This design comes from an exercise in tuning for small area on the open sky130 flow, not from production work. Function was checked by simulation only, so behaviour that the tests miss may differ from the original. The series may have gaps, and a smaller design here may also do less where the tests do not look.

## design/flow/design.v

```verilog
`timescale 1ns / 1ps
module ALU_16(A, B, 	C, Opcode, Flags);
	input [15:0] A, B;	 
	input [7:0] Opcode;	 
	output reg [15:0]	C;		 
	output reg [4:0] Flags;  
	parameter ADD = 8'b00000101;
	parameter ADDI = 8'b01010000;
	parameter ADDU = 8'b00000110;
	parameter ADDUI = 8'b01100000;
	parameter ADDC = 8'b00000111;
	parameter ADDCU = 8'b00001110;   
	parameter ADDCUI = 8'b11100000; 
	parameter ADDCI = 8'b01110000;
	parameter SUB = 8'b00001001;
	parameter SUBI = 8'b10010000;
	parameter CMP = 8'b00001011;
	parameter CMPI = 8'b10110000;
	parameter CMPU = 8'b00001101;     
	parameter AND = 8'b00000001;
	parameter OR = 8'b00000010;
	parameter XOR = 8'b00000011;
	parameter NOT = 8'b00100000;	 	 
	parameter LSH = 8'b10000100;
	parameter LSHI = 8'b10000000;
	parameter RSH = 8'b00001010;      
	parameter RSHI = 8'b1010000;
	parameter ALSH = 8'b10000110;		 
	parameter ARSH = 8'b10000010;
	parameter WAIT = 8'b00000000;
	always @* 
	begin
			C = 16'b0;
			Flags = 5'b0;
			case(Opcode)
			ADD, ADDI:
				begin
					{Flags[4],C} = A + B;
					if (C	== 0) 
						Flags[1] = 1'b1;
					else 
						Flags[1] = 1'b0;
					if( (~A[15] & ~B[15] & 	C[15]) | (A[15] & B[15] & ~C[15]) )
						Flags[2] = 1'b1;
					else 
						Flags[2] = 1'b0;
					Flags[3] = 0; Flags[0] = 1'b0;
				end
			ADDU, ADDUI:
				begin
					{Flags[4], 	C} = A + B;
					if (C	== 0) 
						Flags[1] = 1'b1;
					else 
						Flags[1] = 1'b0;
					Flags[3:2] = 2'b00; Flags[0] = 1'b0;
				end
			ADDC	:
				begin
					{Flags[4], 	C} = (A + Flags[4]) + B;
					if (C == 0) 
						Flags[1] = 1'b1;
					else 
						Flags[1] = 1'b0;
					if( (~A[15] & ~B[15] & 	C[15]) | (A[15] & B[15] & ~C[15]) )
						Flags[4] = 1'b1;
					else 
						Flags[4] = 1'b0;
					Flags[3:2] = 2'b00; Flags[0] = 1'b0;
				end
			ADDCU, ADDCUI:
				begin
					{Flags[4], 	C} = (A + Flags[4]) + B;
					if (C	 == 0) 
						Flags[1] = 1'b1;
					else 
						Flags[1] = 1'b0;
					Flags[3:2] = 2'b00; Flags[0] = 1'b0;
				end
			SUB, SUBI:
				begin
					C	= A - B;
					if (C	 == 0)
						Flags[1] = 1'b1;
					else 
						Flags[1] = 1'b0;
					if( (~A[15] & B[15] & 	C[15]) | (A[15] & ~B[15] & ~C[15]) )
						Flags[2] = 1'b1;  
					else 
						Flags[2] = 1'b0;
					Flags[3:2] = 2'b00; Flags[0] = 1'b0;
				end
				CMP, 	CMPI:
				begin
					if (A == B)
						Flags[1] = 1'b1;  
					else
						Flags[1] = 1'b0;
					if( $signed(A) < $signed(B) )
						Flags[0] = 1'b1;  
					else 
						Flags[0] = 1'b0;
					if(A < B)
						Flags[3] = 1'b1;  
					else
						Flags[3] = 1'b0;
					Flags[4] = 1'b0; Flags[2] = 1'b0; 
					C	= 0;
				end
				CMPU:
				begin
					if (A == B)
						Flags[1] = 1'b1;  
						else
						Flags[1] = 1'b0;
					if(A < B)
						Flags[3] = 1'b1;  
						else
						Flags[3] = 1'b0;
					Flags[4] = 1'b0; Flags[2] = 1'b0; Flags[0] = 1'b0;  
					C	= 0;
				end
			LSH, LSHI:
				begin
				C	= A << B;
				Flags[4:0] = 5'b0000;
				end
			RSH, RSHI:
				begin
				C	= A >> B;
				Flags[4:0] = 5'b0000;
				end
			ALSH:
				begin
				C	= A <<< B;
				Flags[4:0] = 5'b0000;
				end
			ARSH:
				begin
				C	= A >>> B;
				Flags[4:0] = 5'b0000;
				end
			AND:
				begin
				C	= A & B;
				Flags[4:0] = 5'b0000;
				end
			OR:
				begin
				C	= A | B;
				Flags[4:0] = 5'b0000;
				end
			XOR:
				begin
				C	= A ^ B;
				Flags[4:0] = 5'b0000;
				end
			NOT:
				begin
				C	= ~A;
				Flags[4:0] = 5'b0000;
				end
			WAIT:
				begin
					C	= 4'b0000;
					Flags = 5'b00010;
				end
			default: 
				begin
				end
				endcase
	end
endmodule
`timescale 1ns / 1ps
module mux(imm, Rin, ctrl, enable, out);
	input [15:0] imm, Rin;
	input ctrl, enable;
	output reg [15:0] out;
	always@(imm, Rin, ctrl, enable)
	begin
		if(ctrl)
			out <= Rin;
		else
			out <= imm;
	end
endmodule
`timescale 1ns / 1ps
module register(clk, write, EnableWrite, read, rst);
	input [15:0] write;
	input clk, rst, EnableWrite;
	output wire [15:0] read;
	reg [15:0] register;
	assign read = register;
	always @(posedge clk, posedge rst)
	begin
		if(rst)
			register <= 0;
		else if(EnableWrite)
			register <= write;
	end
endmodule
`timescale 1ns / 1ps
module regfile(Rdest, Rsrc, EnableWrite, A, B, write, rst, clk);
	input [3:0] Rdest, Rsrc;
	input [15:0] write;
	input EnableWrite, rst, clk;
	wire[15:0] readReg [0:15];
	wire [15:0] writeEnable;
	output wire[15:0] A, B;
	assign A = readReg[Rdest];
	assign B = readReg[Rsrc];
	assign writeEnable[15:0] = (EnableWrite << Rdest);
		register R0(.clk(clk), .write(write), .EnableWrite(writeEnable[0]), .read(readReg[0]), .rst(rst));
		register R1(.clk(clk), .write(write), .EnableWrite(writeEnable[1]), .read(readReg[1]), .rst(rst));
		register R2(.clk(clk), .write(write), .EnableWrite(writeEnable[2]), .read(readReg[2]), .rst(rst));
		register R3(.clk(clk), .write(write), .EnableWrite(writeEnable[3]), .read(readReg[3]), .rst(rst));
		register R4(.clk(clk), .write(write), .EnableWrite(writeEnable[4]), .read(readReg[4]), .rst(rst));
		register R5(.clk(clk), .write(write), .EnableWrite(writeEnable[5]), .read(readReg[5]), .rst(rst));
		register R6(.clk(clk), .write(write), .EnableWrite(writeEnable[6]), .read(readReg[6]), .rst(rst));
		register R7(.clk(clk), .write(write), .EnableWrite(writeEnable[7]), .read(readReg[7]), .rst(rst));
		register R8(.clk(clk), .write(write), .EnableWrite(writeEnable[8]), .read(readReg[8]), .rst(rst));
		register R9(.clk(clk), .write(write), .EnableWrite(writeEnable[9]), .read(readReg[9]), .rst(rst));
		register R10(.clk(clk), .write(write), .EnableWrite(writeEnable[10]), .read(readReg[10]), .rst(rst));
		register R11(.clk(clk), .write(write), .EnableWrite(writeEnable[11]), .read(readReg[11]), .rst(rst));
		register R12(.clk(clk), .write(write), .EnableWrite(writeEnable[12]), .read(readReg[12]), .rst(rst));
		register R13(.clk(clk), .write(write), .EnableWrite(writeEnable[13]), .read(readReg[13]), .rst(rst));
		register R14(.clk(clk), .write(write), .EnableWrite(writeEnable[14]), .read(readReg[14]), .rst(rst));
		register R15(.clk(clk), .write(write), .EnableWrite(writeEnable[15]), .read(readReg[15]), .rst(rst));
endmodule
`timescale 1ns / 1ps
module CPU(clk, nextInstruction, rst, Flags, OUT, aluOutput, mem_rdata, mem_wdata, mem_we, REGA, REGB, ADDRA, FULLOP);
	reg [15:0] data_a, imm, NextIns, WRITEBACK, FullOp;
	reg [9:0] addr_a, ProgramCounter;
	output[9:0] nextInstruction;
	reg we_a, WriteReg;
	input clk, rst;
	wire [15:0] q_a;
	output [15:0] OUT, aluOutput;
	output wire [4:0] Flags;
	reg [3:0] Rsrc, Rdest;
	wire [15:0] MuxBout, regfileA, regfileB;
	reg ctrlMuxB;
	reg[1:0] TriCount;
	reg[4:0] JcondFlags;
	input [15:0] mem_rdata;
	output [15:0] mem_wdata;
	output mem_we;
	output [15:0] REGA, REGB, FULLOP;
	output [9:0] ADDRA;
	parameter ADD = 8'b00000101;
	parameter ADDI = 8'b01010000;
	parameter ADDU = 8'b00000110;
	parameter ADDUI = 8'b01100000;
	parameter ADDC = 8'b00000111;
	parameter ADDCU = 8'b00001110;   
	parameter ADDCUI = 8'b11100000; 
	parameter ADDCI = 8'b01110000;
	parameter SUB = 8'b00001001;
	parameter SUBI = 8'b10010000;
	parameter CMP = 8'b00001011;
	parameter CMPI = 8'b10110000;
	parameter CMPU = 8'b00001101;     
	parameter AND = 8'b00000001;
	parameter OR = 8'b00000010;
	parameter XOR = 8'b00000011;
	parameter NOT = 8'b00100000;	 	 
	parameter LSH = 8'b10000100;
	parameter LSHI = 8'b1000000x;
	parameter RSH = 8'b00001010;      
	parameter RSHI = 8'b1010000;
	parameter ALSH = 8'b10000110;		 
	parameter ARSH = 8'b10000010;
	parameter WAIT = 8'b00000000;
	parameter LOAD = 8'b01000000;
	parameter STORE = 8'b01000100;
	parameter JAL = 8'b01001000;
	parameter JCOND = 8'b01001100;
assign q_a = mem_rdata;
assign mem_wdata = data_a;
assign mem_we = we_a;
    ALU_16 ALU(
				  .A(regfileA), 
				  .B(MuxBout), 
				  .C(aluOutput),
				  .Opcode({FullOp[15:12], FullOp[7:4]}), 
				  .Flags(Flags)
				  );
	regfile RegFile(
						.Rdest(Rdest),
						.Rsrc(Rsrc),
						.EnableWrite(WriteReg),
						.A(regfileA),
						.B(regfileB),
						.write(WRITEBACK),
						.rst(rst),
						.clk(clk)
						);
	mux muxB(
		  .imm(imm), 
		  .Rin(regfileB), 
		  .ctrl(ctrlMuxB),
		  .enable(1'b1),
		  .out(MuxBout)
		  );
assign nextInstruction = ProgramCounter;
assign OUT = WRITEBACK;
assign ADDRA = addr_a;
assign REGA = regfileA;
assign REGB = MuxBout;
assign FULLOP = FullOp;
reg [15:0] imm_n;
reg [15:0] FullOp_n;
reg [9:0] addr_a_n;
reg [15:0] data_a_n;
reg  we_a_n;
reg [9:0] ProgramCounter_n;
reg  WriteReg_n;
reg [3:0] Rsrc_n;
reg [3:0] Rdest_n;
reg  ctrlMuxB_n;
reg [1:0] TriCount_n;
reg [15:0] NextIns_n;
reg [15:0] WRITEBACK_n;
reg [4:0] JcondFlags_n;
always@(posedge clk, posedge rst)
		begin
		if(rst) begin
		imm <= 0;
		FullOp <= 16'b0;
	   addr_a <= 10'b0;
		we_a <= 0;
		ProgramCounter <= -1;
		WriteReg <= 0;
	   Rsrc <= 4'b0;
		Rdest <= 4'b0;
	   ctrlMuxB <= 1;
	   TriCount <= -1;
		NextIns <= 16'b0;
		WRITEBACK <= 16'b0;
		JcondFlags <= 5'b0;
		end
		else begin
		imm_n = imm;
		FullOp_n = FullOp;
		addr_a_n = addr_a;
		data_a_n = data_a;
		we_a_n = we_a;
		ProgramCounter_n = ProgramCounter;
		WriteReg_n = WriteReg;
		Rsrc_n = Rsrc;
		Rdest_n = Rdest;
		ctrlMuxB_n = ctrlMuxB;
		TriCount_n = TriCount;
		NextIns_n = NextIns;
		WRITEBACK_n = WRITEBACK;
		JcondFlags_n = JcondFlags;
		TriCount_n = TriCount_n + 1;
			case(TriCount_n)
			0: begin  
			WriteReg_n = 0;
			FullOp_n = NextIns_n;
			Rdest_n = FullOp_n[11:8];
			Rsrc_n  = FullOp_n[3:0];
			case(FullOp_n[7:4])
			4'b0: begin
				imm_n = FullOp_n[3:0];
				ctrlMuxB_n = 0;
			end
			default: begin
				ctrlMuxB_n = 1;
			end
			endcase
			case({FullOp_n[15:12],FullOp_n[7:4]})
			JAL: begin
				addr_a_n = regfileB;
				we_a_n = 0;
			end
			JCOND: begin
				case(JcondFlags_n[3])
				0: begin
					addr_a_n = regfileB;
					we_a_n = 0;
				end
				1: begin
					ProgramCounter_n = ProgramCounter_n + 1;
					addr_a_n = ProgramCounter_n;
					we_a_n = 0;
				end
				endcase
			end
			default: begin
			ProgramCounter_n = ProgramCounter_n + 1;
			addr_a_n = ProgramCounter_n;
			we_a_n = 0;
			end
			endcase
			end
			1: begin
			case({FullOp_n[15:12],FullOp_n[7:4]})
				CMP, CMPI, CMPU: begin
					JcondFlags_n = Flags;
				end
				LOAD: begin
					addr_a_n = regfileB;
					we_a_n = 0;
				end
				JAL, JCOND: begin
					we_a_n = 0;
				end
				default: begin
			end
			endcase
			NextIns_n = q_a;
			end
			2: begin
			case({FullOp_n[15:12],FullOp_n[7:4]})
			STORE:
			begin
				data_a_n = regfileB;
				addr_a_n = regfileA;
		   	we_a_n = 1;
				WriteReg_n = 0;
				WRITEBACK_n = regfileB;
			end
			CMP, CMPI, CMPU, WAIT:
			begin
				WriteReg_n = 0;
				WRITEBACK_n = 0;
			end
			LOAD: begin
				WRITEBACK_n = q_a;
				WriteReg_n = 1;
				TriCount_n = TriCount_n - 1;
			end
			JAL: begin
				WRITEBACK_n = ProgramCounter_n;
				WriteReg_n = 1;
				ProgramCounter_n = regfileB;
			end
			JCOND: begin
				WRITEBACK_n = ProgramCounter_n;
				WriteReg_n = 0;
				ProgramCounter_n = regfileB;
			end
			default:
			begin
				WRITEBACK_n = aluOutput;
				WriteReg_n = 1;
			end
			endcase
			TriCount_n = -1;
			end
			default: begin
			end
			endcase
				imm <= imm_n;
		FullOp <= FullOp_n;
		addr_a <= addr_a_n;
		data_a <= data_a_n;
		we_a <= we_a_n;
		ProgramCounter <= ProgramCounter_n;
		WriteReg <= WriteReg_n;
		Rsrc <= Rsrc_n;
		Rdest <= Rdest_n;
		ctrlMuxB <= ctrlMuxB_n;
		TriCount <= TriCount_n;
		NextIns <= NextIns_n;
		WRITEBACK <= WRITEBACK_n;
		JcondFlags <= JcondFlags_n;
		end
	end
endmodule 
```

## design/flow/config.mk

```make
export PLATFORM = sky130hd
export DESIGN_NAME = CPU
export DESIGN_NICKNAME = CPU
export VERILOG_FILES = /design/flow/design.v
export SDC_FILE = /design/flow/constraint.sdc
export NUM_CORES = 4
export LEC_CHECK = 0
export ABC_AREA = 1
export CAP_MARGIN = 20
export CORE_MARGIN = 2
export CORE_UTILIZATION = 40
export PLACE_DENSITY = 0.6
export SLEW_MARGIN = 20
```

## design/flow/run.sh

```bash
#!/bin/bash
# synth_recipe.tcl (not shown) runs the flow's synth.tcl, then flattens the netlist and writes it again
# the make line also repeats each setting of config.mk as NAME=value (left out here)
make -C /OpenROAD-flow-scripts/flow DESIGN_CONFIG=/design/flow/config.mk WORK_HOME=/design/flow/orfs CLKGATE_MAP_FILE= SYNTH_SCRIPT=/design/flow/synth_recipe.tcl finish
```

## design/flow/constraint.sdc

```tcl
create_clock -name core_clock -period 12.0 [get_ports {clk}]
set_input_delay 2.4000 -clock core_clock [delete_from_list [all_inputs] [get_ports {clk}]]
set_output_delay 2.4000 -clock core_clock [all_outputs]
set_load 0.01 [all_outputs]
```

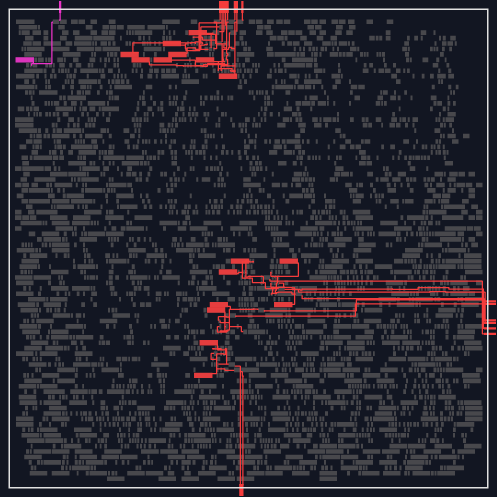
Figure 1: run 1, wires at chosen ports, followed through buffers.
(2 px per um)
colour	port	direction	edge	end cells	buffers	wire
magenta	mem_we	output	top	1	1	38.6 um
red	FULLOP	output	8 top, 6 right, 2 bottom	16	16	1580 um

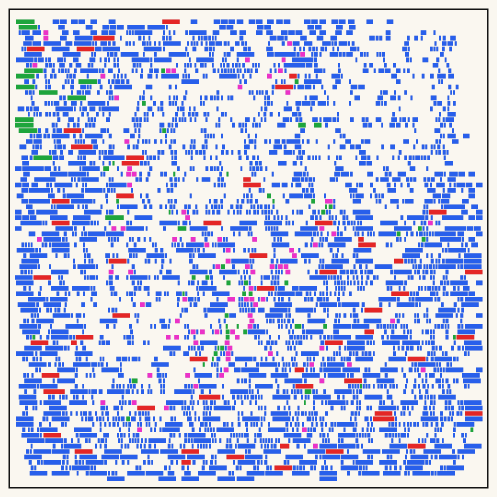
Figure 2: run 1, cells by drive strength.
(2 px per um)
colour	size	cells	share
blue	_0 and _1 cells	3108	94%
red	_6 and larger	57	1.7%
magenta	_3 and _4 cells	90	2.7%
green	_2 cells	65	2.0%

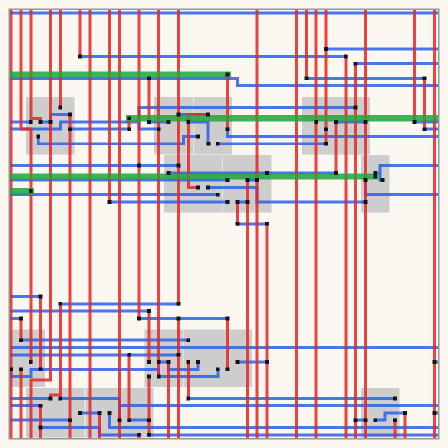
Figure 3: run 1, layout detail.
Window x 169 to 189, y 169 to 189 um. Cells in grey, sequential cells in the stronger grey; small squares are vias.
colour	layer
red	metal 2
green	metal 3
blue	metal 1
most frequent	xor2_1 (2), o21ai_0 (2), a221oi_1 (2)
sequential cells in the window	0
cells with their middle in the window	13

==> impl_metrics.py, run 1 <==
metrics = {
    "run_status": {
        "status": "timing/DRC/antenna clean",
    },
    "sta": {
        "rsz0062_at_grt": "false",
        "post-route-period-util": 0.803,
        "slew_headroom": 0.222,
        "setup_slack_ns": 2.36,
        "final.setup.tns_ns": 0,
        "max_freq_mhz": 104,
        "drv_slew": 0,
        "hold_violations": 0,
        "skew_ns": 0.0156,
        "hold_ws_ns": 0.478,
        "tightest_slew_ns": 1.16,
        "final-setup-viol-count": 0,
        "min_period_ns": 9.64,
    },
    "global_route": {
        "grt-ovfl-total": 0,
        "grt_pass1_wl_um": 156000,
        "grt_start_max_net_pins": 74,
        "grt_pass1_vias": 22300,
        "grtUsageTotal": 0.376,
        "antenna_found_initial": 3,
    },
    "final_layout": {
        "fin_cells": 4017,
        "syn2layout_area_growth_pct": 16.8,
        "drive_above_1_share": 0.0639,
        "layout_common_cells": "1083 x nand2_1, 364 x o21ai_0, 321 x dfrtp_1",
        "stdcell_area_um2": 25700,
        "final_common_cell": "nand2_1",
        "multiInputGateArea_um2": 11400,
        "nets": 3364,
        "register_area_um2": 8850,
    },
    "clock_tree": {
        "htree_num_levels": 2,
        "postCtsHoldBufs": 0,
        "postCtsSetupBuffers": 0,
        "cts_root_buffer": "clkbuf_16",
        "cts_tree": "yes",
        "cts.sinks": 350,
        "insertion_delay_ns": 0.58,
        "clockBufferDepth": 3,
        "numCtsBuffers": 42,
        "cts_resized": 0,
    },
    "logic_synthesis": {
        "synth_mux_area_frac": 0,
        "synth_top_family_by_area": "simple AND/OR/NAND/NOR gates",
        "seq_area_frac_synth": 0.403,
        "yosys.area_share.simple": 0.308,
        "syn_nets": 3258,
        "ys_seq_elements": 350,
        "syn_inst": 3184,
        "synth_fa_ha_area_frac": 0.0326,
        "synthArstFlopShare": 0.954,
        "synth.distinct_cells": 56,
        "synth_area_um2": 22000,
        "synth_xor_area_frac": 0.0120,
        "synth.avg_cell_area_um2": 6.91,
        "synth_compound_area_frac": 0.164,
        "ys.warnings.count": 5,
        "synth_ff_type": "dfrtp_1",
    },
    "floorplanning": {
        "die_y_um": 238,
        "rows": 85,
        "dieArea_um2": 56900,
        "placeableCoreArea_um2": 54100,
        "initial_core_util": 0.406,
        "die_w_um": 238,
        "ios": 140,
    },
    "setup_path": {
        "crit_required_ns": 9.60,
        "reg2reg_to": "WRITEBACK[11]$_DFFE_PP0P_",
        "reg2regPathDepth": 30,
        "worst_path_most_repeated_cell": "nand2_1",
        "arrival_ns": 7.24,
        "startpoint_type": "register",
        "crit_type": "register to output pin",
        "crit_start": "FullOp[3]$_DFFE_PP0P_",
        "setup.worst_path.end_class": "output pin",
        "cpMaxStageDelayCell": "o21ai_0",
        "r2r-start": "FullOp[3]$_DFFE_PP0P_",
        "reg2reg_slack_ns": 5.41,
        "cp_max_fo": 39,
    },
    "place": {
        "gp_congestion": 1.01,
        "place_area_um2": 24300,
        "place_inst": 3942,
        "dp_slack_ns": 3.10,
        "hpwl_um": 76900,
        "port_buffers": 139,
    },
    "route": {
        "drt_iter0_drc": 2944,
        "drt-total-wl_um": 108000,
        "drc": 0,
        "antenna_left": 0,
        "routedWlPerCell_um": 26.9,
        "first_pass_iters": 6,
        "num_vias": 23800,
        "detail_route.vias_per_cell": 5.93,
    },
    "worst_hold_path": {
        "hold_path.class": "register to register",
    },
    "run": {
        "max_cap_viol_count": 0,
    },
}
[run 1: area by class of cell]
class	count	area share
Multi-Input combinational cell	2372	0.443
Antenna cell	1	0.0000974
Clock buffer	54	0.0455
Sequential cell	350	0.345
Tap cell	696	0.0339
Inverter	303	0.0446
Timing Repair Buffer	221	0.0781
Clock inverter	20	0.00974
[run 1: cells by family (layout without fill, tap and decap cells)]
family / Yosys count / after routing
simple gates: 1655 / 1655
compound gates: 631 / 631
buf+inv: 462 / 598
flops: 350 / 350
fa+ha+maj: 56 / 56
xor+xnor: 30 / 30
other cells: 0 / 1
[run 1: Yosys cell counts (all sizes together) (10+ instances only)]
| cell | count | area [um2] |
|---|---|---|
| o22ai | 33 | 206 |
| a211oi | 14 | 105 |
| edfxtp | 16 | 480 |
| ha | 54 | 676 |
| dfrtp | 321 | 8030 |
| nor3 | 18 | 90.1 |
| nor2 | 241 | 935 |
| o2111ai | 10 | 87.6 |
| a22o | 12 | 105 |
| dfstp | 13 | 342 |
| a21oi | 98 | 490 |
| nand2 | 1090 | 4100 |
| xor2 | 27 | 236 |
| nand4 | 37 | 231 |
| nand3 | 237 | 1200 |
| a221oi | 27 | 236 |
| nor4 | 14 | 87.6 |
| o21ai | 377 | 1890 |
| inv | 294 | 1100 |
| clkbuf | 126 | 473 |
| buf | 33 | 176 |
[run 1: worst max-delay path, delay by kind of cell, from the launching register on]
kind,cells,cell delay (ns)
AOI/OAI and AO/OA,8,1.93
xor gates and xnor gates,1,0.25
adders and majority gates,1,0.28
buffers and inverters,5,1.94
DFF,1,0.49
and+or+nand+nor,14,1.77
[run 1: stage by stage]
| step | utilization |
|---|---|
| final | 0.474 |
| after global routing | 0.474 |
| after CTS | 0.474 |
| after detailed placement | 0.448 |
| after global placement | 0.448 |
| after floorplan | - |
[run 1: per-layer routing]
metal,part of all wire,vias to the layer above,wire length [um],GRT usage
met2,0.42,1411,45000,0.548
met4,0.050,0,5400,0.167
met1,0.43,11500,46200,0.533
li1,-,10600,-,-
met3,0.11,257,11500,0.0835
met5,0,-,0,0
[run 1: worst min path at each step]
| stage | startpoint | endpoint | slack [ns] | cells after the start |
|---|---|---|---|---|
| CTS | NextIns[9]$_DFFE_PP0P_ | NextIns[9]$_DFFE_PP0P_ | 0.48 | 2 |
| floorplan | NextIns[10]$_DFFE_PP0P_ | NextIns[10]$_DFFE_PP0P_ | 0.44 | 2 |
| global route | NextIns[9]$_DFFE_PP0P_ | NextIns[9]$_DFFE_PP0P_ | 0.50 | 2 |
| finish | NextIns[11]$_DFFE_PP0P_ | NextIns[11]$_DFFE_PP0P_ | 0.48 | 2 |
| detailed placement | NextIns[9]$_DFFE_PP0P_ | NextIns[9]$_DFFE_PP0P_ | 0.46 | 2 |
| global placement | NextIns[9]$_DFFE_PP0P_ | NextIns[9]$_DFFE_PP0P_ | 0.46 | 2 |
--- run 2 (changed files replaced; the others as in run 1) ---
removed: design/flow/run.sh
==> design/flow/design.v <==
`timescale 1ns / 1ps
module ALU_16(A, B, C, Opcode, Flags);
	input [15:0] A, B;
	input [7:0] Opcode;
	output [15:0] C;
	output [4:0] Flags;    
	wire oADD  = (Opcode == 8'h05) | (Opcode == 8'h50);
	wire oADDC = (Opcode == 8'h07);
	wire oADDU = (Opcode == 8'h06) | (Opcode == 8'h60) | (Opcode == 8'h0E) | (Opcode == 8'hE0);
	wire oSUB  = (Opcode == 8'h09) | (Opcode == 8'h90);
	wire oCMPS = (Opcode == 8'h0B) | (Opcode == 8'hB0);
	wire oCMPU = (Opcode == 8'h0D);
	wire oSHL  = (Opcode == 8'h84) | (Opcode == 8'h80) | (Opcode == 8'h86);
	wire oSHR  = (Opcode == 8'h0A) | (Opcode == 8'h82);
	wire oAND  = (Opcode == 8'h01);
	wire oOR   = (Opcode == 8'h02);
	wire oXOR  = (Opcode == 8'h03);
	wire oNOT  = (Opcode == 8'h20);
	wire oWAIT = (Opcode == 8'h00);
	wire oCMP = oCMPS | oCMPU;
	wire sub = oSUB | oCMP;
	wire oSUM = oADD | oADDC | oADDU | oSUB;
	wire [15:0] b = B ^ {16{sub}};
	wire [16:0] c;
	wire [15:0] s;
	assign c[0] = sub;
	genvar i;
	generate
		for (i = 0; i < 16; i = i + 1) begin : add
			assign s[i] = A[i] ^ b[i] ^ c[i];
			assign c[i+1] = (A[i] & b[i]) | (A[i] & c[i]) | (b[i] & c[i]);
		end
	endgenerate
	wire ovf = c[15] ^ c[16];
	wire zero = (s == 16'b0);
	wire [15:0] x, xr, y, yr;
	generate
		for (i = 0; i < 16; i = i + 1) begin : rev
			assign xr[i] = A[15-i];
			assign yr[i] = y[15-i];
		end
	endgenerate
	assign x = oSHR ? xr : A;
	assign y = (B[15:4] != 12'b0) ? 16'b0 : (x << B[3:0]);
	wire [15:0] sh = oSHR ? yr : y;
	assign C = ({16{oSUM}} & s)
		| ({16{oSHL | oSHR}} & sh)
		| ({16{oAND}} & (A & B))
		| ({16{oOR}} & (A | B))
		| ({16{oXOR}} & (A ^ B))
		| ({16{oNOT}} & ~A);
	assign Flags[4] = ((oADD | oADDU) & c[16]) | (oADDC & ovf);
	assign Flags[3] = oCMP & ~c[16];
	assign Flags[2] = oADD & ovf;
	assign Flags[1] = ((oSUM | oCMP) & zero) | oWAIT;
	assign Flags[0] = oCMPS & (s[15] ^ ovf);
endmodule
`timescale 1ns / 1ps
module regfile(clk, rst, Rdest, Rsrc, EnableWrite, write, A, B);
	input clk, rst, EnableWrite;
	input [3:0] Rdest, Rsrc;
	input [15:0] write;
	output reg [15:0] A, B;
	reg [15:0] R [0:15];
	reg [15:0] valid;
	wire [15:0] decA = 16'b1 << Rdest;
	wire [15:0] decB = 16'b1 << Rsrc;
	wire [15:0] we = decA & {16{EnableWrite}};
	integer i;
	always @* begin
		A = 16'b0;
		B = 16'b0;
		for (i = 0; i < 16; i = i + 1) begin
			A = A | ({16{decA[i] & valid[i]}} & R[i]);
			B = B | ({16{decB[i] & valid[i]}} & R[i]);
		end
	end
	always @(posedge clk, posedge rst) begin
		if (rst)
			valid <= 16'b0;
		else
			valid <= valid | we;
	end
	genvar g;
	generate
		for (g = 0; g < 16; g = g + 1) begin : regs
			always @(posedge clk)
				if (we[g])
					R[g] <= write;
		end
	endgenerate
endmodule
`timescale 1ns / 1ps
module CPU(clk, nextInstruction, rst, Flags, OUT, aluOutput, mem_rdata, mem_wdata, mem_we, REGA, REGB, ADDRA, FULLOP);
	input clk, rst;
	input [15:0] mem_rdata;
	output [9:0] nextInstruction, ADDRA;
	output [4:0] Flags;
	output [15:0] OUT, aluOutput, mem_wdata, REGA, REGB, FULLOP;
	output mem_we;
	reg [15:0] FullOp, NextIns, WB;
	reg [9:0] PC, addr;
	reg s0, s1;      
	reg L;           
	wire sD = ~s0 & ~s1;     
	wire [7:0] op  = {FullOp[15:12], FullOp[7:4]};
	wire [7:0] nop = {NextIns[15:12], NextIns[7:4]};
	wire extz = (FullOp[7:4] == 4'b0);
	wire isSTORE = (op == 8'h44);
	wire isLOAD  = (op == 8'h40);
	wire isJ     = (op == 8'h48) | (op == 8'h4C);
	wire isCMP   = (op == 8'h0B) | (op == 8'hB0) | (op == 8'h0D);
	wire noWrite = isSTORE | isCMP | (op == 8'h00) | (op == 8'h4C);
	wire WriteReg = sD & ~noWrite;
	wire [15:0] ra, rb;
	wire [15:0] bop = extz ? {12'b0, FullOp[3:0]} : rb;
	regfile RegFile(.clk(clk), .rst(rst), .Rdest(FullOp[11:8]), .Rsrc(FullOp[3:0]),
		.EnableWrite(WriteReg), .write(WB), .A(ra), .B(rb));
	ALU_16 ALU(.A(ra), .B(bop), .C(aluOutput), .Opcode(op), .Flags(Flags));
	assign nextInstruction = PC;
	assign ADDRA = addr;
	assign OUT = WB;
	assign mem_wdata = WB;
	assign mem_we = sD & isSTORE;
	assign REGA = ra;
	assign REGB = bop;
	assign FULLOP = FullOp;
	wire njump = (nop == 8'h48) | ((nop == 8'h4C) & ~L);
	wire [9:0] pc1 = PC + 10'd1;
	always @(posedge clk, posedge rst) begin
		if (rst) begin
			s0 <= 1'b0;
			s1 <= 1'b0;
			FullOp <= 16'b0;
			NextIns <= 16'b0;
			WB <= 16'b0;
			PC <= 10'h3FF;
			addr <= 10'b0;
			L <= 1'b0;
		end else begin
			s0 <= sD;
			s1 <= s0;
			if (sD) begin
				FullOp <= NextIns;
				if (njump)
					addr <= rb[9:0];
				else begin
					PC <= pc1;
					addr <= pc1;
				end
			end
			if (s0) begin
				NextIns <= mem_rdata;
				if (isCMP)
					L <= Flags[3];
				if (isLOAD)
					addr <= rb[9:0];
			end
			if (s1) begin
				if (isSTORE) begin
					addr <= ra[9:0];
					WB <= rb;
				end else if (isLOAD)
					WB <= mem_rdata;
				else if (isJ) begin
					WB <= {6'b0, PC};
					PC <= rb[9:0];
				end else
					WB <= aluOutput;
			end
		end
	end
endmodule
==> design/flow/flow/run.sh <==
#!/bin/bash
# Own layout flow: the standard layout with three changes.
#  1. synthesis maps the logic with an area-oriented abc script (my_synth.tcl);
#     the registers are those of the standard synthesis.
#  2. port buffers are buf_1 cells instead of the default.
#  3. CTS uses clkbuf_8 buffers and no dummy loads.
# Each tool's output goes to a log file in this folder.
set -euo pipefail
W=$PWD
F=$W/flow
make -C "$FLOW_HOME" DESIGN_CONFIG=$W/config.mk WORK_HOME=$W/orfs CLKGATE_MAP_FILE= \
  SYNTH_SCRIPT=$F/my_synth.tcl MY_ABC_SCRIPT=$F/area.abc synth > $W/synth.log 2>&1
export BUFFER_PORTS_ARGS="-buffer_cell sky130_fd_sc_hd__buf_1"
export CTS_ARGS="-sink_clustering_enable -repair_clock_nets -buf_list sky130_fd_sc_hd__clkbuf_8 -dont_use_dummy_load"
bash $W/standard.sh > $W/layout.log 2>&1
==> design/flow/flow/area.abc <==
strash
&get -n
&st
&syn2
&dch -f
&nf -a -R 1000
&put
topo
==> design/flow/flow/my_synth.tcl <==
# The standard synthesis (synth_recipe.tcl: ORFS synth.tcl, then flatten and
# rename) with one change: abc maps the logic with flow/area.abc, an
# area-oriented script, instead of ORFS's abc_area.script.
proc synth {args} { yosys synth -nofsm -noshare {*}$args }
set f [open $::env(SCRIPTS_DIR)/synth.tcl]; set t [read $f]; close $f
set old {log_cmd abc {*}$abc_args}
if { [string first $old $t] < 0 } { error "abc call not found in synth.tcl" }
set t [string map [list $old {log_cmd abc {*}[lreplace $abc_args 1 1 $::env(MY_ABC_SCRIPT)]}] $t]
set p $::env(OBJECTS_DIR)/synth_patched.tcl
set f [open $p w]; puts -nonewline $f $t; close $f
source $p
# left out here: clear keep_hierarchy, flatten, clean up, hide names made inside functions, write 1_2_yosys.v
==> design/flow/standard.sh <==
#!/bin/bash
# synth_recipe.tcl (not shown) runs the flow's synth.tcl, then flattens the netlist and writes it again
# the make line also repeats each setting of config.mk as NAME=value (left out here)
make -C /OpenROAD-flow-scripts/flow DESIGN_CONFIG=/design/flow/config.mk WORK_HOME=/design/flow/orfs CLKGATE_MAP_FILE= SYNTH_SCRIPT=/design/flow/synth_recipe.tcl "${@:-finish}"
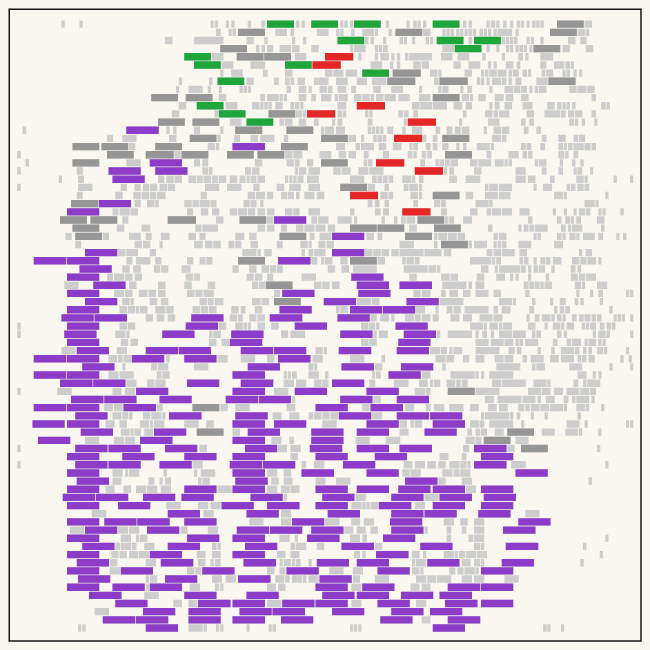
Figure 4: run 2, register map, names as in the netlist.
(3 px per um)
colour	netlist name	flops
purple	RegFile.R	256
red	PC	10
green	NextIns	16
not coloured	61

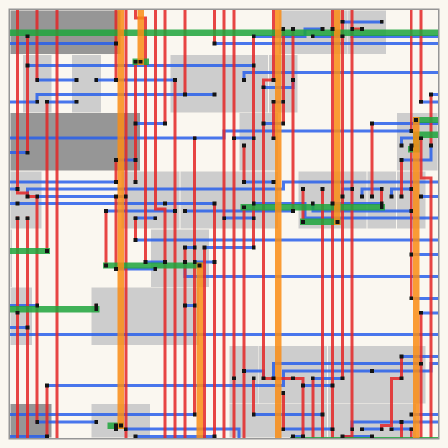
Figure 5: run 2, layout detail.
Window x 148 to 168, y 148 to 168 um. Cells in grey, sequential cells in the stronger grey; small squares are vias.
colour	layer
red	metal 2
orange	metal 4
green	metal 3
blue	metal 1
sequential cells in the window	2
cells with their middle in the window	24
most frequent	a211oi_1 (4), ha_1 (4), nand2_1 (3)
netlist names of flops here include	addr (2)

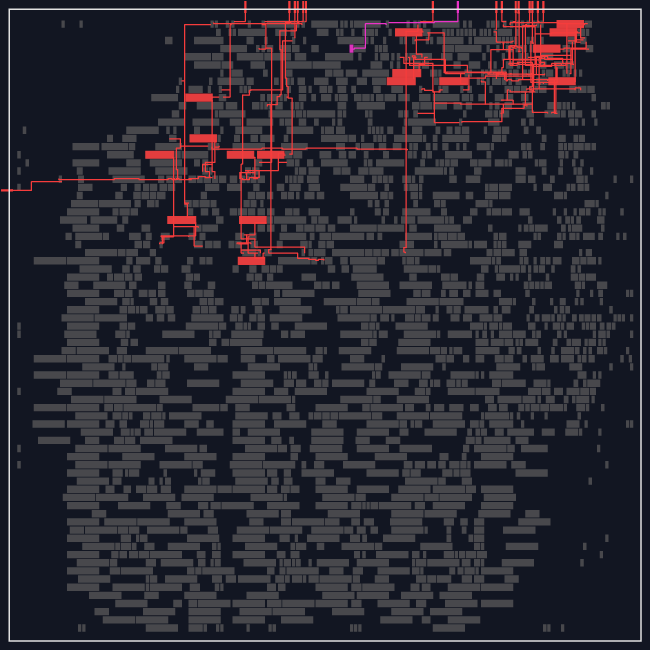
Figure 6: run 2, wires at chosen ports, followed through buffers.
(3 px per um)
colour	port	direction	edge	end cells	buffers	wire
red	FULLOP	output	15 top, 1 left	16	33	1920 um
magenta	mem_we	output	top	1	1	47.2 um

==> run 2 against run 1 <==
Net effect: still clean; synthesized cell count shrank 56%; sequential cell count shrank 7; cell count shrank 43%; die area shrank 22%; global-route usage shrank 5.6 points; area after synthesis shrank 23%; non-clock buffer count grew 67; highest routed layer unchanged.
==> impl_metrics.py, run 2 <==
metrics = {
    "sta": {
        "rsz0062_at_grt": "false",
        "hold_violations": 0,
        "max_freq_mhz": 85.4,
        "min_period_ns": 11.71,
        "final-setup-viol-count": 0,
        "post-route-period-util": 0.976,
        "drv_slew": 0,
        "tightest_slew_ns": 1.11,
    },
    "global_route": {
        "use_met3": 0.0694,
        "antenna_found_initial": 2,
        "grt-ovfl-total": 0,
        "grt.met2_usage": 0.509,
        "met1_usage": 0.419,
        "grtUsageTotal": 0.320,
        "grt_start_max_net_pins": 72,
        "grt_pass1_vias": 14700,
    },
    "logic_synthesis": {
        "syn_inst": 1407,
        "ys.warnings.count": 3,
        "yosysTopAreaCell": "edfxtp_1",
        "syn_nets": 1474,
        "synth.distinct_cells": 50,
        "synth_ff_type": "edfxtp_1",
        "ys_seq_elements": 343,
        "synth_area_um2": 17000,
        "synthArstFlopShare": 0.254,
        "yosysMostFrequentCell": "edfxtp_1",
        "synth_common_cells": "256 x edfxtp_1, 149 x nand2_1, 110 x nor2_1",
        "synth.avg_cell_area_um2": 12.1,
    },
    "place": {
        "gp_congestion": 0.947,
        "hpwl_um": 48200,
        "place_inst": 2213,
    },
    "clock_tree": {
        "numCtsBuffers": 56,
        "cts_root_buffer": "clkbuf_8",
        "insertion_delay_ns": 0.67,
        "cts_tree": "yes",
        "htree_num_levels": 2,
    },
    "floorplanning": {
        "placeableCoreArea_um2": 41900,
        "die_w_um": 210,
        "dieArea_um2": 44100,
        "die_y_um": 210,
        "ios": 140,
        "rows": 75,
    },
    "final_layout": {
        "nets": 1804,
        "final_util": 0.482,
        "syn2layout_area_growth_pct": 19.1,
        "fin_cells": 2275,
        "drive_above_1_share": 0.157,
    },
    "route": {
        "antenna_left": 0,
        "routedWlPerCell_um": 31.7,
        "detail_route.vias_per_cell": 6.72,
        "drc": 0,
        "drt-total-wl_um": 72100,
    },
    "setup_path": {
        "cp_max_fo": 5,
        "cpMaxStageDelayCell": "dfrtp_2",
        "worst_path_most_repeated_cell": "fa_2",
        "arrival_ns": 9.31,
        "reg2regPathDepth": 28,
        "crit_required_ns": 9.60,
        "crit_type": "register to output pin",
    },
    "worst_hold_path": {
        "hold_path_depth": 2,
        "hold_path.class": "register to register",
    },
    "run_status": {
        "status": "timing/DRC/antenna clean",
    },
    "run": {
        "max_cap_viol_count": 0,
    },
}
## run 2: cell count changes after synthesis, sizes merged, moves of 131 or more
cell	delta
nand2	-941
dfrtp	-244
inv	-294
edfxtp	+240
o21ai	-315
nand3	-201
nor2	-131
## run 2: area by class of cell
type	count	area, um2	share of cell area
multi-input combinational	1005	7080	0.350
inverter	43	163	0.00804
clock buffer	56	771	0.0381
antenna	1	2.50	0.000124
sequential	343	9880	0.488
tap	539	674	0.0333
timing repair buffer	288	1660	0.0821
## run 2: cells by family (layout without fill, tap and decap cells)
| kind of cell | Yosys count | in the layout | synth area share |
|---|---|---|---|
| AO/OA/AOI/OAI | 441 | 441 | 0.196 |
| XOR/XNOR | 25 | 25 | 0.0129 |
| adder cells (fa/ha/maj) | 49 | 49 | 0.0432 |
| buffers and inverters | 59 | 387 | 0.0166 |
| flip-flops | 343 | 343 | 0.581 |
| multiplexers | 37 | 37 | 0.0236 |
| other | 0 | 1 | 0 |
| AND/OR/NAND/NOR | 453 | 453 | 0.127 |
## run 2: worst max-delay path: cells and delay by family (launching register included)
kind	cells	cell delay, ns
fa+ha+maj	15	5.92
simple gates	8	1.16
compound gates	2	0.52
flops	1	0.44
buf+inv	3	0.40
mux	1	0.20
xor+xnor	1	0.12
## run 2: final timing paths
| path | slack (ns) | endpoint | startpoint |
|---|---|---|---|
| max | 0.29 | Flags[1] | FullOp[0]$_DFFE_PP0P_ |
| min | 0.47 | FullOp[8]$_DFFE_PP0P_ | NextIns[8]$_DFFE_PP0P_ |
| max reg2reg | 2.98 | WB[15]$_DFFE_PP0P_ | FullOp[0]$_DFFE_PP0P_ |
| min reg2reg | 0.47 | FullOp[8]$_DFFE_PP0P_ | NextIns[8]$_DFFE_PP0P_ |
| max in group asynchronous | 9.21 | PC[8]$_DFF_PP1_ | rst |
| min in group asynchronous | 1.77 | s0$_DFF_PP0_ | rst |
## run 2: metrics by stage
stage	instance area, um2	hold slack [ns]	worst slack (ns)	TNS [ns]
after global placement	19300	0.460	-0.267	-0.267
after detailed placement	19300	0.457	-0.326	-0.377
after CTS	20200	0.475	0.0190	0
after global routing	20200	0.507	0.0152	0
final	20200	0.469	0.288	0
after floorplan	17100	0.432	0.0465	0
## run 2: what timing repair did
item	in CTS	in global routing
gates resized for setup	16	7
endpoints found under the setup margin	8	2
pin swaps	6	9
hold buffers	0	0
setup buffers	1	3
## run 2: routing by layer
metal,vias to the layer above,routed length [um]
li1,6355,-
met1,7528,26800
met2,1159,32700
met3,257,8510
met4,0,4060
met5,-,0
==> run 3: changes to the inputs <==
--- a/design/flow/config.mk
+++ b/design/flow/config.mk
@@ -9,5 +9,6 @@
 export CAP_MARGIN = 20
 export CORE_MARGIN = 2
 export CORE_UTILIZATION = 40
+export GPL_TIMING_DRIVEN = 0
 export PLACE_DENSITY = 0.6
 export SLEW_MARGIN = 20
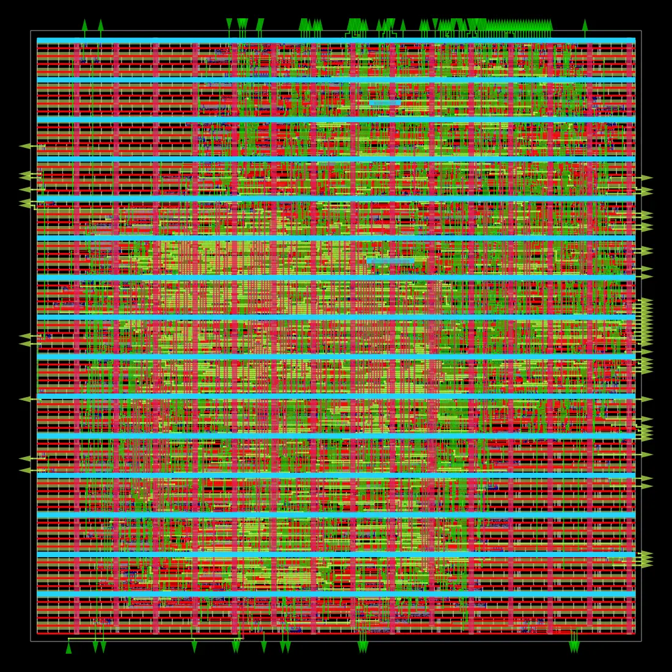
Figure 7: run 3, the whole layout, all layers.
Die H: 210 um
final core occ: 0.484

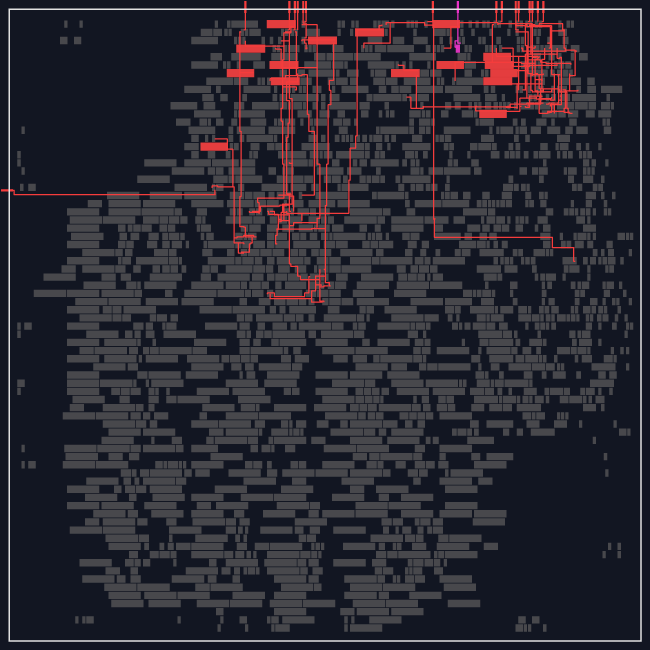
Figure 8: run 3, wires at chosen ports, followed through buffers.
(3 px per um)
colour	port	direction	edge	end cells	buffers	wire
magenta	mem_we	output	top	1	1	15.5 um
red	FULLOP	output	15 top, 1 left	16	18	1940 um
PortBufs: 139
IO Count: 140

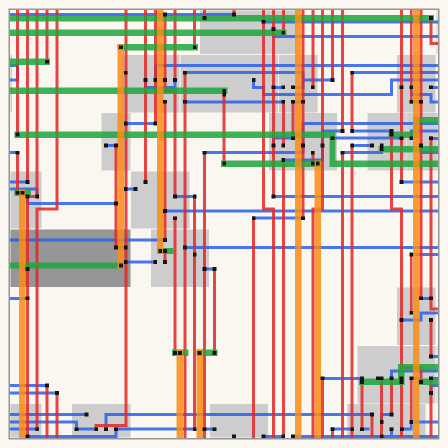
Figure 9: run 3, layout detail.
Window x 148 to 168, y 148 to 168 um. Cells in grey, sequential cells in the stronger grey; small squares are vias.
colour	layer
red	metal 2
blue	metal 1
orange	metal 4
green	metal 3
netlist names of flops here include	addr (1)
most frequent	o21ai_0 (5), a211oi_1 (5)
cells with their middle in the window	19
sequential cells in the window	1

==> run 3 against run 2 <==
Net effect: the layout now fails its checks (setup timing); setup slack got worse by 0.39 ns; die area is the same; sequential cell count stayed put; wire length up 0.21%; fmax decreased by 3.2%.
==> impl_metrics.py, run 3 <==
metrics = {
    "logic_synthesis": {
        "synth_area_um2": 17000,
        "ys.warnings.count": 3,
        "synth_edf_count": 256,
        "synth_common_cells": "256 x edfxtp_1, 149 x nand2_1, 110 x nor2_1",
        "synth_ff_type": "edfxtp_1",
        "syn_nets": 1474,
        "synth.avg_cell_area_um2": 12.1,
        "synth.distinct_cells": 50,
        "ys_seq_elements": 343,
        "synthArstFlopShare": 0.254,
        "yosysMostFrequentCell": "edfxtp_1",
        "seq_area_frac_synth": 0.581,
        "syn_inst": 1407,
        "ys_top_cells_by_area": "edfxtp_1 45%, dfrtp_1 11%, a222oi_1 5.2%, nand2_1 3.3%, a22oi_1 2.7%",
        "synth_top_cell_area_share": 0.453,
        "yosysTopAreaCell": "edfxtp_1",
    },
    "clock_tree": {
        "clk_pin_slew_ns": 0.06,
        "htree_num_levels": 2,
        "clockBufferDepth": 3,
        "insertion_delay_ns": 0.62,
        "numCtsBuffers": 52,
        "cts_root_buffer": "clkbuf_8",
        "cts_tree": "yes",
        "cts.sinks": 343,
    },
    "sta": {
        "post-route-period-util": 1.01,
        "min_period_ns": 12.10,
        "hold_violations": 0,
        "skew_ns": 0.0707,
        "setup_slack_ns": -0.102,
        "final-setup-viol-count": 1,
        "rsz0062_at_grt": "true",
        "tightest_slew_ns": 1.19,
        "final.setup.tns_ns": -0.102,
        "drv_slew": 0,
        "hold_ws_ns": 0.452,
        "max_freq_mhz": 82.6,
        "slew_headroom": 0.203,
    },
    "setup_path": {
        "startpoint_type": "register",
        "cp_max_fo": 16,
        "setup.worst_path.end_class": "output pin",
        "reg2reg_to": "WB[15]$_DFFE_PP0P_",
        "cpMaxStageDelayCell": "dfrtp_2",
        "crit_type": "register to output pin",
        "reg2reg_slack_ns": 2.80,
        "cp-endpoint": "Flags[1]",
        "crit_start": "FullOp[11]$_DFFE_PP0P_",
        "r2r-start": "FullOp[11]$_DFFE_PP0P_",
        "max_stage_delay_ns": 0.59,
        "crit_required_ns": 9.60,
        "worst_path_most_repeated_cell": "fa_2",
        "reg2regPathDepth": 28,
        "arrival_ns": 9.70,
    },
    "final_layout": {
        "top_register": "RegFile.R",
        "nets": 1766,
        "syn2layout_area_growth_pct": 19.5,
        "largest_reg_flops": 256,
        "stdcell_area_um2": 20300,
        "layout_common_cells": "256 x edfxtp_1, 149 x nand2_1, 138 x buf_1",
        "final_common_cell": "edfxtp_1",
        "drive_above_1_share": 0.167,
        "antenna_cells": 0,
    },
    "route": {
        "antenna_left": 0,
        "detail_route.vias_per_cell": 6.88,
        "routedWlPerCell_um": 32.3,
        "drt-total-wl_um": 72200,
        "drc": 0,
        "num_vias": 15400,
        "first_pass_iters": 11,
        "drt_iter0_drc": 2663,
    },
    "place": {
        "place_area_um2": 18700,
        "gp_congestion": 0.931,
        "hpwl_um": 43500,
    },
    "floorplanning": {
        "rows": 75,
        "dieArea_um2": 44100,
        "initial_core_util": 0.405,
        "die_w_um": 210,
        "placeableCoreArea_um2": 41900,
    },
    "worst_hold_path": {
        "hold_path.class": "register to register",
    },
    "global_route": {
        "antenna_found_initial": 2,
        "grtUsageTotal": 0.321,
        "grt_pass1_vias": 14600,
        "grt-ovfl-total": 0,
        "grt_pass1_wl_um": 101000,
        "grt_start_max_net_pins": 65,
    },
    "run_status": {
        "failed_checks": "setup timing",
        "status": "complete, but fails checks",
    },
    "run": {
        "max_cap_viol_count": 0,
    },
}
## run 3: cell counts after synthesis
Identical to the previous run, type by type.
## run 3: worst min path at each step
| stage | start | end | slack (ns) | depth (start not counted) |
|---|---|---|---|---|
| after global routing | NextIns[10]$_DFFE_PP0P_ | FullOp[10]$_DFFE_PP0P_ | 0.48 | 2 |
| final | NextIns[8]$_DFFE_PP0P_ | FullOp[8]$_DFFE_PP0P_ | 0.45 | 2 |
| after floorplan | NextIns[10]$_DFFE_PP0P_ | FullOp[10]$_DFFE_PP0P_ | 0.43 | 2 |
| after CTS | NextIns[8]$_DFFE_PP0P_ | FullOp[8]$_DFFE_PP0P_ | 0.46 | 2 |
| after detailed placement | NextIns[8]$_DFFE_PP0P_ | FullOp[8]$_DFFE_PP0P_ | 0.44 | 2 |
| after global placement | NextIns[8]$_DFFE_PP0P_ | FullOp[8]$_DFFE_PP0P_ | 0.44 | 2 |
## run 3: cell families (layout without fill, tap and decap cells)
family                   count (synthesis)  after routing  synth area share
multiplexers                            37             38            0.0236
AO/OA/AOI/OAI                          441            441             0.196
flip-flops                             343            343             0.581
adder cells (fa/ha/maj)                 49             49            0.0432
XOR/XNOR                                25             25            0.0129
buffers and inverters                   59            348            0.0166
AND/OR/NAND/NOR                        453            453             0.127
## run 3: worst max-delay path: cells and delay by family, from the launching register on
family	cells	cell delay [ns]
fa+ha+maj	15	5.84
simple gates	8	1.69
flops	1	0.59
compound gates	4	0.58
buf+inv	3	0.38
## run 3: layout make-up
class / instances / area [um2]
plain buffers: 16 / 120
clock buffers: 52 / 716
fillers: 3712 / 21600
inverters: 43 / 171
multi-input cells: 1006 / 7370
flip-flops and latches: 343 / 9890
well taps: 539 / 674
repair buffers: 237 / 1370
## run 3: timing repair
action	4_1_cts	5_1_grt
buffers inserted	73	0
cloned	1	0
pin swaps	38	0
endpoints found under the setup margin	11	1
hold buffers	0	0
resized for setup	103	3
hold endpoints to repair	0	0
## run 3: through the flow
stage,util,setup slack (ns),std cells
2_1_floorplan,-,0.0465,1407
3_3_place_gp,0.435,-2.24,2085
3_5_place_dp,0.446,-2.28,2110
4_1_cts,0.484,0.0268,2236
5_1_grt,0.484,-0.207,2236
6_report,0.484,-0.102,2236
## run 3: metal layers
layer / routed length (um) / GRT usage / vias to the layer above
met5: 23 / 0 / -
met4: 5850 / 0.225 / 4
met3: 9550 / 0.0878 / 350
met2: 31100 / 0.481 / 1301
met1: 25600 / 0.403 / 7435
li1: - / - / 6302
==> run 4: changes to the inputs <==
==> design/flow/run.sh (new file) <==
#!/bin/bash
# synth_recipe.tcl (not shown) runs the flow's synth.tcl, then flattens the netlist and writes it again
# the make line also repeats each setting of config.mk as NAME=value (left out here)
make -C /OpenROAD-flow-scripts/flow DESIGN_CONFIG=/design/flow/config.mk WORK_HOME=/design/flow/orfs CLKGATE_MAP_FILE= SYNTH_SCRIPT=/design/flow/synth_recipe.tcl finish
--- a/design/flow/config.mk
+++ b/design/flow/config.mk
@@ -9,6 +9,5 @@
 export CAP_MARGIN = 20
 export CORE_MARGIN = 2
 export CORE_UTILIZATION = 40
-export GPL_TIMING_DRIVEN = 0
 export PLACE_DENSITY = 0.6
 export SLEW_MARGIN = 20
removed: design/flow/flow/run.sh
removed: design/flow/flow/area.abc
removed: design/flow/flow/my_synth.tcl
removed: design/flow/standard.sh
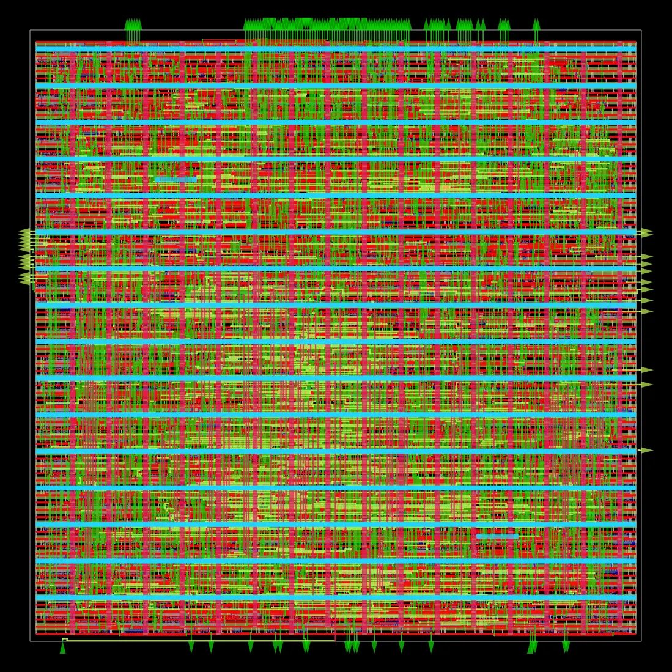
Figure 10: run 4, the whole layout, all layers.
Horiz. Die Dim: 227 um
final core occ: 0.511
total wire length: 103000 um

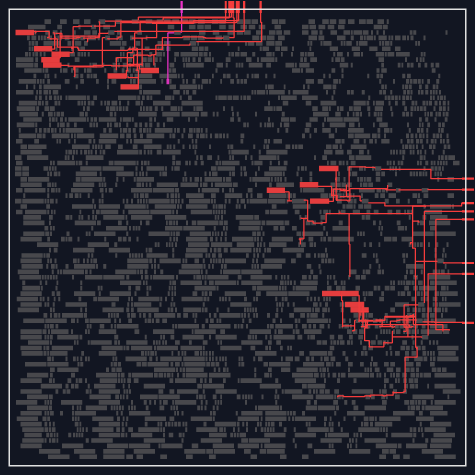
Figure 11: run 4, wires at chosen ports, followed through buffers.
(2 px per um)
colour	port	direction	edge	end cells	buffers	wire
magenta	mem_we	output	top	1	1	38.0 um
red	FULLOP	output	8 right, 8 top	16	35	2010 um

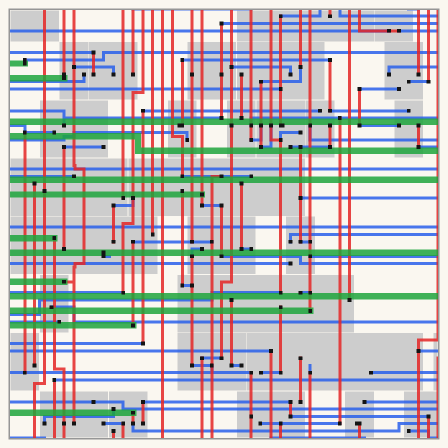
Figure 12: run 4, layout detail.
Window x 161 to 181, y 161 to 181 um. Cells in grey, sequential cells in the stronger grey; small squares are vias.
colour	layer
blue	metal 1
green	metal 3
red	metal 2
sequential cells in the window	0
cells with their middle in the window	27
most frequent	fa_2 (5), xor2_1 (4)

==> run 4 against run 3 <==
Net effect: now clean on timing, DRC and antenna; wire length up 42%; die area increased by 17%; cell count up 56%.
==> impl_metrics.py, run 4 <==
metrics = {
    "run_status": {
        "status": "timing/DRC/antenna clean",
    },
    "logic_synthesis": {
        "yosysTopAreaCell": "edfxtp_1",
        "ys_seq_elements": 343,
        "synth_common_cells": "880 x nand2_1, 256 x edfxtp_1, 225 x nor2_1",
        "yosysMostFrequentCell": "nand2_1",
        "synth_top_cell_area_share": 0.385,
        "synth_top_family_by_area": "simple AND/OR/NAND/NOR gates",
        "synth_xor_area_frac": 0.00833,
        "synth.avg_cell_area_um2": 8.10,
        "ys.warnings.count": 3,
        "synth_edf_count": 256,
        "ys_top_cells_by_area": "edfxtp_1 38%, nand2_1 17%, dfrtp_1 9.6%, nand3_1 5.4%, nor2_1 4.2%",
        "yosys.area_share.simple": 0.328,
        "synth_fa_ha_area_frac": 0.0367,
        "synth.distinct_cells": 50,
        "synth_mux_area_frac": 0,
        "syn_nets": 2532,
        "synth_compound_area_frac": 0.0642,
        "syn_inst": 2465,
        "synth_ff_type": "edfxtp_1",
    },
    "sta": {
        "hold_violations": 0,
        "min_period_ns": 11.68,
        "skew_ns": 0.0334,
        "max_freq_mhz": 85.6,
        "final-setup-viol-count": 0,
        "hold_ws_ns": 0.483,
        "drv_slew": 0,
        "tightest_slew_ns": 1.23,
        "rsz0062_at_grt": "false",
        "final.setup.tns_ns": 0,
        "post-route-period-util": 0.974,
        "slew_headroom": 0.177,
    },
    "clock_tree": {
        "clockBufferDepth": 3,
        "cts_tree": "yes",
        "insertion_delay_ns": 0.59,
        "cts.sinks": 343,
        "cts_root_buffer": "clkbuf_16",
        "htree_num_levels": 2,
        "numCtsBuffers": 40,
        "postCtsHoldBufs": 0,
        "clk_pin_slew_ns": 0.05,
    },
    "floorplanning": {
        "initial_core_util": 0.406,
        "dieArea_um2": 51700,
        "ios": 140,
        "rows": 81,
        "placeableCoreArea_um2": 49200,
    },
    "setup_path": {
        "arrival_ns": 9.28,
        "worst_path_most_repeated_cell": "fa_2",
        "critPathBufInv": 7,
        "crit_type": "register to output pin",
        "crit_required_ns": 9.60,
        "crit_family": "adder cells",
        "cp_max_fo": 6,
        "startpoint_type": "register",
        "setup.worst_path.end_class": "output pin",
        "cpMaxStageDelayCell": "dfrtp_2",
    },
    "route": {
        "num_vias": 20400,
        "routedWlPerCell_um": 29.5,
        "antenna_left": 0,
        "first_pass_iters": 8,
        "detail_route.vias_per_cell": 5.85,
        "drc": 0,
        "drt_iter0_drc": 2875,
    },
    "final_layout": {
        "fillers": 4733,
        "register_area_um2": 9880,
        "drive_above_1_share": 0.166,
        "multiInputGateArea_um2": 8930,
        "stdcell_area_um2": 25100,
        "largest_reg_flops": 256,
        "nets": 2863,
        "syn2layout_area_growth_pct": 25.7,
        "layout_common_cells": "879 x nand2_1, 270 x buf_4, 256 x edfxtp_1",
        "top_register": "RegFile.R",
    },
    "worst_hold_path": {
        "hold_path.class": "register to register",
    },
    "global_route": {
        "antenna_found_initial": 3,
        "grt-ovfl-total": 0,
        "grtUsageTotal": 0.397,
        "grt_pass1_wl_um": 143000,
        "grt_start_max_net_pins": 73,
        "grt_pass1_vias": 19500,
    },
    "place": {
        "gp_congestion": 1.08,
        "hpwl_um": 75900,
        "port_buffers": 139,
    },
    "run": {
        "max_cap_viol_count": 0,
    },
}
[run 4: cell count changes after synthesis, sizes merged, moves of 25 or more]
cell / before / now
inv: 0 / 182
clkbuf: 0 / 43
nand3: 36 / 219
clkinv: 43 / 2
and3: 41 / 1
nand2: 149 / 887
nor2: 110 / 254
o21ai: 62 / 107
nand4: 29 / 133
a22oi: 62 / 4
buf: 16 / 80
a221oi: 36 / 8
a222oi: 88 / 0
mux2: 25 / 0
[run 4: worst paths after layout]
| path | startpoint | end | cells after the start | slack, ns |
|---|---|---|---|---|
| worst max-delay path | FullOp[0]$_DFFE_PP0P_ | aluOutput[15] | 34 | 0.32 |
| worst min-delay path | NextIns[11]$_DFFE_PP0P_ | NextIns[11]$_DFFE_PP0P_ | 2 | 0.48 |
| worst max register to register | FullOp[0]$_DFFE_PP0P_ | WB[15]$_DFFE_PP0P_ | 36 | 3.14 |
| worst min register to register | NextIns[11]$_DFFE_PP0P_ | NextIns[11]$_DFFE_PP0P_ | 2 | 0.48 |
| max in group asynchronous | rst | FullOp[11]$_DFFE_PP0P_ | 3 | 8.54 |
| min in group asynchronous | rst | RegFile.valid[1]$_DFF_PP0_ | 2 | 2.13 |
[run 4: what timing repair did]
item | CTS | global route
setup buffers | 1 | 2
pin swaps | 3 | 10
gates resized for setup | 31 | 10
endpoints found under the setup margin | 8 | 7
gates cloned | 0 | 0
[run 4: kinds of logic after synthesis]
group	after synthesis
buffers and inverters	307
xor gates and xnor gates	19
DFF	343
AOI/OAI and AO/OA	223
adders and majority gates	49
and+or+nand+nor	1524
[run 4: worst min-delay path, cell delays in order (launching register included)]
cell	delay [ns]
dfrtp_1	0.35
nand2_1	0.06
nand2_1	0.05
[run 4: layer usage]
metal / wire (um) / up-vias / track usage
met5: 27 / - / 0
met4: 5860 / 4 / 0.201
met3: 12800 / 288 / 0.126
met2: 43100 / 1335 / 0.577
met1: 41000 / 9880 / 0.533
li1: - / 8914 / -
[run 4: final cells by class]
class	count	share of cell area
flip-flops and latches	343	0.394
multi-input cells	1815	0.356
repair buffers	412	0.138
clock buffers	47	0.0422
well taps	664	0.0331
inverters	184	0.0276
clock inverters	27	0.00967
[run 4: through the flow]
stage | util | instances | setup WS (ns)
3_5_place_dp | 0.481 | 3415 | -0.436
6_report | 0.511 | 3492 | 0.317
3_3_place_gp | 0.481 | 3415 | -0.282
2_1_floorplan | - | 2465 | 0.0172
4_1_cts | 0.510 | 3490 | 0.0611
5_1_grt | 0.511 | 3492 | 0.0509
==> run 5: changes to the inputs <==
--- a/design/flow/design.v
+++ b/design/flow/design.v
@@ -41,14 +41,19 @@
 		end
 	endgenerate
 	assign x = oSHR ? xr : A;
-	assign y = (B[15:4] != 12'b0) ? 16'b0 : (x << B[3:0]);
-	wire [15:0] sh = oSHR ? yr : y;
+	assign y = (x << B[3:0]);
+	wire big = (B[15:4] != 12'b0);
+	wire [15:0] sh = ({16{oSHR & ~big}} & yr) | ({16{oSHL & ~big}} & y);
 	assign C = ({16{oSUM}} & s)
-		| ({16{oSHL | oSHR}} & sh)
-		| ({16{oAND}} & (A & B))
-		| ({16{oOR}} & (A | B))
-		| ({16{oXOR}} & (A ^ B))
-		| ({16{oNOT}} & ~A);
+		| sh
+		| lg;
+	wire t3 = oAND | oOR, t2 = oOR | oXOR, t1 = oOR | oXOR | oNOT, t0 = oNOT;
+	wire [15:0] lg;
+	generate
+		for (i = 0; i < 16; i = i + 1) begin : lgc
+			assign lg[i] = A[i] ? (B[i] ? t3 : t2) : (B[i] ? t1 : t0);
+		end
+	endgenerate
 	assign Flags[4] = ((oADD | oADDU) & c[16]) | (oADDC & ovf);
 	assign Flags[3] = oCMP & ~c[16];
 	assign Flags[2] = oADD & ovf;
@@ -100,9 +105,13 @@
 	output mem_we;
 	reg [15:0] FullOp, NextIns, WB;
 	reg [9:0] PC, addr;
-	reg s0, s1;      
+	reg s0, s1;
 	reg L;           
 	wire sD = ~s0 & ~s1;     
+	wire sR = s0 & s1;       
+	wire dec = sD | sR;
+	wire fet = s0 & ~s1;
+	wire exe = ~s0 & s1;
 	wire [7:0] op  = {FullOp[15:12], FullOp[7:4]};
 	wire [7:0] nop = {NextIns[15:12], NextIns[7:4]};
 	wire extz = (FullOp[7:4] == 4'b0);
@@ -125,23 +134,26 @@
 	assign REGA = ra;
 	assign REGB = bop;
 	assign FULLOP = FullOp;
-	wire njump = (nop == 8'h48) | ((nop == 8'h4C) & ~L);
+	wire njump = sD & ((nop == 8'h48) | ((nop == 8'h4C) & ~L));
 	wire [9:0] pc1 = PC + 10'd1;
+	always @(posedge clk)
+		if (fet)
+			NextIns <= mem_rdata;
 	always @(posedge clk, posedge rst) begin
 		if (rst) begin
-			s0 <= 1'b0;
-			s1 <= 1'b0;
+			s0 <= 1'b1;
+			s1 <= 1'b1;
 			FullOp <= 16'b0;
-			NextIns <= 16'b0;
 			WB <= 16'b0;
 			PC <= 10'h3FF;
 			addr <= 10'b0;
 			L <= 1'b0;
 		end else begin
-			s0 <= sD;
-			s1 <= s0;
-			if (sD) begin
+			s0 <= dec;
+			s1 <= fet;
+			if (sD)
 				FullOp <= NextIns;
+			if (dec) begin
 				if (njump)
 					addr <= rb[9:0];
 				else begin
@@ -149,14 +161,13 @@
 					addr <= pc1;
 				end
 			end
-			if (s0) begin
-				NextIns <= mem_rdata;
+			if (fet) begin
 				if (isCMP)
 					L <= Flags[3];
 				if (isLOAD)
 					addr <= rb[9:0];
 			end
-			if (s1) begin
+			if (exe) begin
 				if (isSTORE) begin
 					addr <= ra[9:0];
 					WB <= rb;
==> design/flow/flow/run.sh (new file) <==
#!/bin/bash
# Own layout flow: the standard layout with these changes.
#  1. synthesis (my_synth.tcl) is the standard synthesis except that Yosys's
#     extract_fa step is skipped and abc maps the logic with flow/area.abc,
#     an area-oriented script; the registers are those of the standard synthesis.
#  2. port buffers are buf_1 cells instead of the default.
#  3. CTS uses clkbuf_8 buffers, clusters of up to 12 sinks and no dummy loads.
# Each tool's output goes to a log file in this folder.
set -euo pipefail
W=$PWD
F=$W/flow
MY_NO_FA=1 make -C "$FLOW_HOME" DESIGN_CONFIG=$W/config.mk WORK_HOME=$W/orfs CLKGATE_MAP_FILE= \
  SYNTH_SCRIPT=$F/my_synth.tcl MY_ABC_SCRIPT=$F/area.abc synth > $W/synth.log 2>&1
export BUFFER_PORTS_ARGS="-buffer_cell sky130_fd_sc_hd__buf_1"
export CTS_ARGS="-sink_clustering_enable -repair_clock_nets -buf_list sky130_fd_sc_hd__clkbuf_8 -dont_use_dummy_load -sink_clustering_size 12 -sink_clustering_max_diameter 60"
bash $W/standard.sh > $W/layout.log 2>&1
==> design/flow/flow/area.abc (new file) <==
strash
dc2
&get -n
&st
&dch -f
&nf -a -p -R 1000
&put
topo
==> design/flow/flow/my_synth.tcl (new file) <==
proc synth {args} { yosys synth -nofsm -noshare {*}$args }
set f [open $::env(SCRIPTS_DIR)/synth.tcl]; set t [read $f]; close $f
set old {log_cmd abc {*}$abc_args}
if { [string first $old $t] < 0 } { error "abc call not found in synth.tcl" }
set t [string map [list $old {log_cmd abc {*}[lreplace $abc_args 1 1 $::env(MY_ABC_SCRIPT)]}] $t]
if { [info exists ::env(MY_NO_FA)] && $::env(MY_NO_FA) } {
  set old2 {extract_fa {*}[dont_use_extract_fa_args]}
  if { [string first $old2 $t] < 0 } { error "extract_fa call not found in synth.tcl" }
  set t [string map [list $old2 {}] $t]
}
set p $::env(OBJECTS_DIR)/synth_patched.tcl
set f [open $p w]; puts -nonewline $f $t; close $f
source $p
# left out here: clear keep_hierarchy, flatten, clean up, hide names made inside functions, write 1_2_yosys.v
==> design/flow/standard.sh (new file) <==
#!/bin/bash
# synth_recipe.tcl (not shown) runs the flow's synth.tcl, then flattens the netlist and writes it again
# the make line also repeats each setting of config.mk as NAME=value (left out here)
make -C /OpenROAD-flow-scripts/flow DESIGN_CONFIG=/design/flow/config.mk WORK_HOME=/design/flow/orfs CLKGATE_MAP_FILE= SYNTH_SCRIPT=/design/flow/synth_recipe.tcl "${@:-finish}"
--- a/design/flow/config.mk
+++ b/design/flow/config.mk
@@ -6,8 +6,9 @@
 export NUM_CORES = 4
 export LEC_CHECK = 0
 export ABC_AREA = 1
-export CAP_MARGIN = 20
+export CAP_MARGIN = 0
 export CORE_MARGIN = 2
 export CORE_UTILIZATION = 40
+export GPL_TIMING_DRIVEN = 0
 export PLACE_DENSITY = 0.6
-export SLEW_MARGIN = 20
+export SLEW_MARGIN = 0
removed: design/flow/run.sh
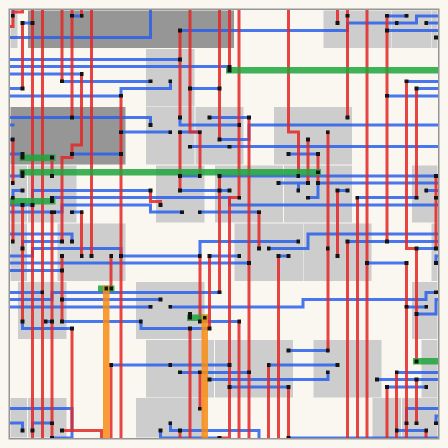
Figure 13: run 5, layout detail.
Window x 145 to 165, y 145 to 165 um. Cells in grey, sequential cells in the stronger grey; small squares are vias.
colour	layer
orange	metal 4
green	metal 3
blue	metal 1
red	metal 2
most frequent	xnor2_1 (4)
cells with their middle in the window	27
netlist names of flops here include	PC (1), WB (1)
sequential cells in the window	2

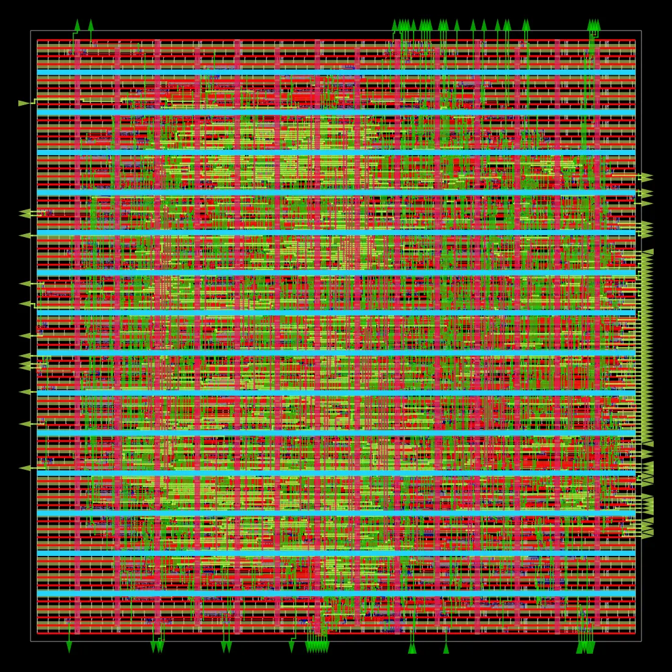
Figure 14: run 5, the whole layout, all layers.
Horiz. Die Dim: 207 um
Core Rows: 74
die footprint: 43000 um2
final core occ: 0.474

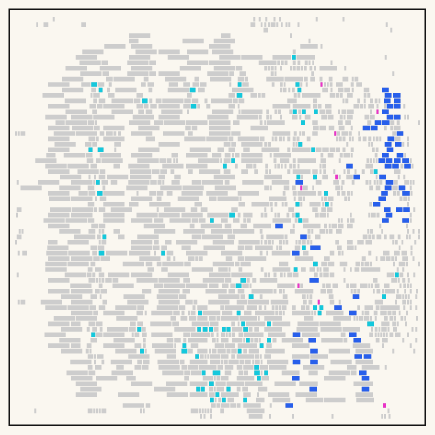
Figure 15: run 5, selected gate families.
(2 px per um)
colour	family	cells	most used
cyan	AND and OR gates	81	and3_1
magenta	inverters	8	clkinv_1
blue	multiplexers	68	mux2i_1
fraction of area in multi-input gates: 0.344
commonest non-fill, non-tap cell in the layout: edfxtp_1
Final Non-Filler Cells: 2091

==> run 5 against run 4 <==
Net effect: fmax rose by 1.7%; sequential share of layout area rose by 12 points; wire length fell by 35%; die area fell by 17%; synthesized cell count fell by 46%; still clean on timing, DRC and antenna; cell count fell by 40%; register-to-register slack got worse by 0.13 ns; first-iteration DRC count rose by 2.8%; setup slack improved by 0.20 ns.
==> impl_metrics.py, run 5 <==
metrics = {
    "run_status": {
        "status": "timing/DRC/antenna clean",
    },
    "logic_synthesis": {
        "synth.avg_cell_area_um2": 12.5,
        "synth_ff_type": "edfxtp_1",
        "synthArstFlopShare": 0.207,
        "yosysMostFrequentCell": "edfxtp_1",
        "syn_nets": 1339,
        "synth_common_cells": "272 x edfxtp_1, 125 x nand2_1, 123 x a222oi_1",
        "yosysTopAreaCell": "edfxtp_1",
        "seq_area_frac_synth": 0.603,
        "ys_seq_elements": 343,
        "ys.warnings.count": 3,
        "synth_edf_count": 272,
    },
    "final_layout": {
        "multiInputGateArea_um2": 6650,
        "nets": 1579,
        "layout_common_cells": "272 x edfxtp_1, 139 x buf_1, 125 x nand2_1",
        "fillers": 3628,
        "register_area_um2": 9960,
    },
    "setup_path": {
        "max_stage_delay_ns": 0.75,
        "r2r-start": "FullOp[2]$_DFFE_PP0P_",
        "reg2reg_slack_ns": 3.01,
        "crit_required_ns": 9.60,
        "crit_type": "register to output pin",
        "setup.worst_path.end_class": "output pin",
        "worst_path_most_repeated_cell": "maj3_1",
        "cp_max_fo": 30,
        "reg2reg_to": "WB[15]$_DFFE_PP0P_",
        "cpMaxStageDelayCell": "dfrtp_1",
    },
    "clock_tree": {
        "numCtsBuffers": 35,
        "cts_tree": "yes",
        "cts_root_buffer": "clkbuf_8",
        "cts.sinks": 343,
        "htree_num_levels": 2,
        "clk_pin_slew_ns": 0.08,
    },
    "sta": {
        "rsz0062_at_grt": "false",
        "min_period_ns": 11.48,
        "skew_ns": 0.0354,
        "final-setup-viol-count": 0,
        "final.setup.tns_ns": 0,
        "post-route-period-util": 0.957,
        "hold_violations": 0,
        "tightest_slew_ns": 1.31,
        "drv_slew": 0,
    },
    "place": {
        "gp_congestion": 0.982,
        "port_buffers": 139,
        "hpwl_um": 46300,
    },
    "global_route": {
        "grt_start_max_net_pins": 44,
        "grt_pass1_wl_um": 95500,
        "grtUsageTotal": 0.301,
        "antenna_found_initial": 0,
        "grt_pass1_vias": 13500,
        "grt-ovfl-total": 0,
    },
    "worst_hold_path": {
        "hold_path.class": "register to register",
        "hold_path_depth": 1,
        "min_to": "FullOp[10]$_DFFE_PP0P_",
    },
    "route": {
        "antenna_left": 0,
        "detail_route.vias_per_cell": 6.87,
        "first_pass_iters": 10,
        "drc": 0,
        "drt_iter0_drc": 2955,
    },
    "floorplanning": {
        "initial_core_util": 0.405,
    },
    "run": {
        "max_cap_viol_count": 0,
    },
}
run 5: changes by cell type after synthesis, sizes merged, moves of 31 or more:
| cell | change |
|---|---|
| inv | -182 |
| xnor2 | +31 |
| nand2 | -762 |
| a222oi | +123 |
| nand4 | -118 |
| nor2 | -169 |
| buf | -64 |
| nand3 | -185 |
| and3 | +34 |
| ha | -33 |
| clkbuf | -43 |
| o21ai | -42 |
| mux2i | +40 |
run 5: worst max-delay path, delay by kind of cell (launching register included):
family	cells	cell delay [ns]
simple gates	6	1.62
fa+ha+maj	7	3.02
compound gates	10	1.86
buf+inv	2	0.43
mux	1	0.49
flops	1	0.75
xor+xnor	2	0.34
run 5: worst max-delay path by stage:
stage | start | endpoint | cells past startpoint
after floorplan | FullOp[3]$_DFFE_PP0P_ | aluOutput[15] | 25
after global placement | FullOp[3]$_DFFE_PP0P_ | aluOutput[15] | 26
after detailed placement | FullOp[1]$_DFFE_PP0P_ | aluOutput[15] | 25
after CTS | FullOp[3]$_DFFE_PP0P_ | aluOutput[15] | 27
after global routing | FullOp[1]$_DFFE_PP0P_ | aluOutput[15] | 27
final | FullOp[2]$_DFFE_PP0P_ | aluOutput[15] | 28
run 5: layout make-up:
type | instances | share of cell area
Timing Repair Buffer | 203 | 0.0739
Inverter | 8 | 0.00168
Tap cell | 532 | 0.0344
Multi-Input combinational cell | 954 | 0.344
Buffer | 16 | 0.00621
Sequential cell | 343 | 0.515
Clock buffer | 35 | 0.0249
run 5: through the flow:
stage | cell area [um2] | setup slack [ns] | cells | hold slack [ns]
detailed placement | 18700 | 0.414 | 2049 | 0.451
global route | 19300 | 0.0710 | 2091 | 0.447
CTS | 19200 | 0.0549 | 2084 | 0.449
finish | 19300 | 0.516 | 2091 | 0.451
global placement | 17700 | -4.22 | 1992 | 0.445
floorplan | 16500 | 0.177 | 1321 | 0.439
run 5: cells by family (layout without fill, tap and decap cells):
kind of cell	count (synthesis)	in the layout	share of synthesized area
and+or+nand+nor	435	435	0.134
AOI/OAI and AO/OA	403	403	0.185
DFF	343	343	0.603
muxes	68	68	0.0433
xor gates and xnor gates	41	41	0.0217
buffers and inverters	24	262	0.00909
adders and majority gates	7	7	0.00424
run 5: layer usage:
metal  vias to the layer above  track usage  wire length (um)  part of all wire
met4                         0        0.148              3770             0.057
li1                       5961            -                 -                 -
met5                         -            0                 0                 0
met1                      7023        0.405             25100              0.38
met3                       222       0.0670              8550              0.13
met2                      1158        0.461             29100              0.44
run 5: timing repair:
item | 4_1_cts | 5_1_grt
buffers inserted | 0 | 6
gates resized for setup | 2 | 13
setup endpoints to repair | 4 | 7
hold buffers | 0 | 0
pin swaps | 0 | 2
==> run 6: changes to the inputs <==
==> design/flow/flow/run.sh (replaced) <==
#!/bin/bash
# Own layout flow: the standard layout with these changes.
#  1. synthesis (my_synth.tcl) is the standard synthesis except that Yosys's
#     extract_fa step is skipped and abc maps the logic with flow/area.abc,
#     an area-oriented script; the registers are those of the standard synthesis.
#  2. port buffers are buf_1 cells instead of the default.
#  3. CTS uses clkbuf_8 buffers and no dummy loads.
# Each tool's output goes to a log file in this folder.
set -euo pipefail
W=$PWD
F=$W/flow
MY_NO_FA=1 make -C "$FLOW_HOME" DESIGN_CONFIG=$W/config.mk WORK_HOME=$W/orfs CLKGATE_MAP_FILE= \
  SYNTH_SCRIPT=$F/my_synth.tcl MY_ABC_SCRIPT=$F/area.abc synth > $W/synth.log 2>&1
export BUFFER_PORTS_ARGS="-buffer_cell sky130_fd_sc_hd__buf_1"
export CTS_ARGS="-sink_clustering_enable -repair_clock_nets -buf_list sky130_fd_sc_hd__clkbuf_8 -dont_use_dummy_load"
bash $W/standard.sh > $W/layout.log 2>&1
--- a/design/flow/config.mk
+++ b/design/flow/config.mk
@@ -6,9 +6,9 @@
 export NUM_CORES = 4
 export LEC_CHECK = 0
 export ABC_AREA = 1
-export CAP_MARGIN = 0
+export CAP_MARGIN = 20
 export CORE_MARGIN = 2
 export CORE_UTILIZATION = 40
 export GPL_TIMING_DRIVEN = 0
 export PLACE_DENSITY = 0.6
-export SLEW_MARGIN = 0
+export SLEW_MARGIN = 20
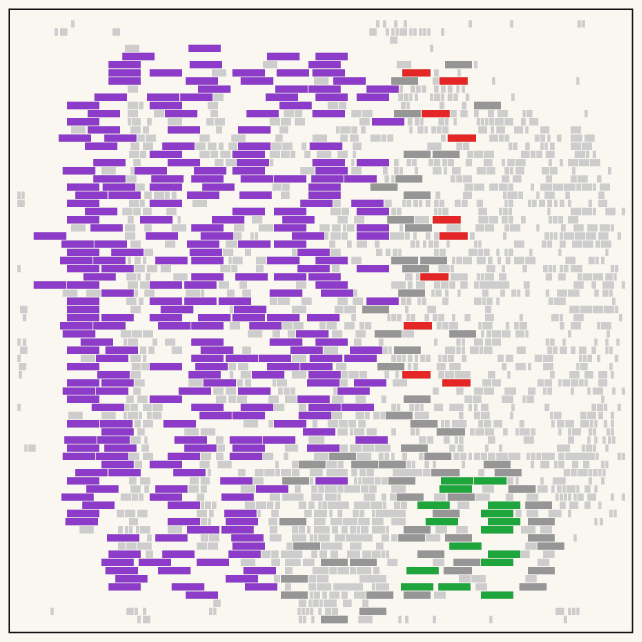
Figure 16: run 6, register map, names as in the netlist.
(3 px per um)
colour	netlist name	flops
purple	RegFile.R	256
green	NextIns	16
red	PC	10
not coloured	61
Seq. cell area: 9960 um2
Seq/total area: 0.512
final core occ: 0.476

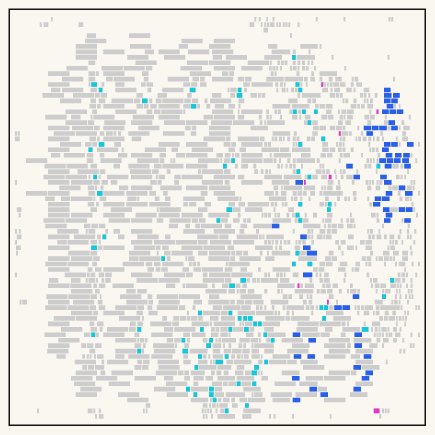
Figure 17: run 6, selected gate families.
(2 px per um)
colour	family	cells	most used
magenta	inverters	8	clkinv_1
blue	multiplexers	68	mux2i_1
cyan	AND and OR gates	81	and3_1
fraction of area in multi-input gates: 0.347
Final Non-Filler Cells: 2106

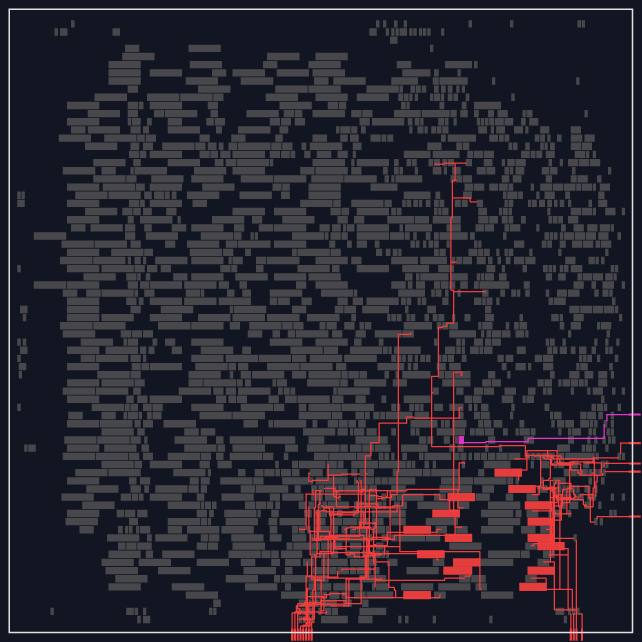
Figure 18: run 6, wires at chosen ports, followed through buffers.
(3 px per um)
colour	port	direction	edge	end cells	buffers	wire
red	FULLOP	output	12 bottom, 4 right	16	16	2350 um
magenta	mem_we	output	right	1	1	64.2 um

==> run 6 against run 5 <==
Net effect: global-route usage increased by 0.14 points; core utilization increased by 0.28 points; first-iteration DRC count decreased by 10%; area after synthesis unchanged; design area increased by 0.58%; sequential cell count unchanged; critical path type unchanged; largest cell class unchanged.
==> impl_metrics.py, run 6 <==
metrics = {
    "route": {
        "drc": 0,
        "num_vias": 14500,
        "routedWlPerCell_um": 31.8,
        "drt-total-wl_um": 66900,
        "drt_iter0_drc": 2651,
        "detail_route.vias_per_cell": 6.89,
    },
    "final_layout": {
        "multiInputGateArea_um2": 6750,
        "largest_reg_flops": 256,
        "antenna_cells": 0,
        "final_common_cell": "edfxtp_1",
        "nets": 1594,
        "fillers": 3632,
        "drive_above_1_share": 0.128,
        "layout_common_cells": "272 x edfxtp_1, 139 x buf_1, 125 x nand2_1",
        "stdcell_area_um2": 19500,
        "syn2layout_area_growth_pct": 17.7,
    },
    "sta": {
        "skew_ns": 0.0380,
        "hold_ws_ns": 0.464,
        "min_period_ns": 11.56,
        "slew_headroom": 0.173,
        "tightest_slew_ns": 1.24,
        "rsz0062_at_grt": "false",
        "post-route-period-util": 0.963,
        "max_freq_mhz": 86.5,
        "hold_violations": 0,
        "final.setup.tns_ns": 0,
        "final-setup-viol-count": 0,
    },
    "setup_path": {
        "worst_path_most_repeated_cell": "maj3_1",
        "crit_family": "adder cells",
        "cp_max_fo": 25,
        "crit_required_ns": 9.60,
        "max_stage_delay_ns": 0.73,
        "setup.worst_path.end_class": "output pin",
        "critPathBufInv": 2,
        "cpMaxStageDelayCell": "dfrtp_1",
        "crit_type": "register to output pin",
    },
    "logic_synthesis": {
        "syn_inst": 1321,
        "synth_edf_count": 272,
        "seq_area_frac_synth": 0.603,
        "syn_nets": 1339,
        "synth.distinct_cells": 53,
        "synth_top_cell_area_share": 0.494,
        "synth_area_um2": 16500,
        "synth.avg_cell_area_um2": 12.5,
        "yosysMostFrequentCell": "edfxtp_1",
        "synth_common_cells": "272 x edfxtp_1, 125 x nand2_1, 123 x a222oi_1",
        "ys_seq_elements": 343,
        "ys_top_cells_by_area": "edfxtp_1 49%, dfrtp_1 8.9%, a222oi_1 7.5%, nand2_1 2.8%, mux2i_1 2.4%",
        "yosysTopAreaCell": "edfxtp_1",
    },
    "clock_tree": {
        "cts.sinks": 343,
        "postCtsHoldBufs": 0,
        "numCtsBuffers": 53,
        "insertion_delay_ns": 0.62,
        "clk_pin_slew_ns": 0.07,
    },
    "floorplanning": {
        "die_w_um": 207,
        "placeableCoreArea_um2": 40800,
        "die_y_um": 207,
        "ios": 140,
        "initial_core_util": 0.405,
        "rows": 74,
        "dieArea_um2": 43000,
    },
    "global_route": {
        "grt_start_max_net_pins": 72,
        "grtUsageTotal": 0.302,
    },
    "run_status": {
        "status": "timing/DRC/antenna clean",
    },
    "run": {
        "max_cap_viol_count": 0,
    },
    "place": {
        "gp_congestion": 0.982,
        "hpwl_um": 44800,
    },
}
==> run 6: layout make-up <==
type,count,share of cell area
repair buffers,200,0.0614
plain buffers,16,0.00618
multi-input cells,954,0.347
clock buffers,53,0.0375
well taps,532,0.0342
inverters,8,0.00187
flip-flops and latches,343,0.512
==> run 6: per-layer routing <==
layer / vias up / global-route usage / share of wire
met3: 229 / 0.0710 / 0.12
met1: 7140 / 0.399 / 0.37
met5: - / 0 / 0
met2: 1163 / 0.474 / 0.45
li1: 5986 / - / -
met4: 0 / 0.140 / 0.050
==> run 6: path summary, 6_finish.rpt <==
kind | cells after the start | startpoint | to
max | 25 | FullOp[1]$_DFFE_PP0P_ | aluOutput[15]
min | 1 | NextIns[10]$_DFFE_PP_ | FullOp[10]$_DFFE_PP0P_
max reg2reg | 26 | FullOp[1]$_DFFE_PP0P_ | WB[15]$_DFFE_PP0P_
min reg2reg | 1 | NextIns[10]$_DFFE_PP_ | FullOp[10]$_DFFE_PP0P_
max in group asynchronous | 2 | rst | FullOp[3]$_DFFE_PP0P_
min in group asynchronous | 2 | rst | FullOp[15]$_DFFE_PP0P_
==> run 6: per-stage QoR <==
step | utilization | setup slack, ns
6_report | 0.476 | 0.442
5_1_grt | 0.476 | 0.0300
4_1_cts | 0.475 | 0.160
3_5_place_dp | 0.457 | 0.289
3_3_place_gp | 0.434 | -4.22
2_1_floorplan | - | 0.177
==> run 6: cell families (layout without fill, tap and decap cells) <==
kind of cell / after synthesis / count (layout) / synth area share
multiplexers: 68 / 68 / 0.0433
AO/OA/AOI/OAI: 403 / 403 / 0.185
XOR/XNOR: 41 / 41 / 0.0217
adder cells (fa/ha/maj): 7 / 7 / 0.00424
buffers and inverters: 24 / 277 / 0.00909
AND/OR/NAND/NOR: 435 / 435 / 0.134
flip-flops: 343 / 343 / 0.603
==> run 6: worst register-to-register path: cells and delay by family, from the launching register on <==
kind	cells	cell delay (ns)
flops	1	0.73
compound gates	12	2.96
fa+ha+maj	6	2.62
mux	1	0.56
buf+inv	1	0.50
simple gates	4	0.97
xor+xnor	2	0.50
==> run 6: timing repair <==
action	4_1_cts	5_1_grt
gates cloned	0	0
pin swaps	0	0
setup endpoints to repair	5	6
gates resized for setup	7	4
setup buffers	0	0
==> run 7: changes to the inputs <==
==> design/flow/flow/run.sh (replaced) <==
#!/bin/bash
# Own layout flow: the standard layout with these changes.
#  1. synthesis (my_synth.tcl) is the standard synthesis except that Yosys's
#     extract_fa step is skipped and abc maps the logic with flow/area.abc,
#     an area-oriented script; the registers are those of the standard synthesis.
#  2. port buffers are buf_1 cells instead of the default.
#  3. the resize step's repair uses only drive strengths 1 and 2 (pre_resize.tcl).
#  4. CTS uses clkbuf_8 buffers, clusters of up to 12 sinks and no dummy loads.
# Each tool's output goes to a log file in this folder.
set -euo pipefail
W=$PWD
F=$W/flow
MY_NO_FA=1 make -C "$FLOW_HOME" DESIGN_CONFIG=$W/config.mk WORK_HOME=$W/orfs CLKGATE_MAP_FILE= \
  SYNTH_SCRIPT=$F/my_synth.tcl MY_ABC_SCRIPT=$F/area.abc synth > $W/synth.log 2>&1
export PRE_RESIZE_TCL=$F/pre_resize.tcl
export BUFFER_PORTS_ARGS="-buffer_cell sky130_fd_sc_hd__buf_1"
export CTS_ARGS="-sink_clustering_enable -repair_clock_nets -buf_list sky130_fd_sc_hd__clkbuf_8 -dont_use_dummy_load -sink_clustering_size 12 -sink_clustering_max_diameter 60"
bash $W/standard.sh > $W/layout.log 2>&1
==> design/flow/flow/pre_resize.tcl (new file) <==
# Sourced before the resize step (3_4): repair_design may use only the
# smallest drive strengths, which mends slew and capacitance with less area.
set_dont_use {sky130_fd_sc_hd__*_4 sky130_fd_sc_hd__*_6 sky130_fd_sc_hd__*_8 sky130_fd_sc_hd__*_12 sky130_fd_sc_hd__*_16}
--- a/design/flow/config.mk
+++ b/design/flow/config.mk
@@ -6,9 +6,9 @@
 export NUM_CORES = 4
 export LEC_CHECK = 0
 export ABC_AREA = 1
-export CAP_MARGIN = 20
+export CAP_MARGIN = 0
 export CORE_MARGIN = 2
 export CORE_UTILIZATION = 40
 export GPL_TIMING_DRIVEN = 0
 export PLACE_DENSITY = 0.6
-export SLEW_MARGIN = 20
+export SLEW_MARGIN = 0
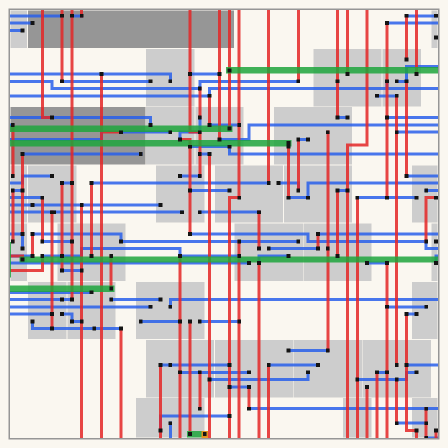
Figure 19: run 7, layout detail.
Window x 145 to 165, y 145 to 165 um. Cells in grey, sequential cells in the stronger grey; small squares are vias.
colour	layer
blue	metal 1
orange	metal 4
green	metal 3
red	metal 2
cells with their middle in the window	27
netlist names of flops here include	PC (1), WB (1)
most frequent	xnor2_1 (4)
sequential cells in the window	2

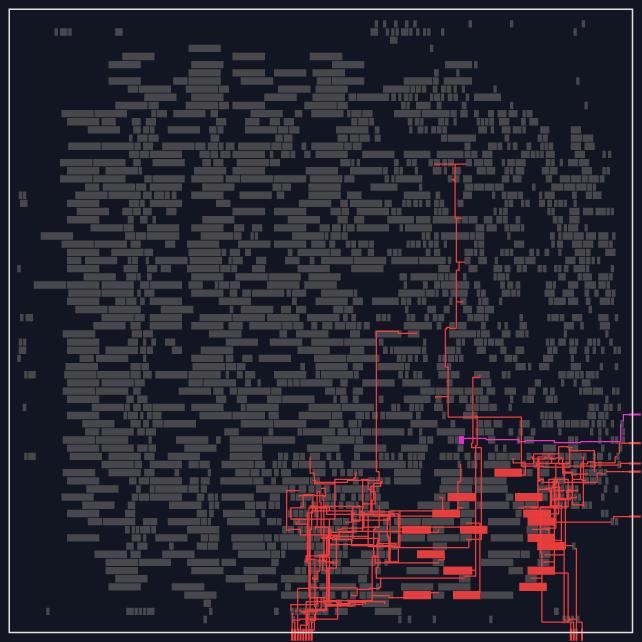
Figure 20: run 7, wires at chosen ports, followed through buffers.
(3 px per um)
colour	port	direction	edge	end cells	buffers	wire
red	FULLOP	output	12 bottom, 4 right	16	16	2420 um
magenta	mem_we	output	right	1	1	66.3 um

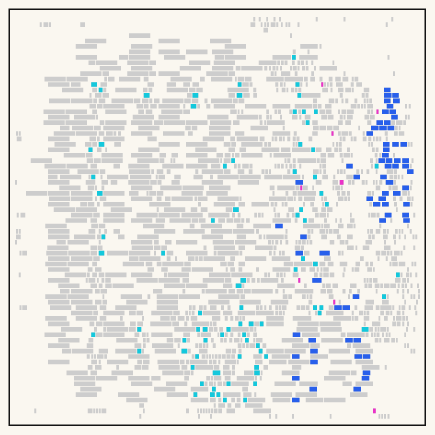
Figure 21: run 7, selected gate families.
(2 px per um)
colour	family	cells	most used
magenta	inverters	8	clkinv_1
blue	multiplexers	68	mux2i_1
cyan	AND and OR gates	81	and3_1
Final Non-Filler Cells: 2087
fraction of area in multi-input gates: 0.354

==> run 7 against run 6 <==
Net effect: global-route usage is 0.33 points lower; clock-buffer cell count fell by 19; wire length shrank 1.2%; critical path type unchanged; clock skew up 0.022 ns; area after synthesis unchanged; via count decreased by 2.0%; sequential cell count stayed put; critical endpoint unchanged; critical path depth grew 3.
==> impl_metrics.py, run 7 <==
metrics = {
    "run_status": {
        "status": "timing/DRC/antenna clean",
    },
    "clock_tree": {
        "numCtsBuffers": 34,
        "clk_pin_slew_ns": 0.08,
        "htree_num_levels": 2,
        "postCtsHoldBufs": 0,
        "insertion_delay_ns": 0.57,
        "clockBufferDepth": 3,
        "cts_tree": "yes",
        "cts_root_buffer": "clkbuf_8",
        "cts.sinks": 343,
        "postCtsSetupBuffers": 0,
    },
    "logic_synthesis": {
        "syn_inst": 1321,
        "ys_top_cells_by_area": "edfxtp_1 49%, dfrtp_1 8.9%, a222oi_1 7.5%, nand2_1 2.8%, mux2i_1 2.4%",
        "synth_compound_area_frac": 0.185,
        "synth_fa_ha_area_frac": 0.00424,
        "synth_edf_count": 272,
        "synth_mux_area_frac": 0.0433,
        "ys_seq_elements": 343,
        "yosys.area_share.simple": 0.134,
        "yosysMostFrequentCell": "edfxtp_1",
        "synth_top_cell_area_share": 0.494,
        "synth.avg_cell_area_um2": 12.5,
        "seq_area_frac_synth": 0.603,
        "syn_nets": 1339,
        "synthArstFlopShare": 0.207,
        "synth_common_cells": "272 x edfxtp_1, 125 x nand2_1, 123 x a222oi_1",
        "ys.warnings.count": 3,
        "synth_ff_type": "edfxtp_1",
        "synth_top_family_by_area": "compound AO/OA/AOI/OAI gates",
        "synth_area_um2": 16500,
        "yosysTopAreaCell": "edfxtp_1",
        "synth_xor_area_frac": 0.0217,
        "synth.distinct_cells": 53,
    },
    "floorplanning": {
        "ios": 140,
        "die_y_um": 207,
        "rows": 74,
        "initial_core_util": 0.405,
        "dieArea_um2": 43000,
        "die_w_um": 207,
        "placeableCoreArea_um2": 40800,
    },
    "final_layout": {
        "final_common_cell": "edfxtp_1",
        "layout_common_cells": "272 x edfxtp_1, 139 x buf_1, 125 x nand2_1",
        "syn2layout_area_growth_pct": 13.2,
        "antenna_cells": 0,
        "nets": 1575,
        "largest_reg_flops": 256,
        "drive_above_1_share": 0.114,
        "top_register": "RegFile.R",
    },
    "route": {
        "detail_route.vias_per_cell": 6.82,
        "drc": 0,
        "num_vias": 14200,
        "drt-total-wl_um": 66100,
        "first_pass_iters": 9,
        "routedWlPerCell_um": 31.7,
        "antenna_left": 0,
        "drt_iter0_drc": 2925,
    },
    "global_route": {
        "grt_pass1_wl_um": 94900,
        "grt_pass1_vias": 13500,
        "grt-ovfl-total": 0,
        "grt_start_max_net_pins": 39,
        "antenna_found_initial": 0,
        "grtUsageTotal": 0.299,
    },
    "sta": {
        "rsz0062_at_grt": "false",
        "skew_ns": 0.0599,
        "hold_violations": 0,
        "tightest_slew_ns": 1.33,
        "final-setup-viol-count": 0,
        "drv_slew": 0,
        "setup_slack_ns": 0.416,
        "min_period_ns": 11.58,
        "post-route-period-util": 0.965,
        "max_freq_mhz": 86.3,
        "slew_headroom": 0.113,
    },
    "worst_hold_path": {
        "hold_path.class": "register to register",
    },
    "setup_path": {
        "critPathBufInv": 2,
        "cp_max_fo": 30,
        "crit_family": "adder cells",
        "crit_required_ns": 9.60,
        "reg2reg_slack_ns": 2.93,
        "cpMaxStageDelayCell": "dfrtp_1",
        "startpoint_type": "register",
        "max_stage_delay_ns": 0.62,
        "crit_type": "register to output pin",
        "setup.worst_path.end_class": "output pin",
        "worst_path_most_repeated_cell": "maj3_1",
        "arrival_ns": 9.18,
    },
    "place": {
        "place_inst": 2053,
        "hpwl_um": 46400,
        "port_buffers": 139,
        "dp_slack_ns": 0.432,
        "gp_congestion": 0.982,
    },
    "run": {
        "max_cap_viol_count": 0,
    },
}
run 7: worst paths after layout:
check	depth (start not counted)	from	end
setup / recovery	28	FullOp[1]$_DFFE_PP0P_	aluOutput[15]
hold / removal	1	NextIns[10]$_DFFE_PP_	FullOp[10]$_DFFE_PP0P_
setup reg to reg	29	FullOp[1]$_DFFE_PP0P_	WB[15]$_DFFE_PP0P_
hold reg to reg	1	NextIns[10]$_DFFE_PP_	FullOp[10]$_DFFE_PP0P_
max in group asynchronous	3	rst	WB[6]$_DFFE_PP0P_
min in group asynchronous	2	rst	RegFile.valid[11]$_DFF_PP0_
run 7: cell type report:
class	instances	area, um2
Multi-Input combinational cell	954	6620
Fill cell	3683	22100
Buffer	16	120
Timing Repair Buffer	200	827
Inverter	8	33.8
Clock buffer	34	468
Sequential cell	343	9960
Tap cell	532	666
run 7: what timing repair did:
| item | 4_1_cts | 5_1_grt |
|---|---|---|
| gates resized for setup | 3 | 15 |
| cloned | 0 | 0 |
| setup endpoints to repair | 3 | 7 |
run 7: cells by family (layout without fill, tap and decap cells):
logic type	count (synthesis)	after routing
simple gates	435	435
compound gates	403	403
flops	343	343
mux	68	68
xor+xnor	41	41
buf+inv	24	258
fa+ha+maj	7	7
run 7: routing by layer:
layer,global-route usage,part of all wire,vias up
met5,0,0,-
met4,0.137,0.053,0
met3,0.0637,0.13,230
met2,0.463,0.44,1157
met1,0.405,0.37,6886
li1,-,-,5957
run 7: metrics by stage:
step / TNS [ns] / instance area (um2) / hold slack [ns] / util
finish: 0 / 18700 / 0.459 / 0.458
global route: 0 / 18700 / 0.485 / 0.458
CTS: 0 / 18700 / 0.457 / 0.457
detailed placement: 0 / 18200 / 0.451 / 0.445
global placement: -59.89 / 17700 / 0.445 / 0.434
floorplan: 0 / 16500 / 0.439 / -
==> run 8: changes to the inputs <==
--- a/design/flow/design.v
+++ b/design/flow/design.v
@@ -139,6 +139,15 @@
 	always @(posedge clk)
 		if (fet)
 			NextIns <= mem_rdata;
+	wire aRB = njump | (fet & isLOAD);
+	wire aPC = dec & ~njump;
+	wire aRA = exe & isSTORE;
+	wire aEN = aRB | aPC | aRA;
+	wire [9:0] addr_n = ({10{aRB}} & rb[9:0]) | ({10{aPC}} & pc1) | ({10{aRA}} & ra[9:0]);
+	wire pJ = exe & isJ;
+	wire [9:0] PC_n = ({10{aPC}} & pc1) | ({10{pJ}} & rb[9:0]);
+	wire [15:0] WB_n = aluOutput | ({16{isSTORE}} & rb) | ({16{isLOAD}} & mem_rdata)
+		| ({16{isJ}} & {6'b0, PC});
 	always @(posedge clk, posedge rst) begin
 		if (rst) begin
 			s0 <= 1'b1;
@@ -153,32 +162,14 @@
 			s1 <= fet;
 			if (sD)
 				FullOp <= NextIns;
-			if (dec) begin
-				if (njump)
-					addr <= rb[9:0];
-				else begin
-					PC <= pc1;
-					addr <= pc1;
-				end
-			end
-			if (fet) begin
-				if (isCMP)
-					L <= Flags[3];
-				if (isLOAD)
-					addr <= rb[9:0];
-			end
-			if (exe) begin
-				if (isSTORE) begin
-					addr <= ra[9:0];
-					WB <= rb;
-				end else if (isLOAD)
-					WB <= mem_rdata;
-				else if (isJ) begin
-					WB <= {6'b0, PC};
-					PC <= rb[9:0];
-				end else
-					WB <= aluOutput;
-			end
+			if (aEN)
+				addr <= addr_n;
+			if (aPC | pJ)
+				PC <= PC_n;
+			if (fet & isCMP)
+				L <= Flags[3];
+			if (exe)
+				WB <= WB_n;
 		end
 	end
 endmodule
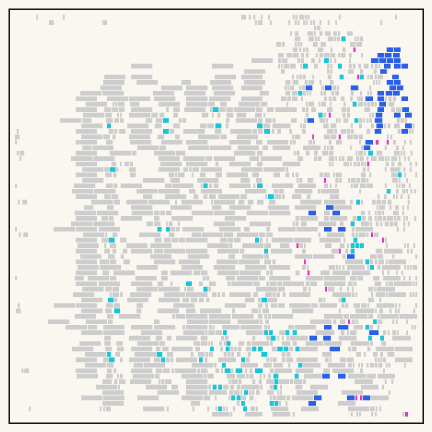
Figure 22: run 8, selected gate families.
(2 px per um)
colour	family	cells	most used
magenta	inverters	20	clkinv_1
blue	multiplexers	59	mux2i_1
cyan	AND and OR gates	89	or2_0
fraction of area in multi-input gates: 0.344
Final Non-Filler Cells: 2066

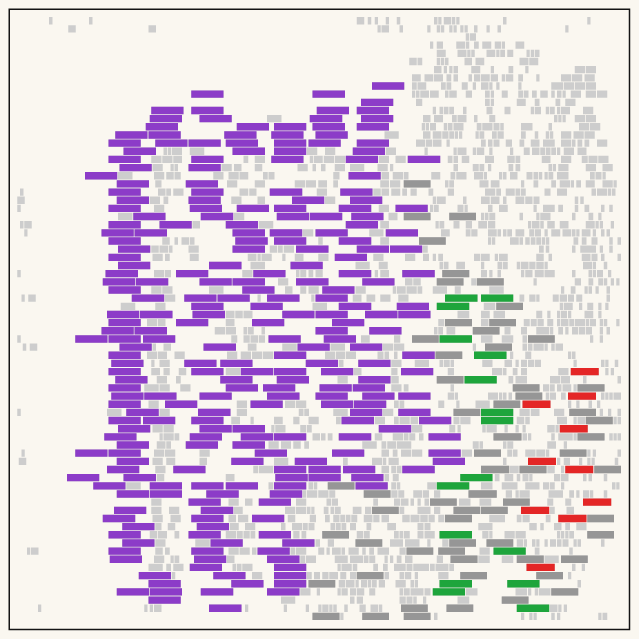
Figure 23: run 8, register map, names as in the netlist.
(3 px per um)
colour	netlist name	flops
red	PC	10
purple	RegFile.R	256
green	NextIns	16
not coloured	61
final core occ: 0.456
Seq/total area: 0.539

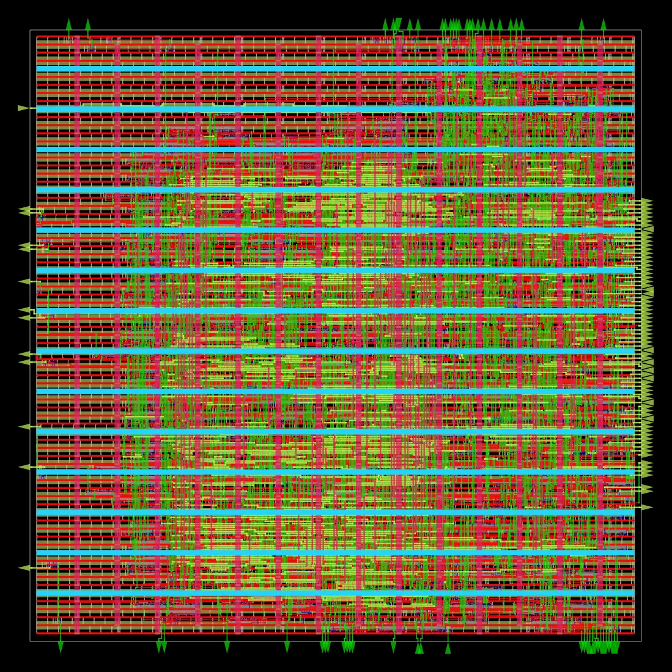
Figure 24: run 8, the whole layout, all layers.
total wire length: 65500 um
die footprint: 42500 um2
Horiz. Die Dim: 206 um
Die H: 206 um
Final Instance Area: 18500 um2

==> run 8 against run 7 <==
Net effect: global-route usage increased by 0.74 points; clock skew increased by 0.015 ns; design area decreased by 1.2%; cell count decreased by 1.0%; sequential share of layout area increased by 0.62 points; sequential cell count unchanged; wire length decreased by 0.91%; area after synthesis decreased by 1.0%; register-to-register slack improved by 0.43 ns.
==> impl_metrics.py, run 8 <==
metrics = {
    "run_status": {
        "status": "timing/DRC/antenna clean",
    },
    "route": {
        "num_vias": 14100,
        "drc": 0,
        "routedWlPerCell_um": 31.7,
        "drt_iter0_drc": 2815,
        "detail_route.vias_per_cell": 6.85,
        "first_pass_iters": 8,
        "antenna_left": 0,
    },
    "setup_path": {
        "crit_required_ns": 9.60,
        "setup.worst_path.end_class": "output pin",
        "max_stage_delay_ns": 1.13,
        "cp_max_fo": 29,
        "startpoint_type": "register",
        "cpMaxStageDelayCell": "and3_1",
        "worst_path_most_repeated_cell": "o21ai_0",
        "arrival_ns": 9.19,
        "crit_type": "register to output pin",
    },
    "global_route": {
        "antenna_found_initial": 1,
        "grt-ovfl-total": 0,
        "grt_start_max_net_pins": 43,
        "grtUsageTotal": 0.306,
        "grt_pass1_wl_um": 93300,
        "grt_pass1_vias": 13400,
    },
    "sta": {
        "drv_slew": 0,
        "post-route-period-util": 0.966,
        "hold_ws_ns": 0.454,
        "rsz0062_at_grt": "false",
        "min_period_ns": 11.59,
        "setup_slack_ns": 0.407,
        "hold_violations": 0,
        "tightest_slew_ns": 1.38,
        "max_freq_mhz": 86.3,
        "final-setup-viol-count": 0,
        "slew_headroom": 0.0798,
        "skew_ns": 0.0751,
    },
    "clock_tree": {
        "clk_pin_slew_ns": 0.08,
        "cts.sinks": 343,
        "postCtsHoldBufs": 0,
        "cts_resized": 3,
        "cts_root_buffer": "clkbuf_8",
        "numCtsBuffers": 36,
        "postCtsSetupBuffers": 0,
        "clockBufferDepth": 3,
        "htree_num_levels": 2,
        "cts_tree": "yes",
        "insertion_delay_ns": 0.57,
    },
    "final_layout": {
        "drive_above_1_share": 0.110,
        "final_common_cell": "edfxtp_1",
        "top_register": "RegFile.R",
        "layout_common_cells": "272 x edfxtp_1, 139 x buf_1, 138 x nand2_1",
        "nets": 1554,
        "fillers": 3735,
        "multiInputGateArea_um2": 6360,
        "syn2layout_area_growth_pct": 13.0,
        "largest_reg_flops": 256,
        "antenna_cells": 0,
        "register_area_um2": 9960,
    },
    "floorplanning": {
        "initial_core_util": 0.403,
        "rows": 74,
        "ios": 140,
        "placeableCoreArea_um2": 40600,
    },
    "run": {
        "max_cap_viol_count": 0,
    },
    "logic_synthesis": {
        "synth_common_cells": "272 x edfxtp_1, 138 x nand2_1, 132 x a222oi_1",
        "yosysTopAreaCell": "edfxtp_1",
        "synthArstFlopShare": 0.207,
        "seq_area_frac_synth": 0.609,
        "yosysMostFrequentCell": "edfxtp_1",
        "synth.avg_cell_area_um2": 12.5,
        "ys.warnings.count": 3,
        "syn_nets": 1322,
        "synth_ff_type": "edfxtp_1",
        "synth.distinct_cells": 49,
        "syn_inst": 1304,
        "synth_area_um2": 16400,
        "synth_top_cell_area_share": 0.499,
        "ys_top_cells_by_area": "edfxtp_1 50%, dfrtp_1 9.0%, a222oi_1 8.1%, nand2_1 3.2%, mux2i_1 2.3%",
        "synth_edf_count": 272,
        "ys_seq_elements": 343,
    },
    "place": {
        "hpwl_um": 45100,
        "dp_slack_ns": 0.532,
        "gp_congestion": 0.929,
        "port_buffers": 139,
    },
    "worst_hold_path": {
        "hold_path.class": "register to register",
    },
}
-- run 8: changes by cell type after synthesis, moves of 8 or more --
| cell | before | now |
|---|---|---|
| a21oi_1 | 72 | 54 |
| a221oi_1 | 11 | 29 |
| a222oi_1 | 123 | 132 |
| a22oi_1 | 34 | 42 |
| and3_1 | 35 | 27 |
| clkinv_1 | 8 | 20 |
| nand2_1 | 125 | 138 |
| nand4_1 | 15 | 23 |
| o21ai_0 | 65 | 28 |
-- run 8: worst max-delay path: cells and delay by family, from the launching register on --
family / cells / cell delay (ns)
AOI/OAI and AO/OA: 16 / 3.36
xor gates and xnor gates: 2 / 0.39
adders and majority gates: 1 / 0.28
muxes: 1 / 0.51
DFF: 1 / 0.85
buffers and inverters: 1 / 0.19
and+or+nand+nor: 9 / 3.04
-- run 8: layer usage --
metal,wire length (um),vias to the layer above,GRT usage
met3,8830,248,0.0804
met2,28900,1153,0.476
met1,23900,6860,0.397
met4,3820,0,0.152
li1,-,5886,-
met5,0,-,0
-- run 8: area by class of cell --
type | instances | area share
clock buffer | 36 | 0.0268
sequential | 343 | 0.539
multi-input combinational | 925 | 0.344
inverter | 20 | 0.00420
buffer | 16 | 0.00650
timing repair buffer | 194 | 0.0437
tap | 532 | 0.0360
-- run 8: final timing paths --
check                                         to                  start  slack (ns)  cells past startpoint
max                                     Flags[1]  FullOp[3]$_DFFE_PP0P_        0.41                     30
min                        FullOp[8]$_DFFE_PP0P_   NextIns[8]$_DFFE_PP_        0.45                      1
max reg2reg                   WB[15]$_DFFE_PP0P_  FullOp[3]$_DFFE_PP0P_        3.36                     30
min reg2reg                FullOp[8]$_DFFE_PP0P_   NextIns[8]$_DFFE_PP_        0.45                      1
max in group asynchronous     WB[10]$_DFFE_PP0P_                    rst        8.72                      3
min in group asynchronous    addr[2]$_DFFE_PP0P_                    rst        1.83                      2
-- run 8: through the flow --
| step | instance area [um2] | instances | TNS, ns |
|---|---|---|---|
| 2_1_floorplan | 16400 | 1304 | 0 |
| 3_3_place_gp | 17500 | 1975 | -13.30 |
| 3_5_place_dp | 17900 | 2029 | 0 |
| 4_1_cts | 18400 | 2065 | 0 |
| 5_1_grt | 18500 | 2066 | 0 |
| 6_report | 18500 | 2066 | 0 |
-- run 8: logic make-up after synthesis --
logic type                 after synthesis  share of synthesized area
and+or+nand+nor                        468                      0.144
AOI/OAI and AO/OA                      360                      0.177
DFF                                    343                      0.609
muxes                                   59                     0.0378
xor gates and xnor gates                37                     0.0198
buffers and inverters                   36                     0.0119
adders and majority gates                1                   0.000612
==> run 9: changes to the inputs <==
==> design/flow/flow/run.sh (replaced) <==
#!/bin/bash
# Own layout flow: the standard layout with these changes.
#  1. synthesis (my_synth.tcl) is the standard synthesis except that Yosys's
#     extract_fa step is skipped and abc maps the logic with flow/area.abc,
#     an area-oriented script; the registers are those of the standard synthesis.
#  2. port buffers are buf_1 cells instead of the default.
#  3. the resize step's repair uses only drive strengths 1 and 2 (pre_resize.tcl).
#  4. CTS uses clkbuf_8 buffers, clusters of up to 16 sinks and no dummy loads.
# Each tool's output goes to a log file in this folder.
set -euo pipefail
W=$PWD
F=$W/flow
MY_NO_FA=1 make -C "$FLOW_HOME" DESIGN_CONFIG=$W/config.mk WORK_HOME=$W/orfs CLKGATE_MAP_FILE= \
  SYNTH_SCRIPT=$F/my_synth.tcl MY_ABC_SCRIPT=$F/area.abc synth > $W/synth.log 2>&1
export PRE_RESIZE_TCL=$F/pre_resize.tcl
export BUFFER_PORTS_ARGS="-buffer_cell sky130_fd_sc_hd__buf_1"
export CTS_ARGS="-sink_clustering_enable -repair_clock_nets -buf_list sky130_fd_sc_hd__clkbuf_8 -dont_use_dummy_load -sink_clustering_size 16 -sink_clustering_max_diameter 60"
bash $W/standard.sh > $W/layout.log 2>&1
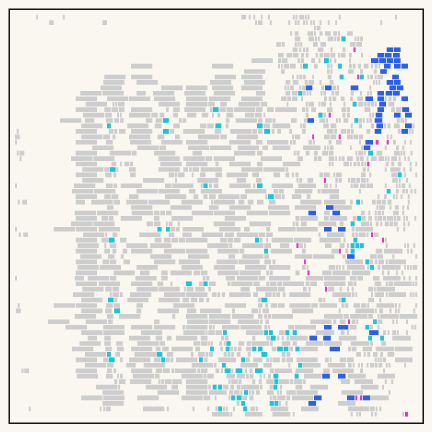
Figure 25: run 9, selected gate families.
(2 px per um)
colour	family	cells	most used
magenta	inverters	20	clkinv_1
cyan	AND and OR gates	89	or2_0
blue	multiplexers	59	mux2i_1

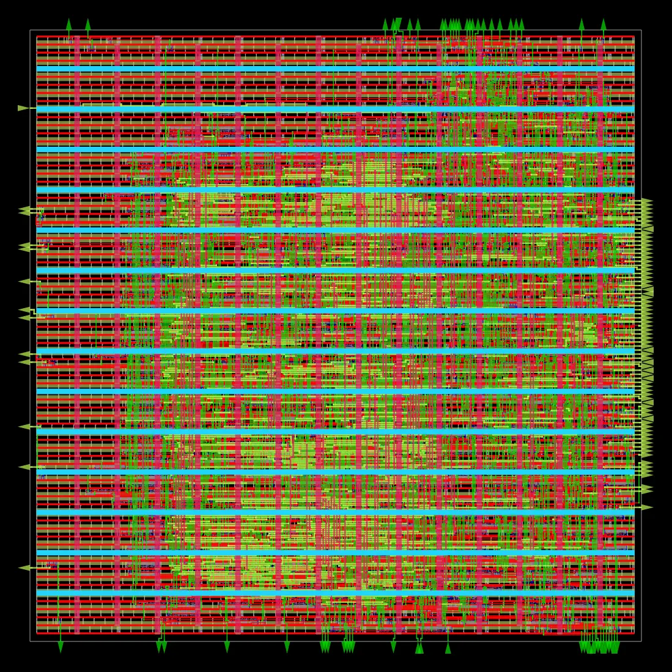
Figure 26: run 9, the whole layout, all layers.
total wire length: 65400 um
Final Non-Filler Cells: 2060
Final Instance Area: 18400 um2
final core occ: 0.454

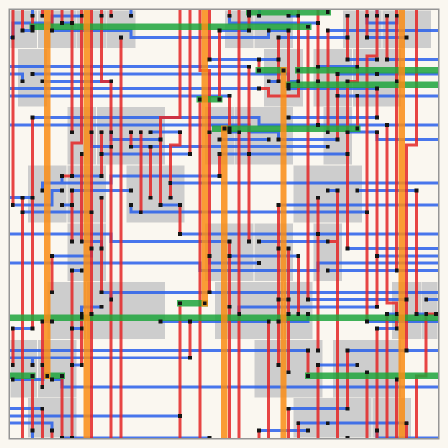
Figure 27: run 9, layout detail.
Window x 145 to 165, y 145 to 165 um. Cells in grey, sequential cells in the stronger grey; small squares are vias.
colour	layer
blue	metal 1
orange	metal 4
green	metal 3
red	metal 2
cells with their middle in the window	38
sequential cells in the window	0
most frequent	nand2_1 (6), nor2_1 (5), a21oi_1 (5)

==> run 9 against run 8 <==
Net effect: design area is 0.41% lower; highest routed layer unchanged; hold slack worse by 0.010 ns; still clean; clock skew grew 0.018 ns; synthesized cell count stayed put; core utilization fell by 0.19 points; critical path depth rose by 2; largest cell class unchanged; register-to-register slack gained 0.12 ns.
==> impl_metrics.py, run 9 <==
metrics = {
    "final_layout": {
        "largest_reg_flops": 256,
        "top_register": "RegFile.R",
        "antenna_cells": 0,
        "syn2layout_area_growth_pct": 12.5,
        "layout_common_cells": "272 x edfxtp_1, 139 x buf_1, 138 x nand2_1",
        "nets": 1548,
        "final_common_cell": "edfxtp_1",
    },
    "place": {
        "hpwl_um": 45100,
        "place_area_um2": 17900,
        "place_inst": 2029,
        "port_buffers": 139,
        "gp_congestion": 0.929,
    },
    "sta": {
        "slew_headroom": 0.0407,
        "tightest_slew_ns": 1.44,
        "rsz0062_at_grt": "false",
        "min_period_ns": 11.51,
        "hold_violations": 0,
        "skew_ns": 0.0931,
        "max_freq_mhz": 86.9,
        "final-setup-viol-count": 0,
        "drv_slew": 0,
    },
    "floorplanning": {
        "initial_core_util": 0.403,
        "dieArea_um2": 42500,
        "ios": 140,
        "rows": 74,
        "placeableCoreArea_um2": 40600,
        "die_y_um": 206,
        "die_w_um": 206,
    },
    "clock_tree": {
        "clockBufferDepth": 3,
        "cts.sinks": 343,
        "numCtsBuffers": 30,
        "postCtsHoldBufs": 0,
        "clk_pin_slew_ns": 0.09,
        "htree_num_levels": 1,
        "insertion_delay_ns": 0.65,
        "cts_root_buffer": "clkbuf_8",
        "postCtsSetupBuffers": 0,
    },
    "logic_synthesis": {
        "synth_ff_type": "edfxtp_1",
        "ys.warnings.count": 3,
        "syn_nets": 1322,
        "ys_seq_elements": 343,
        "synth_edf_count": 272,
        "yosysTopAreaCell": "edfxtp_1",
        "synth_common_cells": "272 x edfxtp_1, 138 x nand2_1, 132 x a222oi_1",
        "ys_top_cells_by_area": "edfxtp_1 50%, dfrtp_1 9.0%, a222oi_1 8.1%, nand2_1 3.2%, mux2i_1 2.3%",
        "seq_area_frac_synth": 0.609,
        "synthArstFlopShare": 0.207,
        "synth.avg_cell_area_um2": 12.5,
        "syn_inst": 1304,
        "synth_area_um2": 16400,
        "synth.distinct_cells": 49,
    },
    "setup_path": {
        "startpoint_type": "register",
        "arrival_ns": 9.11,
        "crit_required_ns": 9.60,
        "reg2reg_slack_ns": 3.48,
        "max_stage_delay_ns": 0.71,
        "cp_max_fo": 26,
        "cpMaxStageDelayCell": "dfrtp_1",
        "setup.worst_path.end_class": "output pin",
        "crit_type": "register to output pin",
        "critPathBufInv": 2,
    },
    "route": {
        "drt_iter0_drc": 2737,
        "detail_route.vias_per_cell": 6.87,
        "first_pass_iters": 13,
        "drc": 0,
        "num_vias": 14200,
    },
    "run_status": {
        "status": "timing/DRC/antenna clean",
    },
    "run": {
        "max_cap_viol_count": 0,
    },
    "global_route": {
        "grt-ovfl-total": 0,
        "grt_start_max_net_pins": 43,
        "antenna_found_initial": 0,
        "grtUsageTotal": 0.305,
    },
}
## run 9: cell counts after synthesis
No cell type changed its count.
## run 9: kinds of logic (layout without fill, tap and decap cells)
logic type / Yosys count / count (layout) / synth area share
simple gates: 468 / 468 / 0.144
compound gates: 360 / 360 / 0.177
flops: 343 / 343 / 0.609
mux: 59 / 59 / 0.0378
xor+xnor: 37 / 37 / 0.0198
buf+inv: 36 / 260 / 0.0119
fa+ha+maj: 1 / 1 / 0.000612
## run 9: per-stage QoR
stage / setup TNS, ns / hold WS, ns / worst slack, ns / utilization
4_1_cts: 0 / 0.440 / 0.122 / 0.453
6_report: 0 / 0.444 / 0.488 / 0.454
3_5_place_dp: 0 / 0.449 / 0.532 / 0.442
2_1_floorplan: 0 / 0.439 / 2.03 / -
3_3_place_gp: -13.30 / 0.441 / -2.02 / 0.433
5_1_grt: 0 / 0.457 / 0.117 / 0.454
## run 9: repair_timing
item                                    CTS  global route
gates resized for setup                   4            14
endpoints found under the setup margin    1             4
hold endpoints to repair                  0             0
pin swaps                                 0             0
## run 9: worst paths after layout
check,startpoint,endpoint,cells after the start
max in group asynchronous,rst,WB[10]$_DFFE_PP0P_,3
worst min register to register,NextIns[10]$_DFFE_PP_,FullOp[10]$_DFFE_PP0P_,1
min in group asynchronous,rst,FullOp[2]$_DFFE_PP0P_,2
worst min-delay path,NextIns[10]$_DFFE_PP_,FullOp[10]$_DFFE_PP0P_,1
worst max-delay path,FullOp[2]$_DFFE_PP0P_,Flags[1],32
worst max register to register,FullOp[2]$_DFFE_PP0P_,WB[15]$_DFFE_PP0P_,32
## run 9: layout make-up
class	instances	area [um2]
inverter	20	77.6
tap	532	666
timing repair buffer	194	807
sequential	343	9960
fill	3757	22100
buffer	16	120
multi-input combinational	925	6360
clock buffer	30	413
## run 9: worst reg2reg max path: cells and delay by family (launching register included)
family / cells / cell delay, ns
and+or+nand+nor: 9 / 2.07
adders and majority gates: 1 / 0.28
buffers and inverters: 1 / 0.47
xor gates and xnor gates: 1 / 0.17
AOI/OAI and AO/OA: 18 / 3.68
DFF: 1 / 0.71
muxes: 2 / 0.95
## run 9: routing by layer
metal  part of all wire  global-route usage
met5                  0                   0
met1               0.36               0.391
met2               0.44               0.477
met3               0.14              0.0822
met4              0.061               0.153
==> run 10: changes to the inputs <==
--- a/design/flow/flow/run.sh
+++ b/design/flow/flow/run.sh
@@ -2,7 +2,7 @@
 # Own layout flow: the standard layout with these changes.
 #  1. synthesis (my_synth.tcl) is the standard synthesis except that Yosys's
 #     extract_fa step is skipped and abc maps the logic with flow/area.abc,
-#     an area-oriented script; the registers are those of the standard synthesis.
+#     an area-oriented script (AIG optimisation with &deepsyn for 60 s, then area mapping); the registers are those of the standard synthesis.
 #  2. port buffers are buf_1 cells instead of the default.
 #  3. the resize step's repair uses only drive strengths 1 and 2 (pre_resize.tcl).
 #  4. CTS uses clkbuf_8 buffers, clusters of up to 16 sinks and no dummy loads.
==> design/flow/flow/area.abc (replaced) <==
strash
&get -n
&deepsyn -T 60
&put
dc2
&get -n
&st
&dch -f
&nf -a -p -R 1000
&put
topo
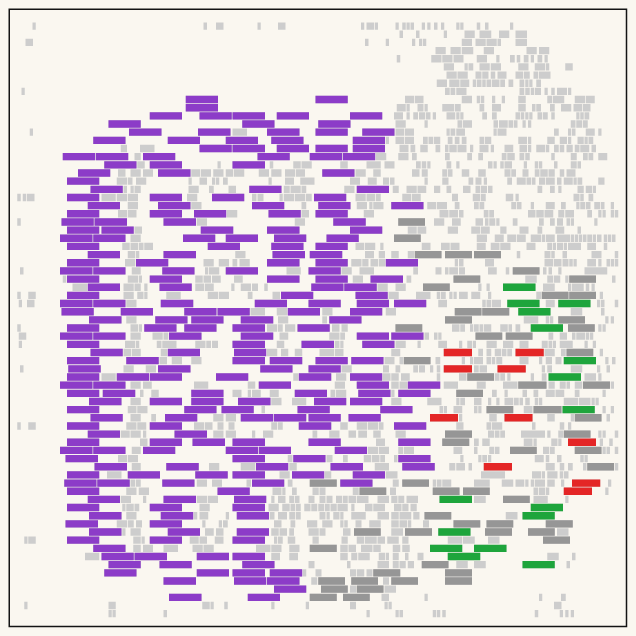
Figure 28: run 10, register map, names as in the netlist.
(3 px per um)
colour	netlist name	flops
green	NextIns	16
red	PC	10
purple	RegFile.R	256
not coloured	61

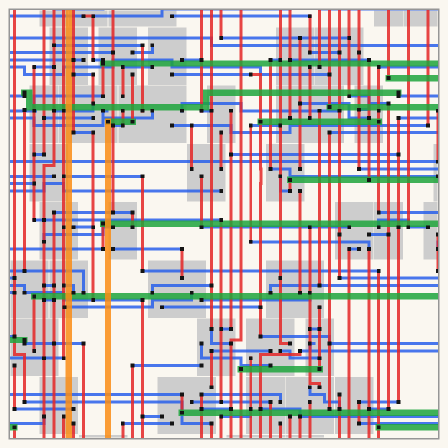
Figure 29: run 10, layout detail.
Window x 144 to 164, y 144 to 164 um. Cells in grey, sequential cells in the stronger grey; small squares are vias.
colour	layer
orange	metal 4
blue	metal 1
red	metal 2
green	metal 3
sequential cells in the window	0
cells with their middle in the window	32
most frequent	o21ai_0 (7), a21oi_1 (7), nand2_1 (6)

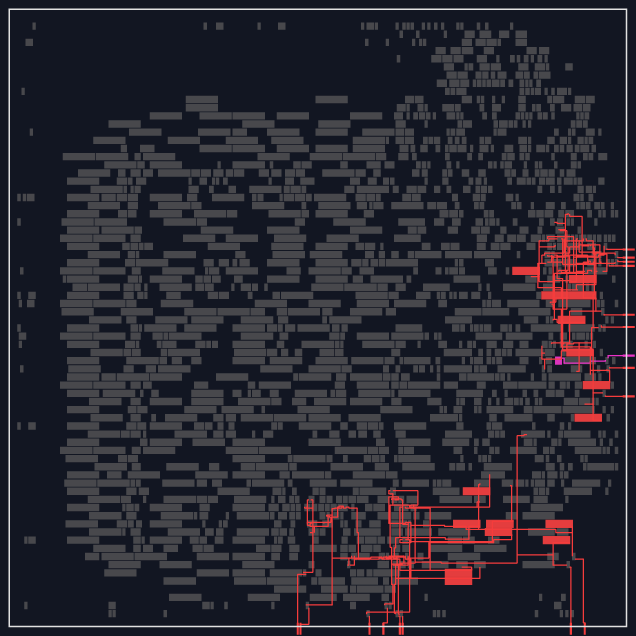
Figure 30: run 10, wires at chosen ports, followed through buffers.
(3 px per um)
colour	port	direction	edge	end cells	buffers	wire
magenta	mem_we	output	right	1	1	25.0 um
red	FULLOP	output	8 bottom, 8 right	16	16	1760 um

==> run 10 against run 9 <==
Net effect: design area shrank 1.2%; die area fell by 0.89%; sequential share of layout area up 0.63 points; hold slack better by 0.029 ns; critical path depth fell by 6; largest cell class unchanged.
==> impl_metrics.py, run 10 <==
metrics = {
    "sta": {
        "setup_slack_ns": 0.264,
        "max_freq_mhz": 85.2,
        "drv_slew": 0,
        "tightest_slew_ns": 1.31,
        "hold_ws_ns": 0.472,
        "slew_headroom": 0.121,
        "post-route-period-util": 0.978,
    },
    "logic_synthesis": {
        "synth_top_cell_area_share": 0.504,
        "ys.warnings.count": 3,
        "synth.distinct_cells": 46,
        "synth_common_cells": "272 x edfxtp_1, 132 x nand2_1, 116 x a222oi_1",
        "yosysMostFrequentCell": "edfxtp_1",
        "seq_area_frac_synth": 0.615,
        "synth_edf_count": 272,
        "synth_ff_type": "edfxtp_1",
        "syn_inst": 1275,
        "ys_top_cells_by_area": "edfxtp_1 50%, dfrtp_1 9.1%, a222oi_1 7.2%, nand2_1 3.1%, a22oi_1 2.6%",
    },
    "clock_tree": {
        "clk_pin_slew_ns": 0.10,
        "cts_root_buffer": "clkbuf_8",
        "cts.sinks": 343,
        "insertion_delay_ns": 0.67,
    },
    "floorplanning": {
        "die_w_um": 205,
        "ios": 140,
        "dieArea_um2": 42100,
        "initial_core_util": 0.407,
    },
    "final_layout": {
        "largest_reg_flops": 256,
        "drive_above_1_share": 0.104,
        "nets": 1494,
        "top_register": "RegFile.R",
        "register_area_um2": 9960,
        "final_common_cell": "edfxtp_1",
        "stdcell_area_um2": 18200,
        "fillers": 3677,
        "layout_common_cells": "272 x edfxtp_1, 139 x buf_1, 132 x nand2_1",
        "antenna_cells": 0,
    },
    "route": {
        "drt-total-wl_um": 66000,
        "num_vias": 14000,
        "first_pass_iters": 9,
    },
    "place": {
        "hpwl_um": 42300,
        "place_inst": 1967,
        "dp_slack_ns": -0.0664,
    },
    "global_route": {
        "grt_pass1_wl_um": 92100,
        "grt_pass1_vias": 13100,
    },
    "setup_path": {
        "setup.worst_path.end_class": "output pin",
        "cp_max_fo": 16,
        "crit_type": "register to output pin",
        "reg2reg_slack_ns": 3.04,
        "crit_start": "FullOp[11]$_DFFE_PP0P_",
        "crit_required_ns": 9.60,
    },
    "worst_hold_path": {
        "hold_path.class": "register to register",
        "min_from": "NextIns[10]$_DFFE_PP_",
    },
    "run_status": {
        "status": "timing/DRC/antenna clean",
    },
}
[run 10: cell families (layout without fill, tap and decap cells)]
group                    count (synthesis)  after routing  share of synthesized area
adder cells (fa/ha/maj)                  9              9                    0.00556
buffers and inverters                   23            222                    0.00903
AND/OR/NAND/NOR                        420            420                      0.129
flip-flops                             343            343                      0.615
XOR/XNOR                                44             44                     0.0238
multiplexers                            52             52                     0.0340
AO/OA/AOI/OAI                          384            384                      0.184
[run 10: layout make-up]
| class | count | area share |
|---|---|---|
| Tap cell | 525 | 0.0361 |
| Multi-Input combinational cell | 909 | 0.348 |
| Timing Repair Buffer | 169 | 0.0372 |
| Inverter | 7 | 0.00199 |
| Buffer | 16 | 0.00660 |
| Clock buffer | 30 | 0.0227 |
| Sequential cell | 343 | 0.547 |
[run 10: path summary, 6_finish.rpt]
kind                                              end  depth (start not counted)
setup / recovery                        aluOutput[15]                         26
hold / removal                 FullOp[10]$_DFFE_PP0P_                          1
setup reg to reg                   WB[15]$_DFFE_PP0P_                         27
max in group asynchronous           WB[8]$_DFFE_PP0P_                          3
hold reg to reg                FullOp[10]$_DFFE_PP0P_                          1
min in group asynchronous  RegFile.valid[6]$_DFF_PP0_                          2
[run 10: metal layers]
layer / track usage / wire (um) / up-vias
met5: 0 / 0 / -
met4: 0.137 / 3340 / 0
met3: 0.0912 / 9750 / 243
met2: 0.463 / 28600 / 1208
met1: 0.405 / 24300 / 6799
li1: - / - / 5714
[run 10: what timing repair did]
item / CTS / global route
setup buffers: 0 / 2
endpoints found under the setup margin: 7 / 6
gates resized for setup: 22 / 39
[run 10: through the flow]
| stage | setup TNS, ns |
|---|---|
| finish | 0 |
| global placement | -24.56 |
| CTS | 0 |
| global route | -0.0580 |
| detailed placement | -0.114 |
| floorplan | 0 |

==> port drivers added, routing unchanged <==
Ports are ideal in the flow. The routed layouts listed here were re-timed in OpenROAD.
Step 1 (the two cells are an assumption about what drives the block):
set clk [get_ports {clk}]
set_driving_cell -lib_cell sky130_fd_sc_hd__clkbuf_16 $clk
set_driving_cell -lib_cell sky130_fd_sc_hd__buf_2 [delete_from_list [all_inputs] $clk]
Step 2, shift: input delay + t, output delay - t, t = (earliest + latest rising clock arrival at the registers) / 2. This alone moves slack from input paths to output paths.
a / b / c = no drivers / after step 1 / after step 2; a / b = the first two.
run | t (ns) | slack for setup (ns) | worst hold slack (ns) | latest minus earliest clock arrival (ns)
run 1 | 0.634 | 2.365 / 2.301 / 2.935 | 0.478 / 0.478 / 0.478 | 0.016 / 0.016
run 2 | 0.652 | 0.288 / 0.240 / 0.892 | 0.469 / 0.469 / 0.469 | 0.130 / 0.130
run 3 | 0.631 | -0.102 / -0.150 / 0.481 | 0.452 / 0.452 / 0.452 | 0.071 / 0.070
run 4 | 0.623 | 0.317 / 0.263 / 0.886 | 0.483 / 0.483 / 0.483 | 0.034 / 0.034
run 5 | 0.589 | 0.516 / 0.465 / 1.054 | 0.451 / 0.451 / 0.451 | 0.044 / 0.045
run 6 | 0.649 | 0.442 / 0.390 / 1.038 | 0.464 / 0.464 / 0.464 | 0.051 / 0.051
run 7 | 0.591 | 0.416 / 0.368 / 0.959 | 0.459 / 0.459 / 0.459 | 0.060 / 0.060
run 8 | 0.580 | 0.407 / 0.357 / 0.936 | 0.454 / 0.454 / 0.454 | 0.075 / 0.075
run 9 | 0.652 | 0.488 / 0.439 / 1.092 | 0.444 / 0.444 / 0.444 | 0.093 / 0.093
run 10 | 0.679 | 0.264 / 0.214 / 0.893 | 0.472 / 0.472 / 0.472 | 0.092 / 0.092
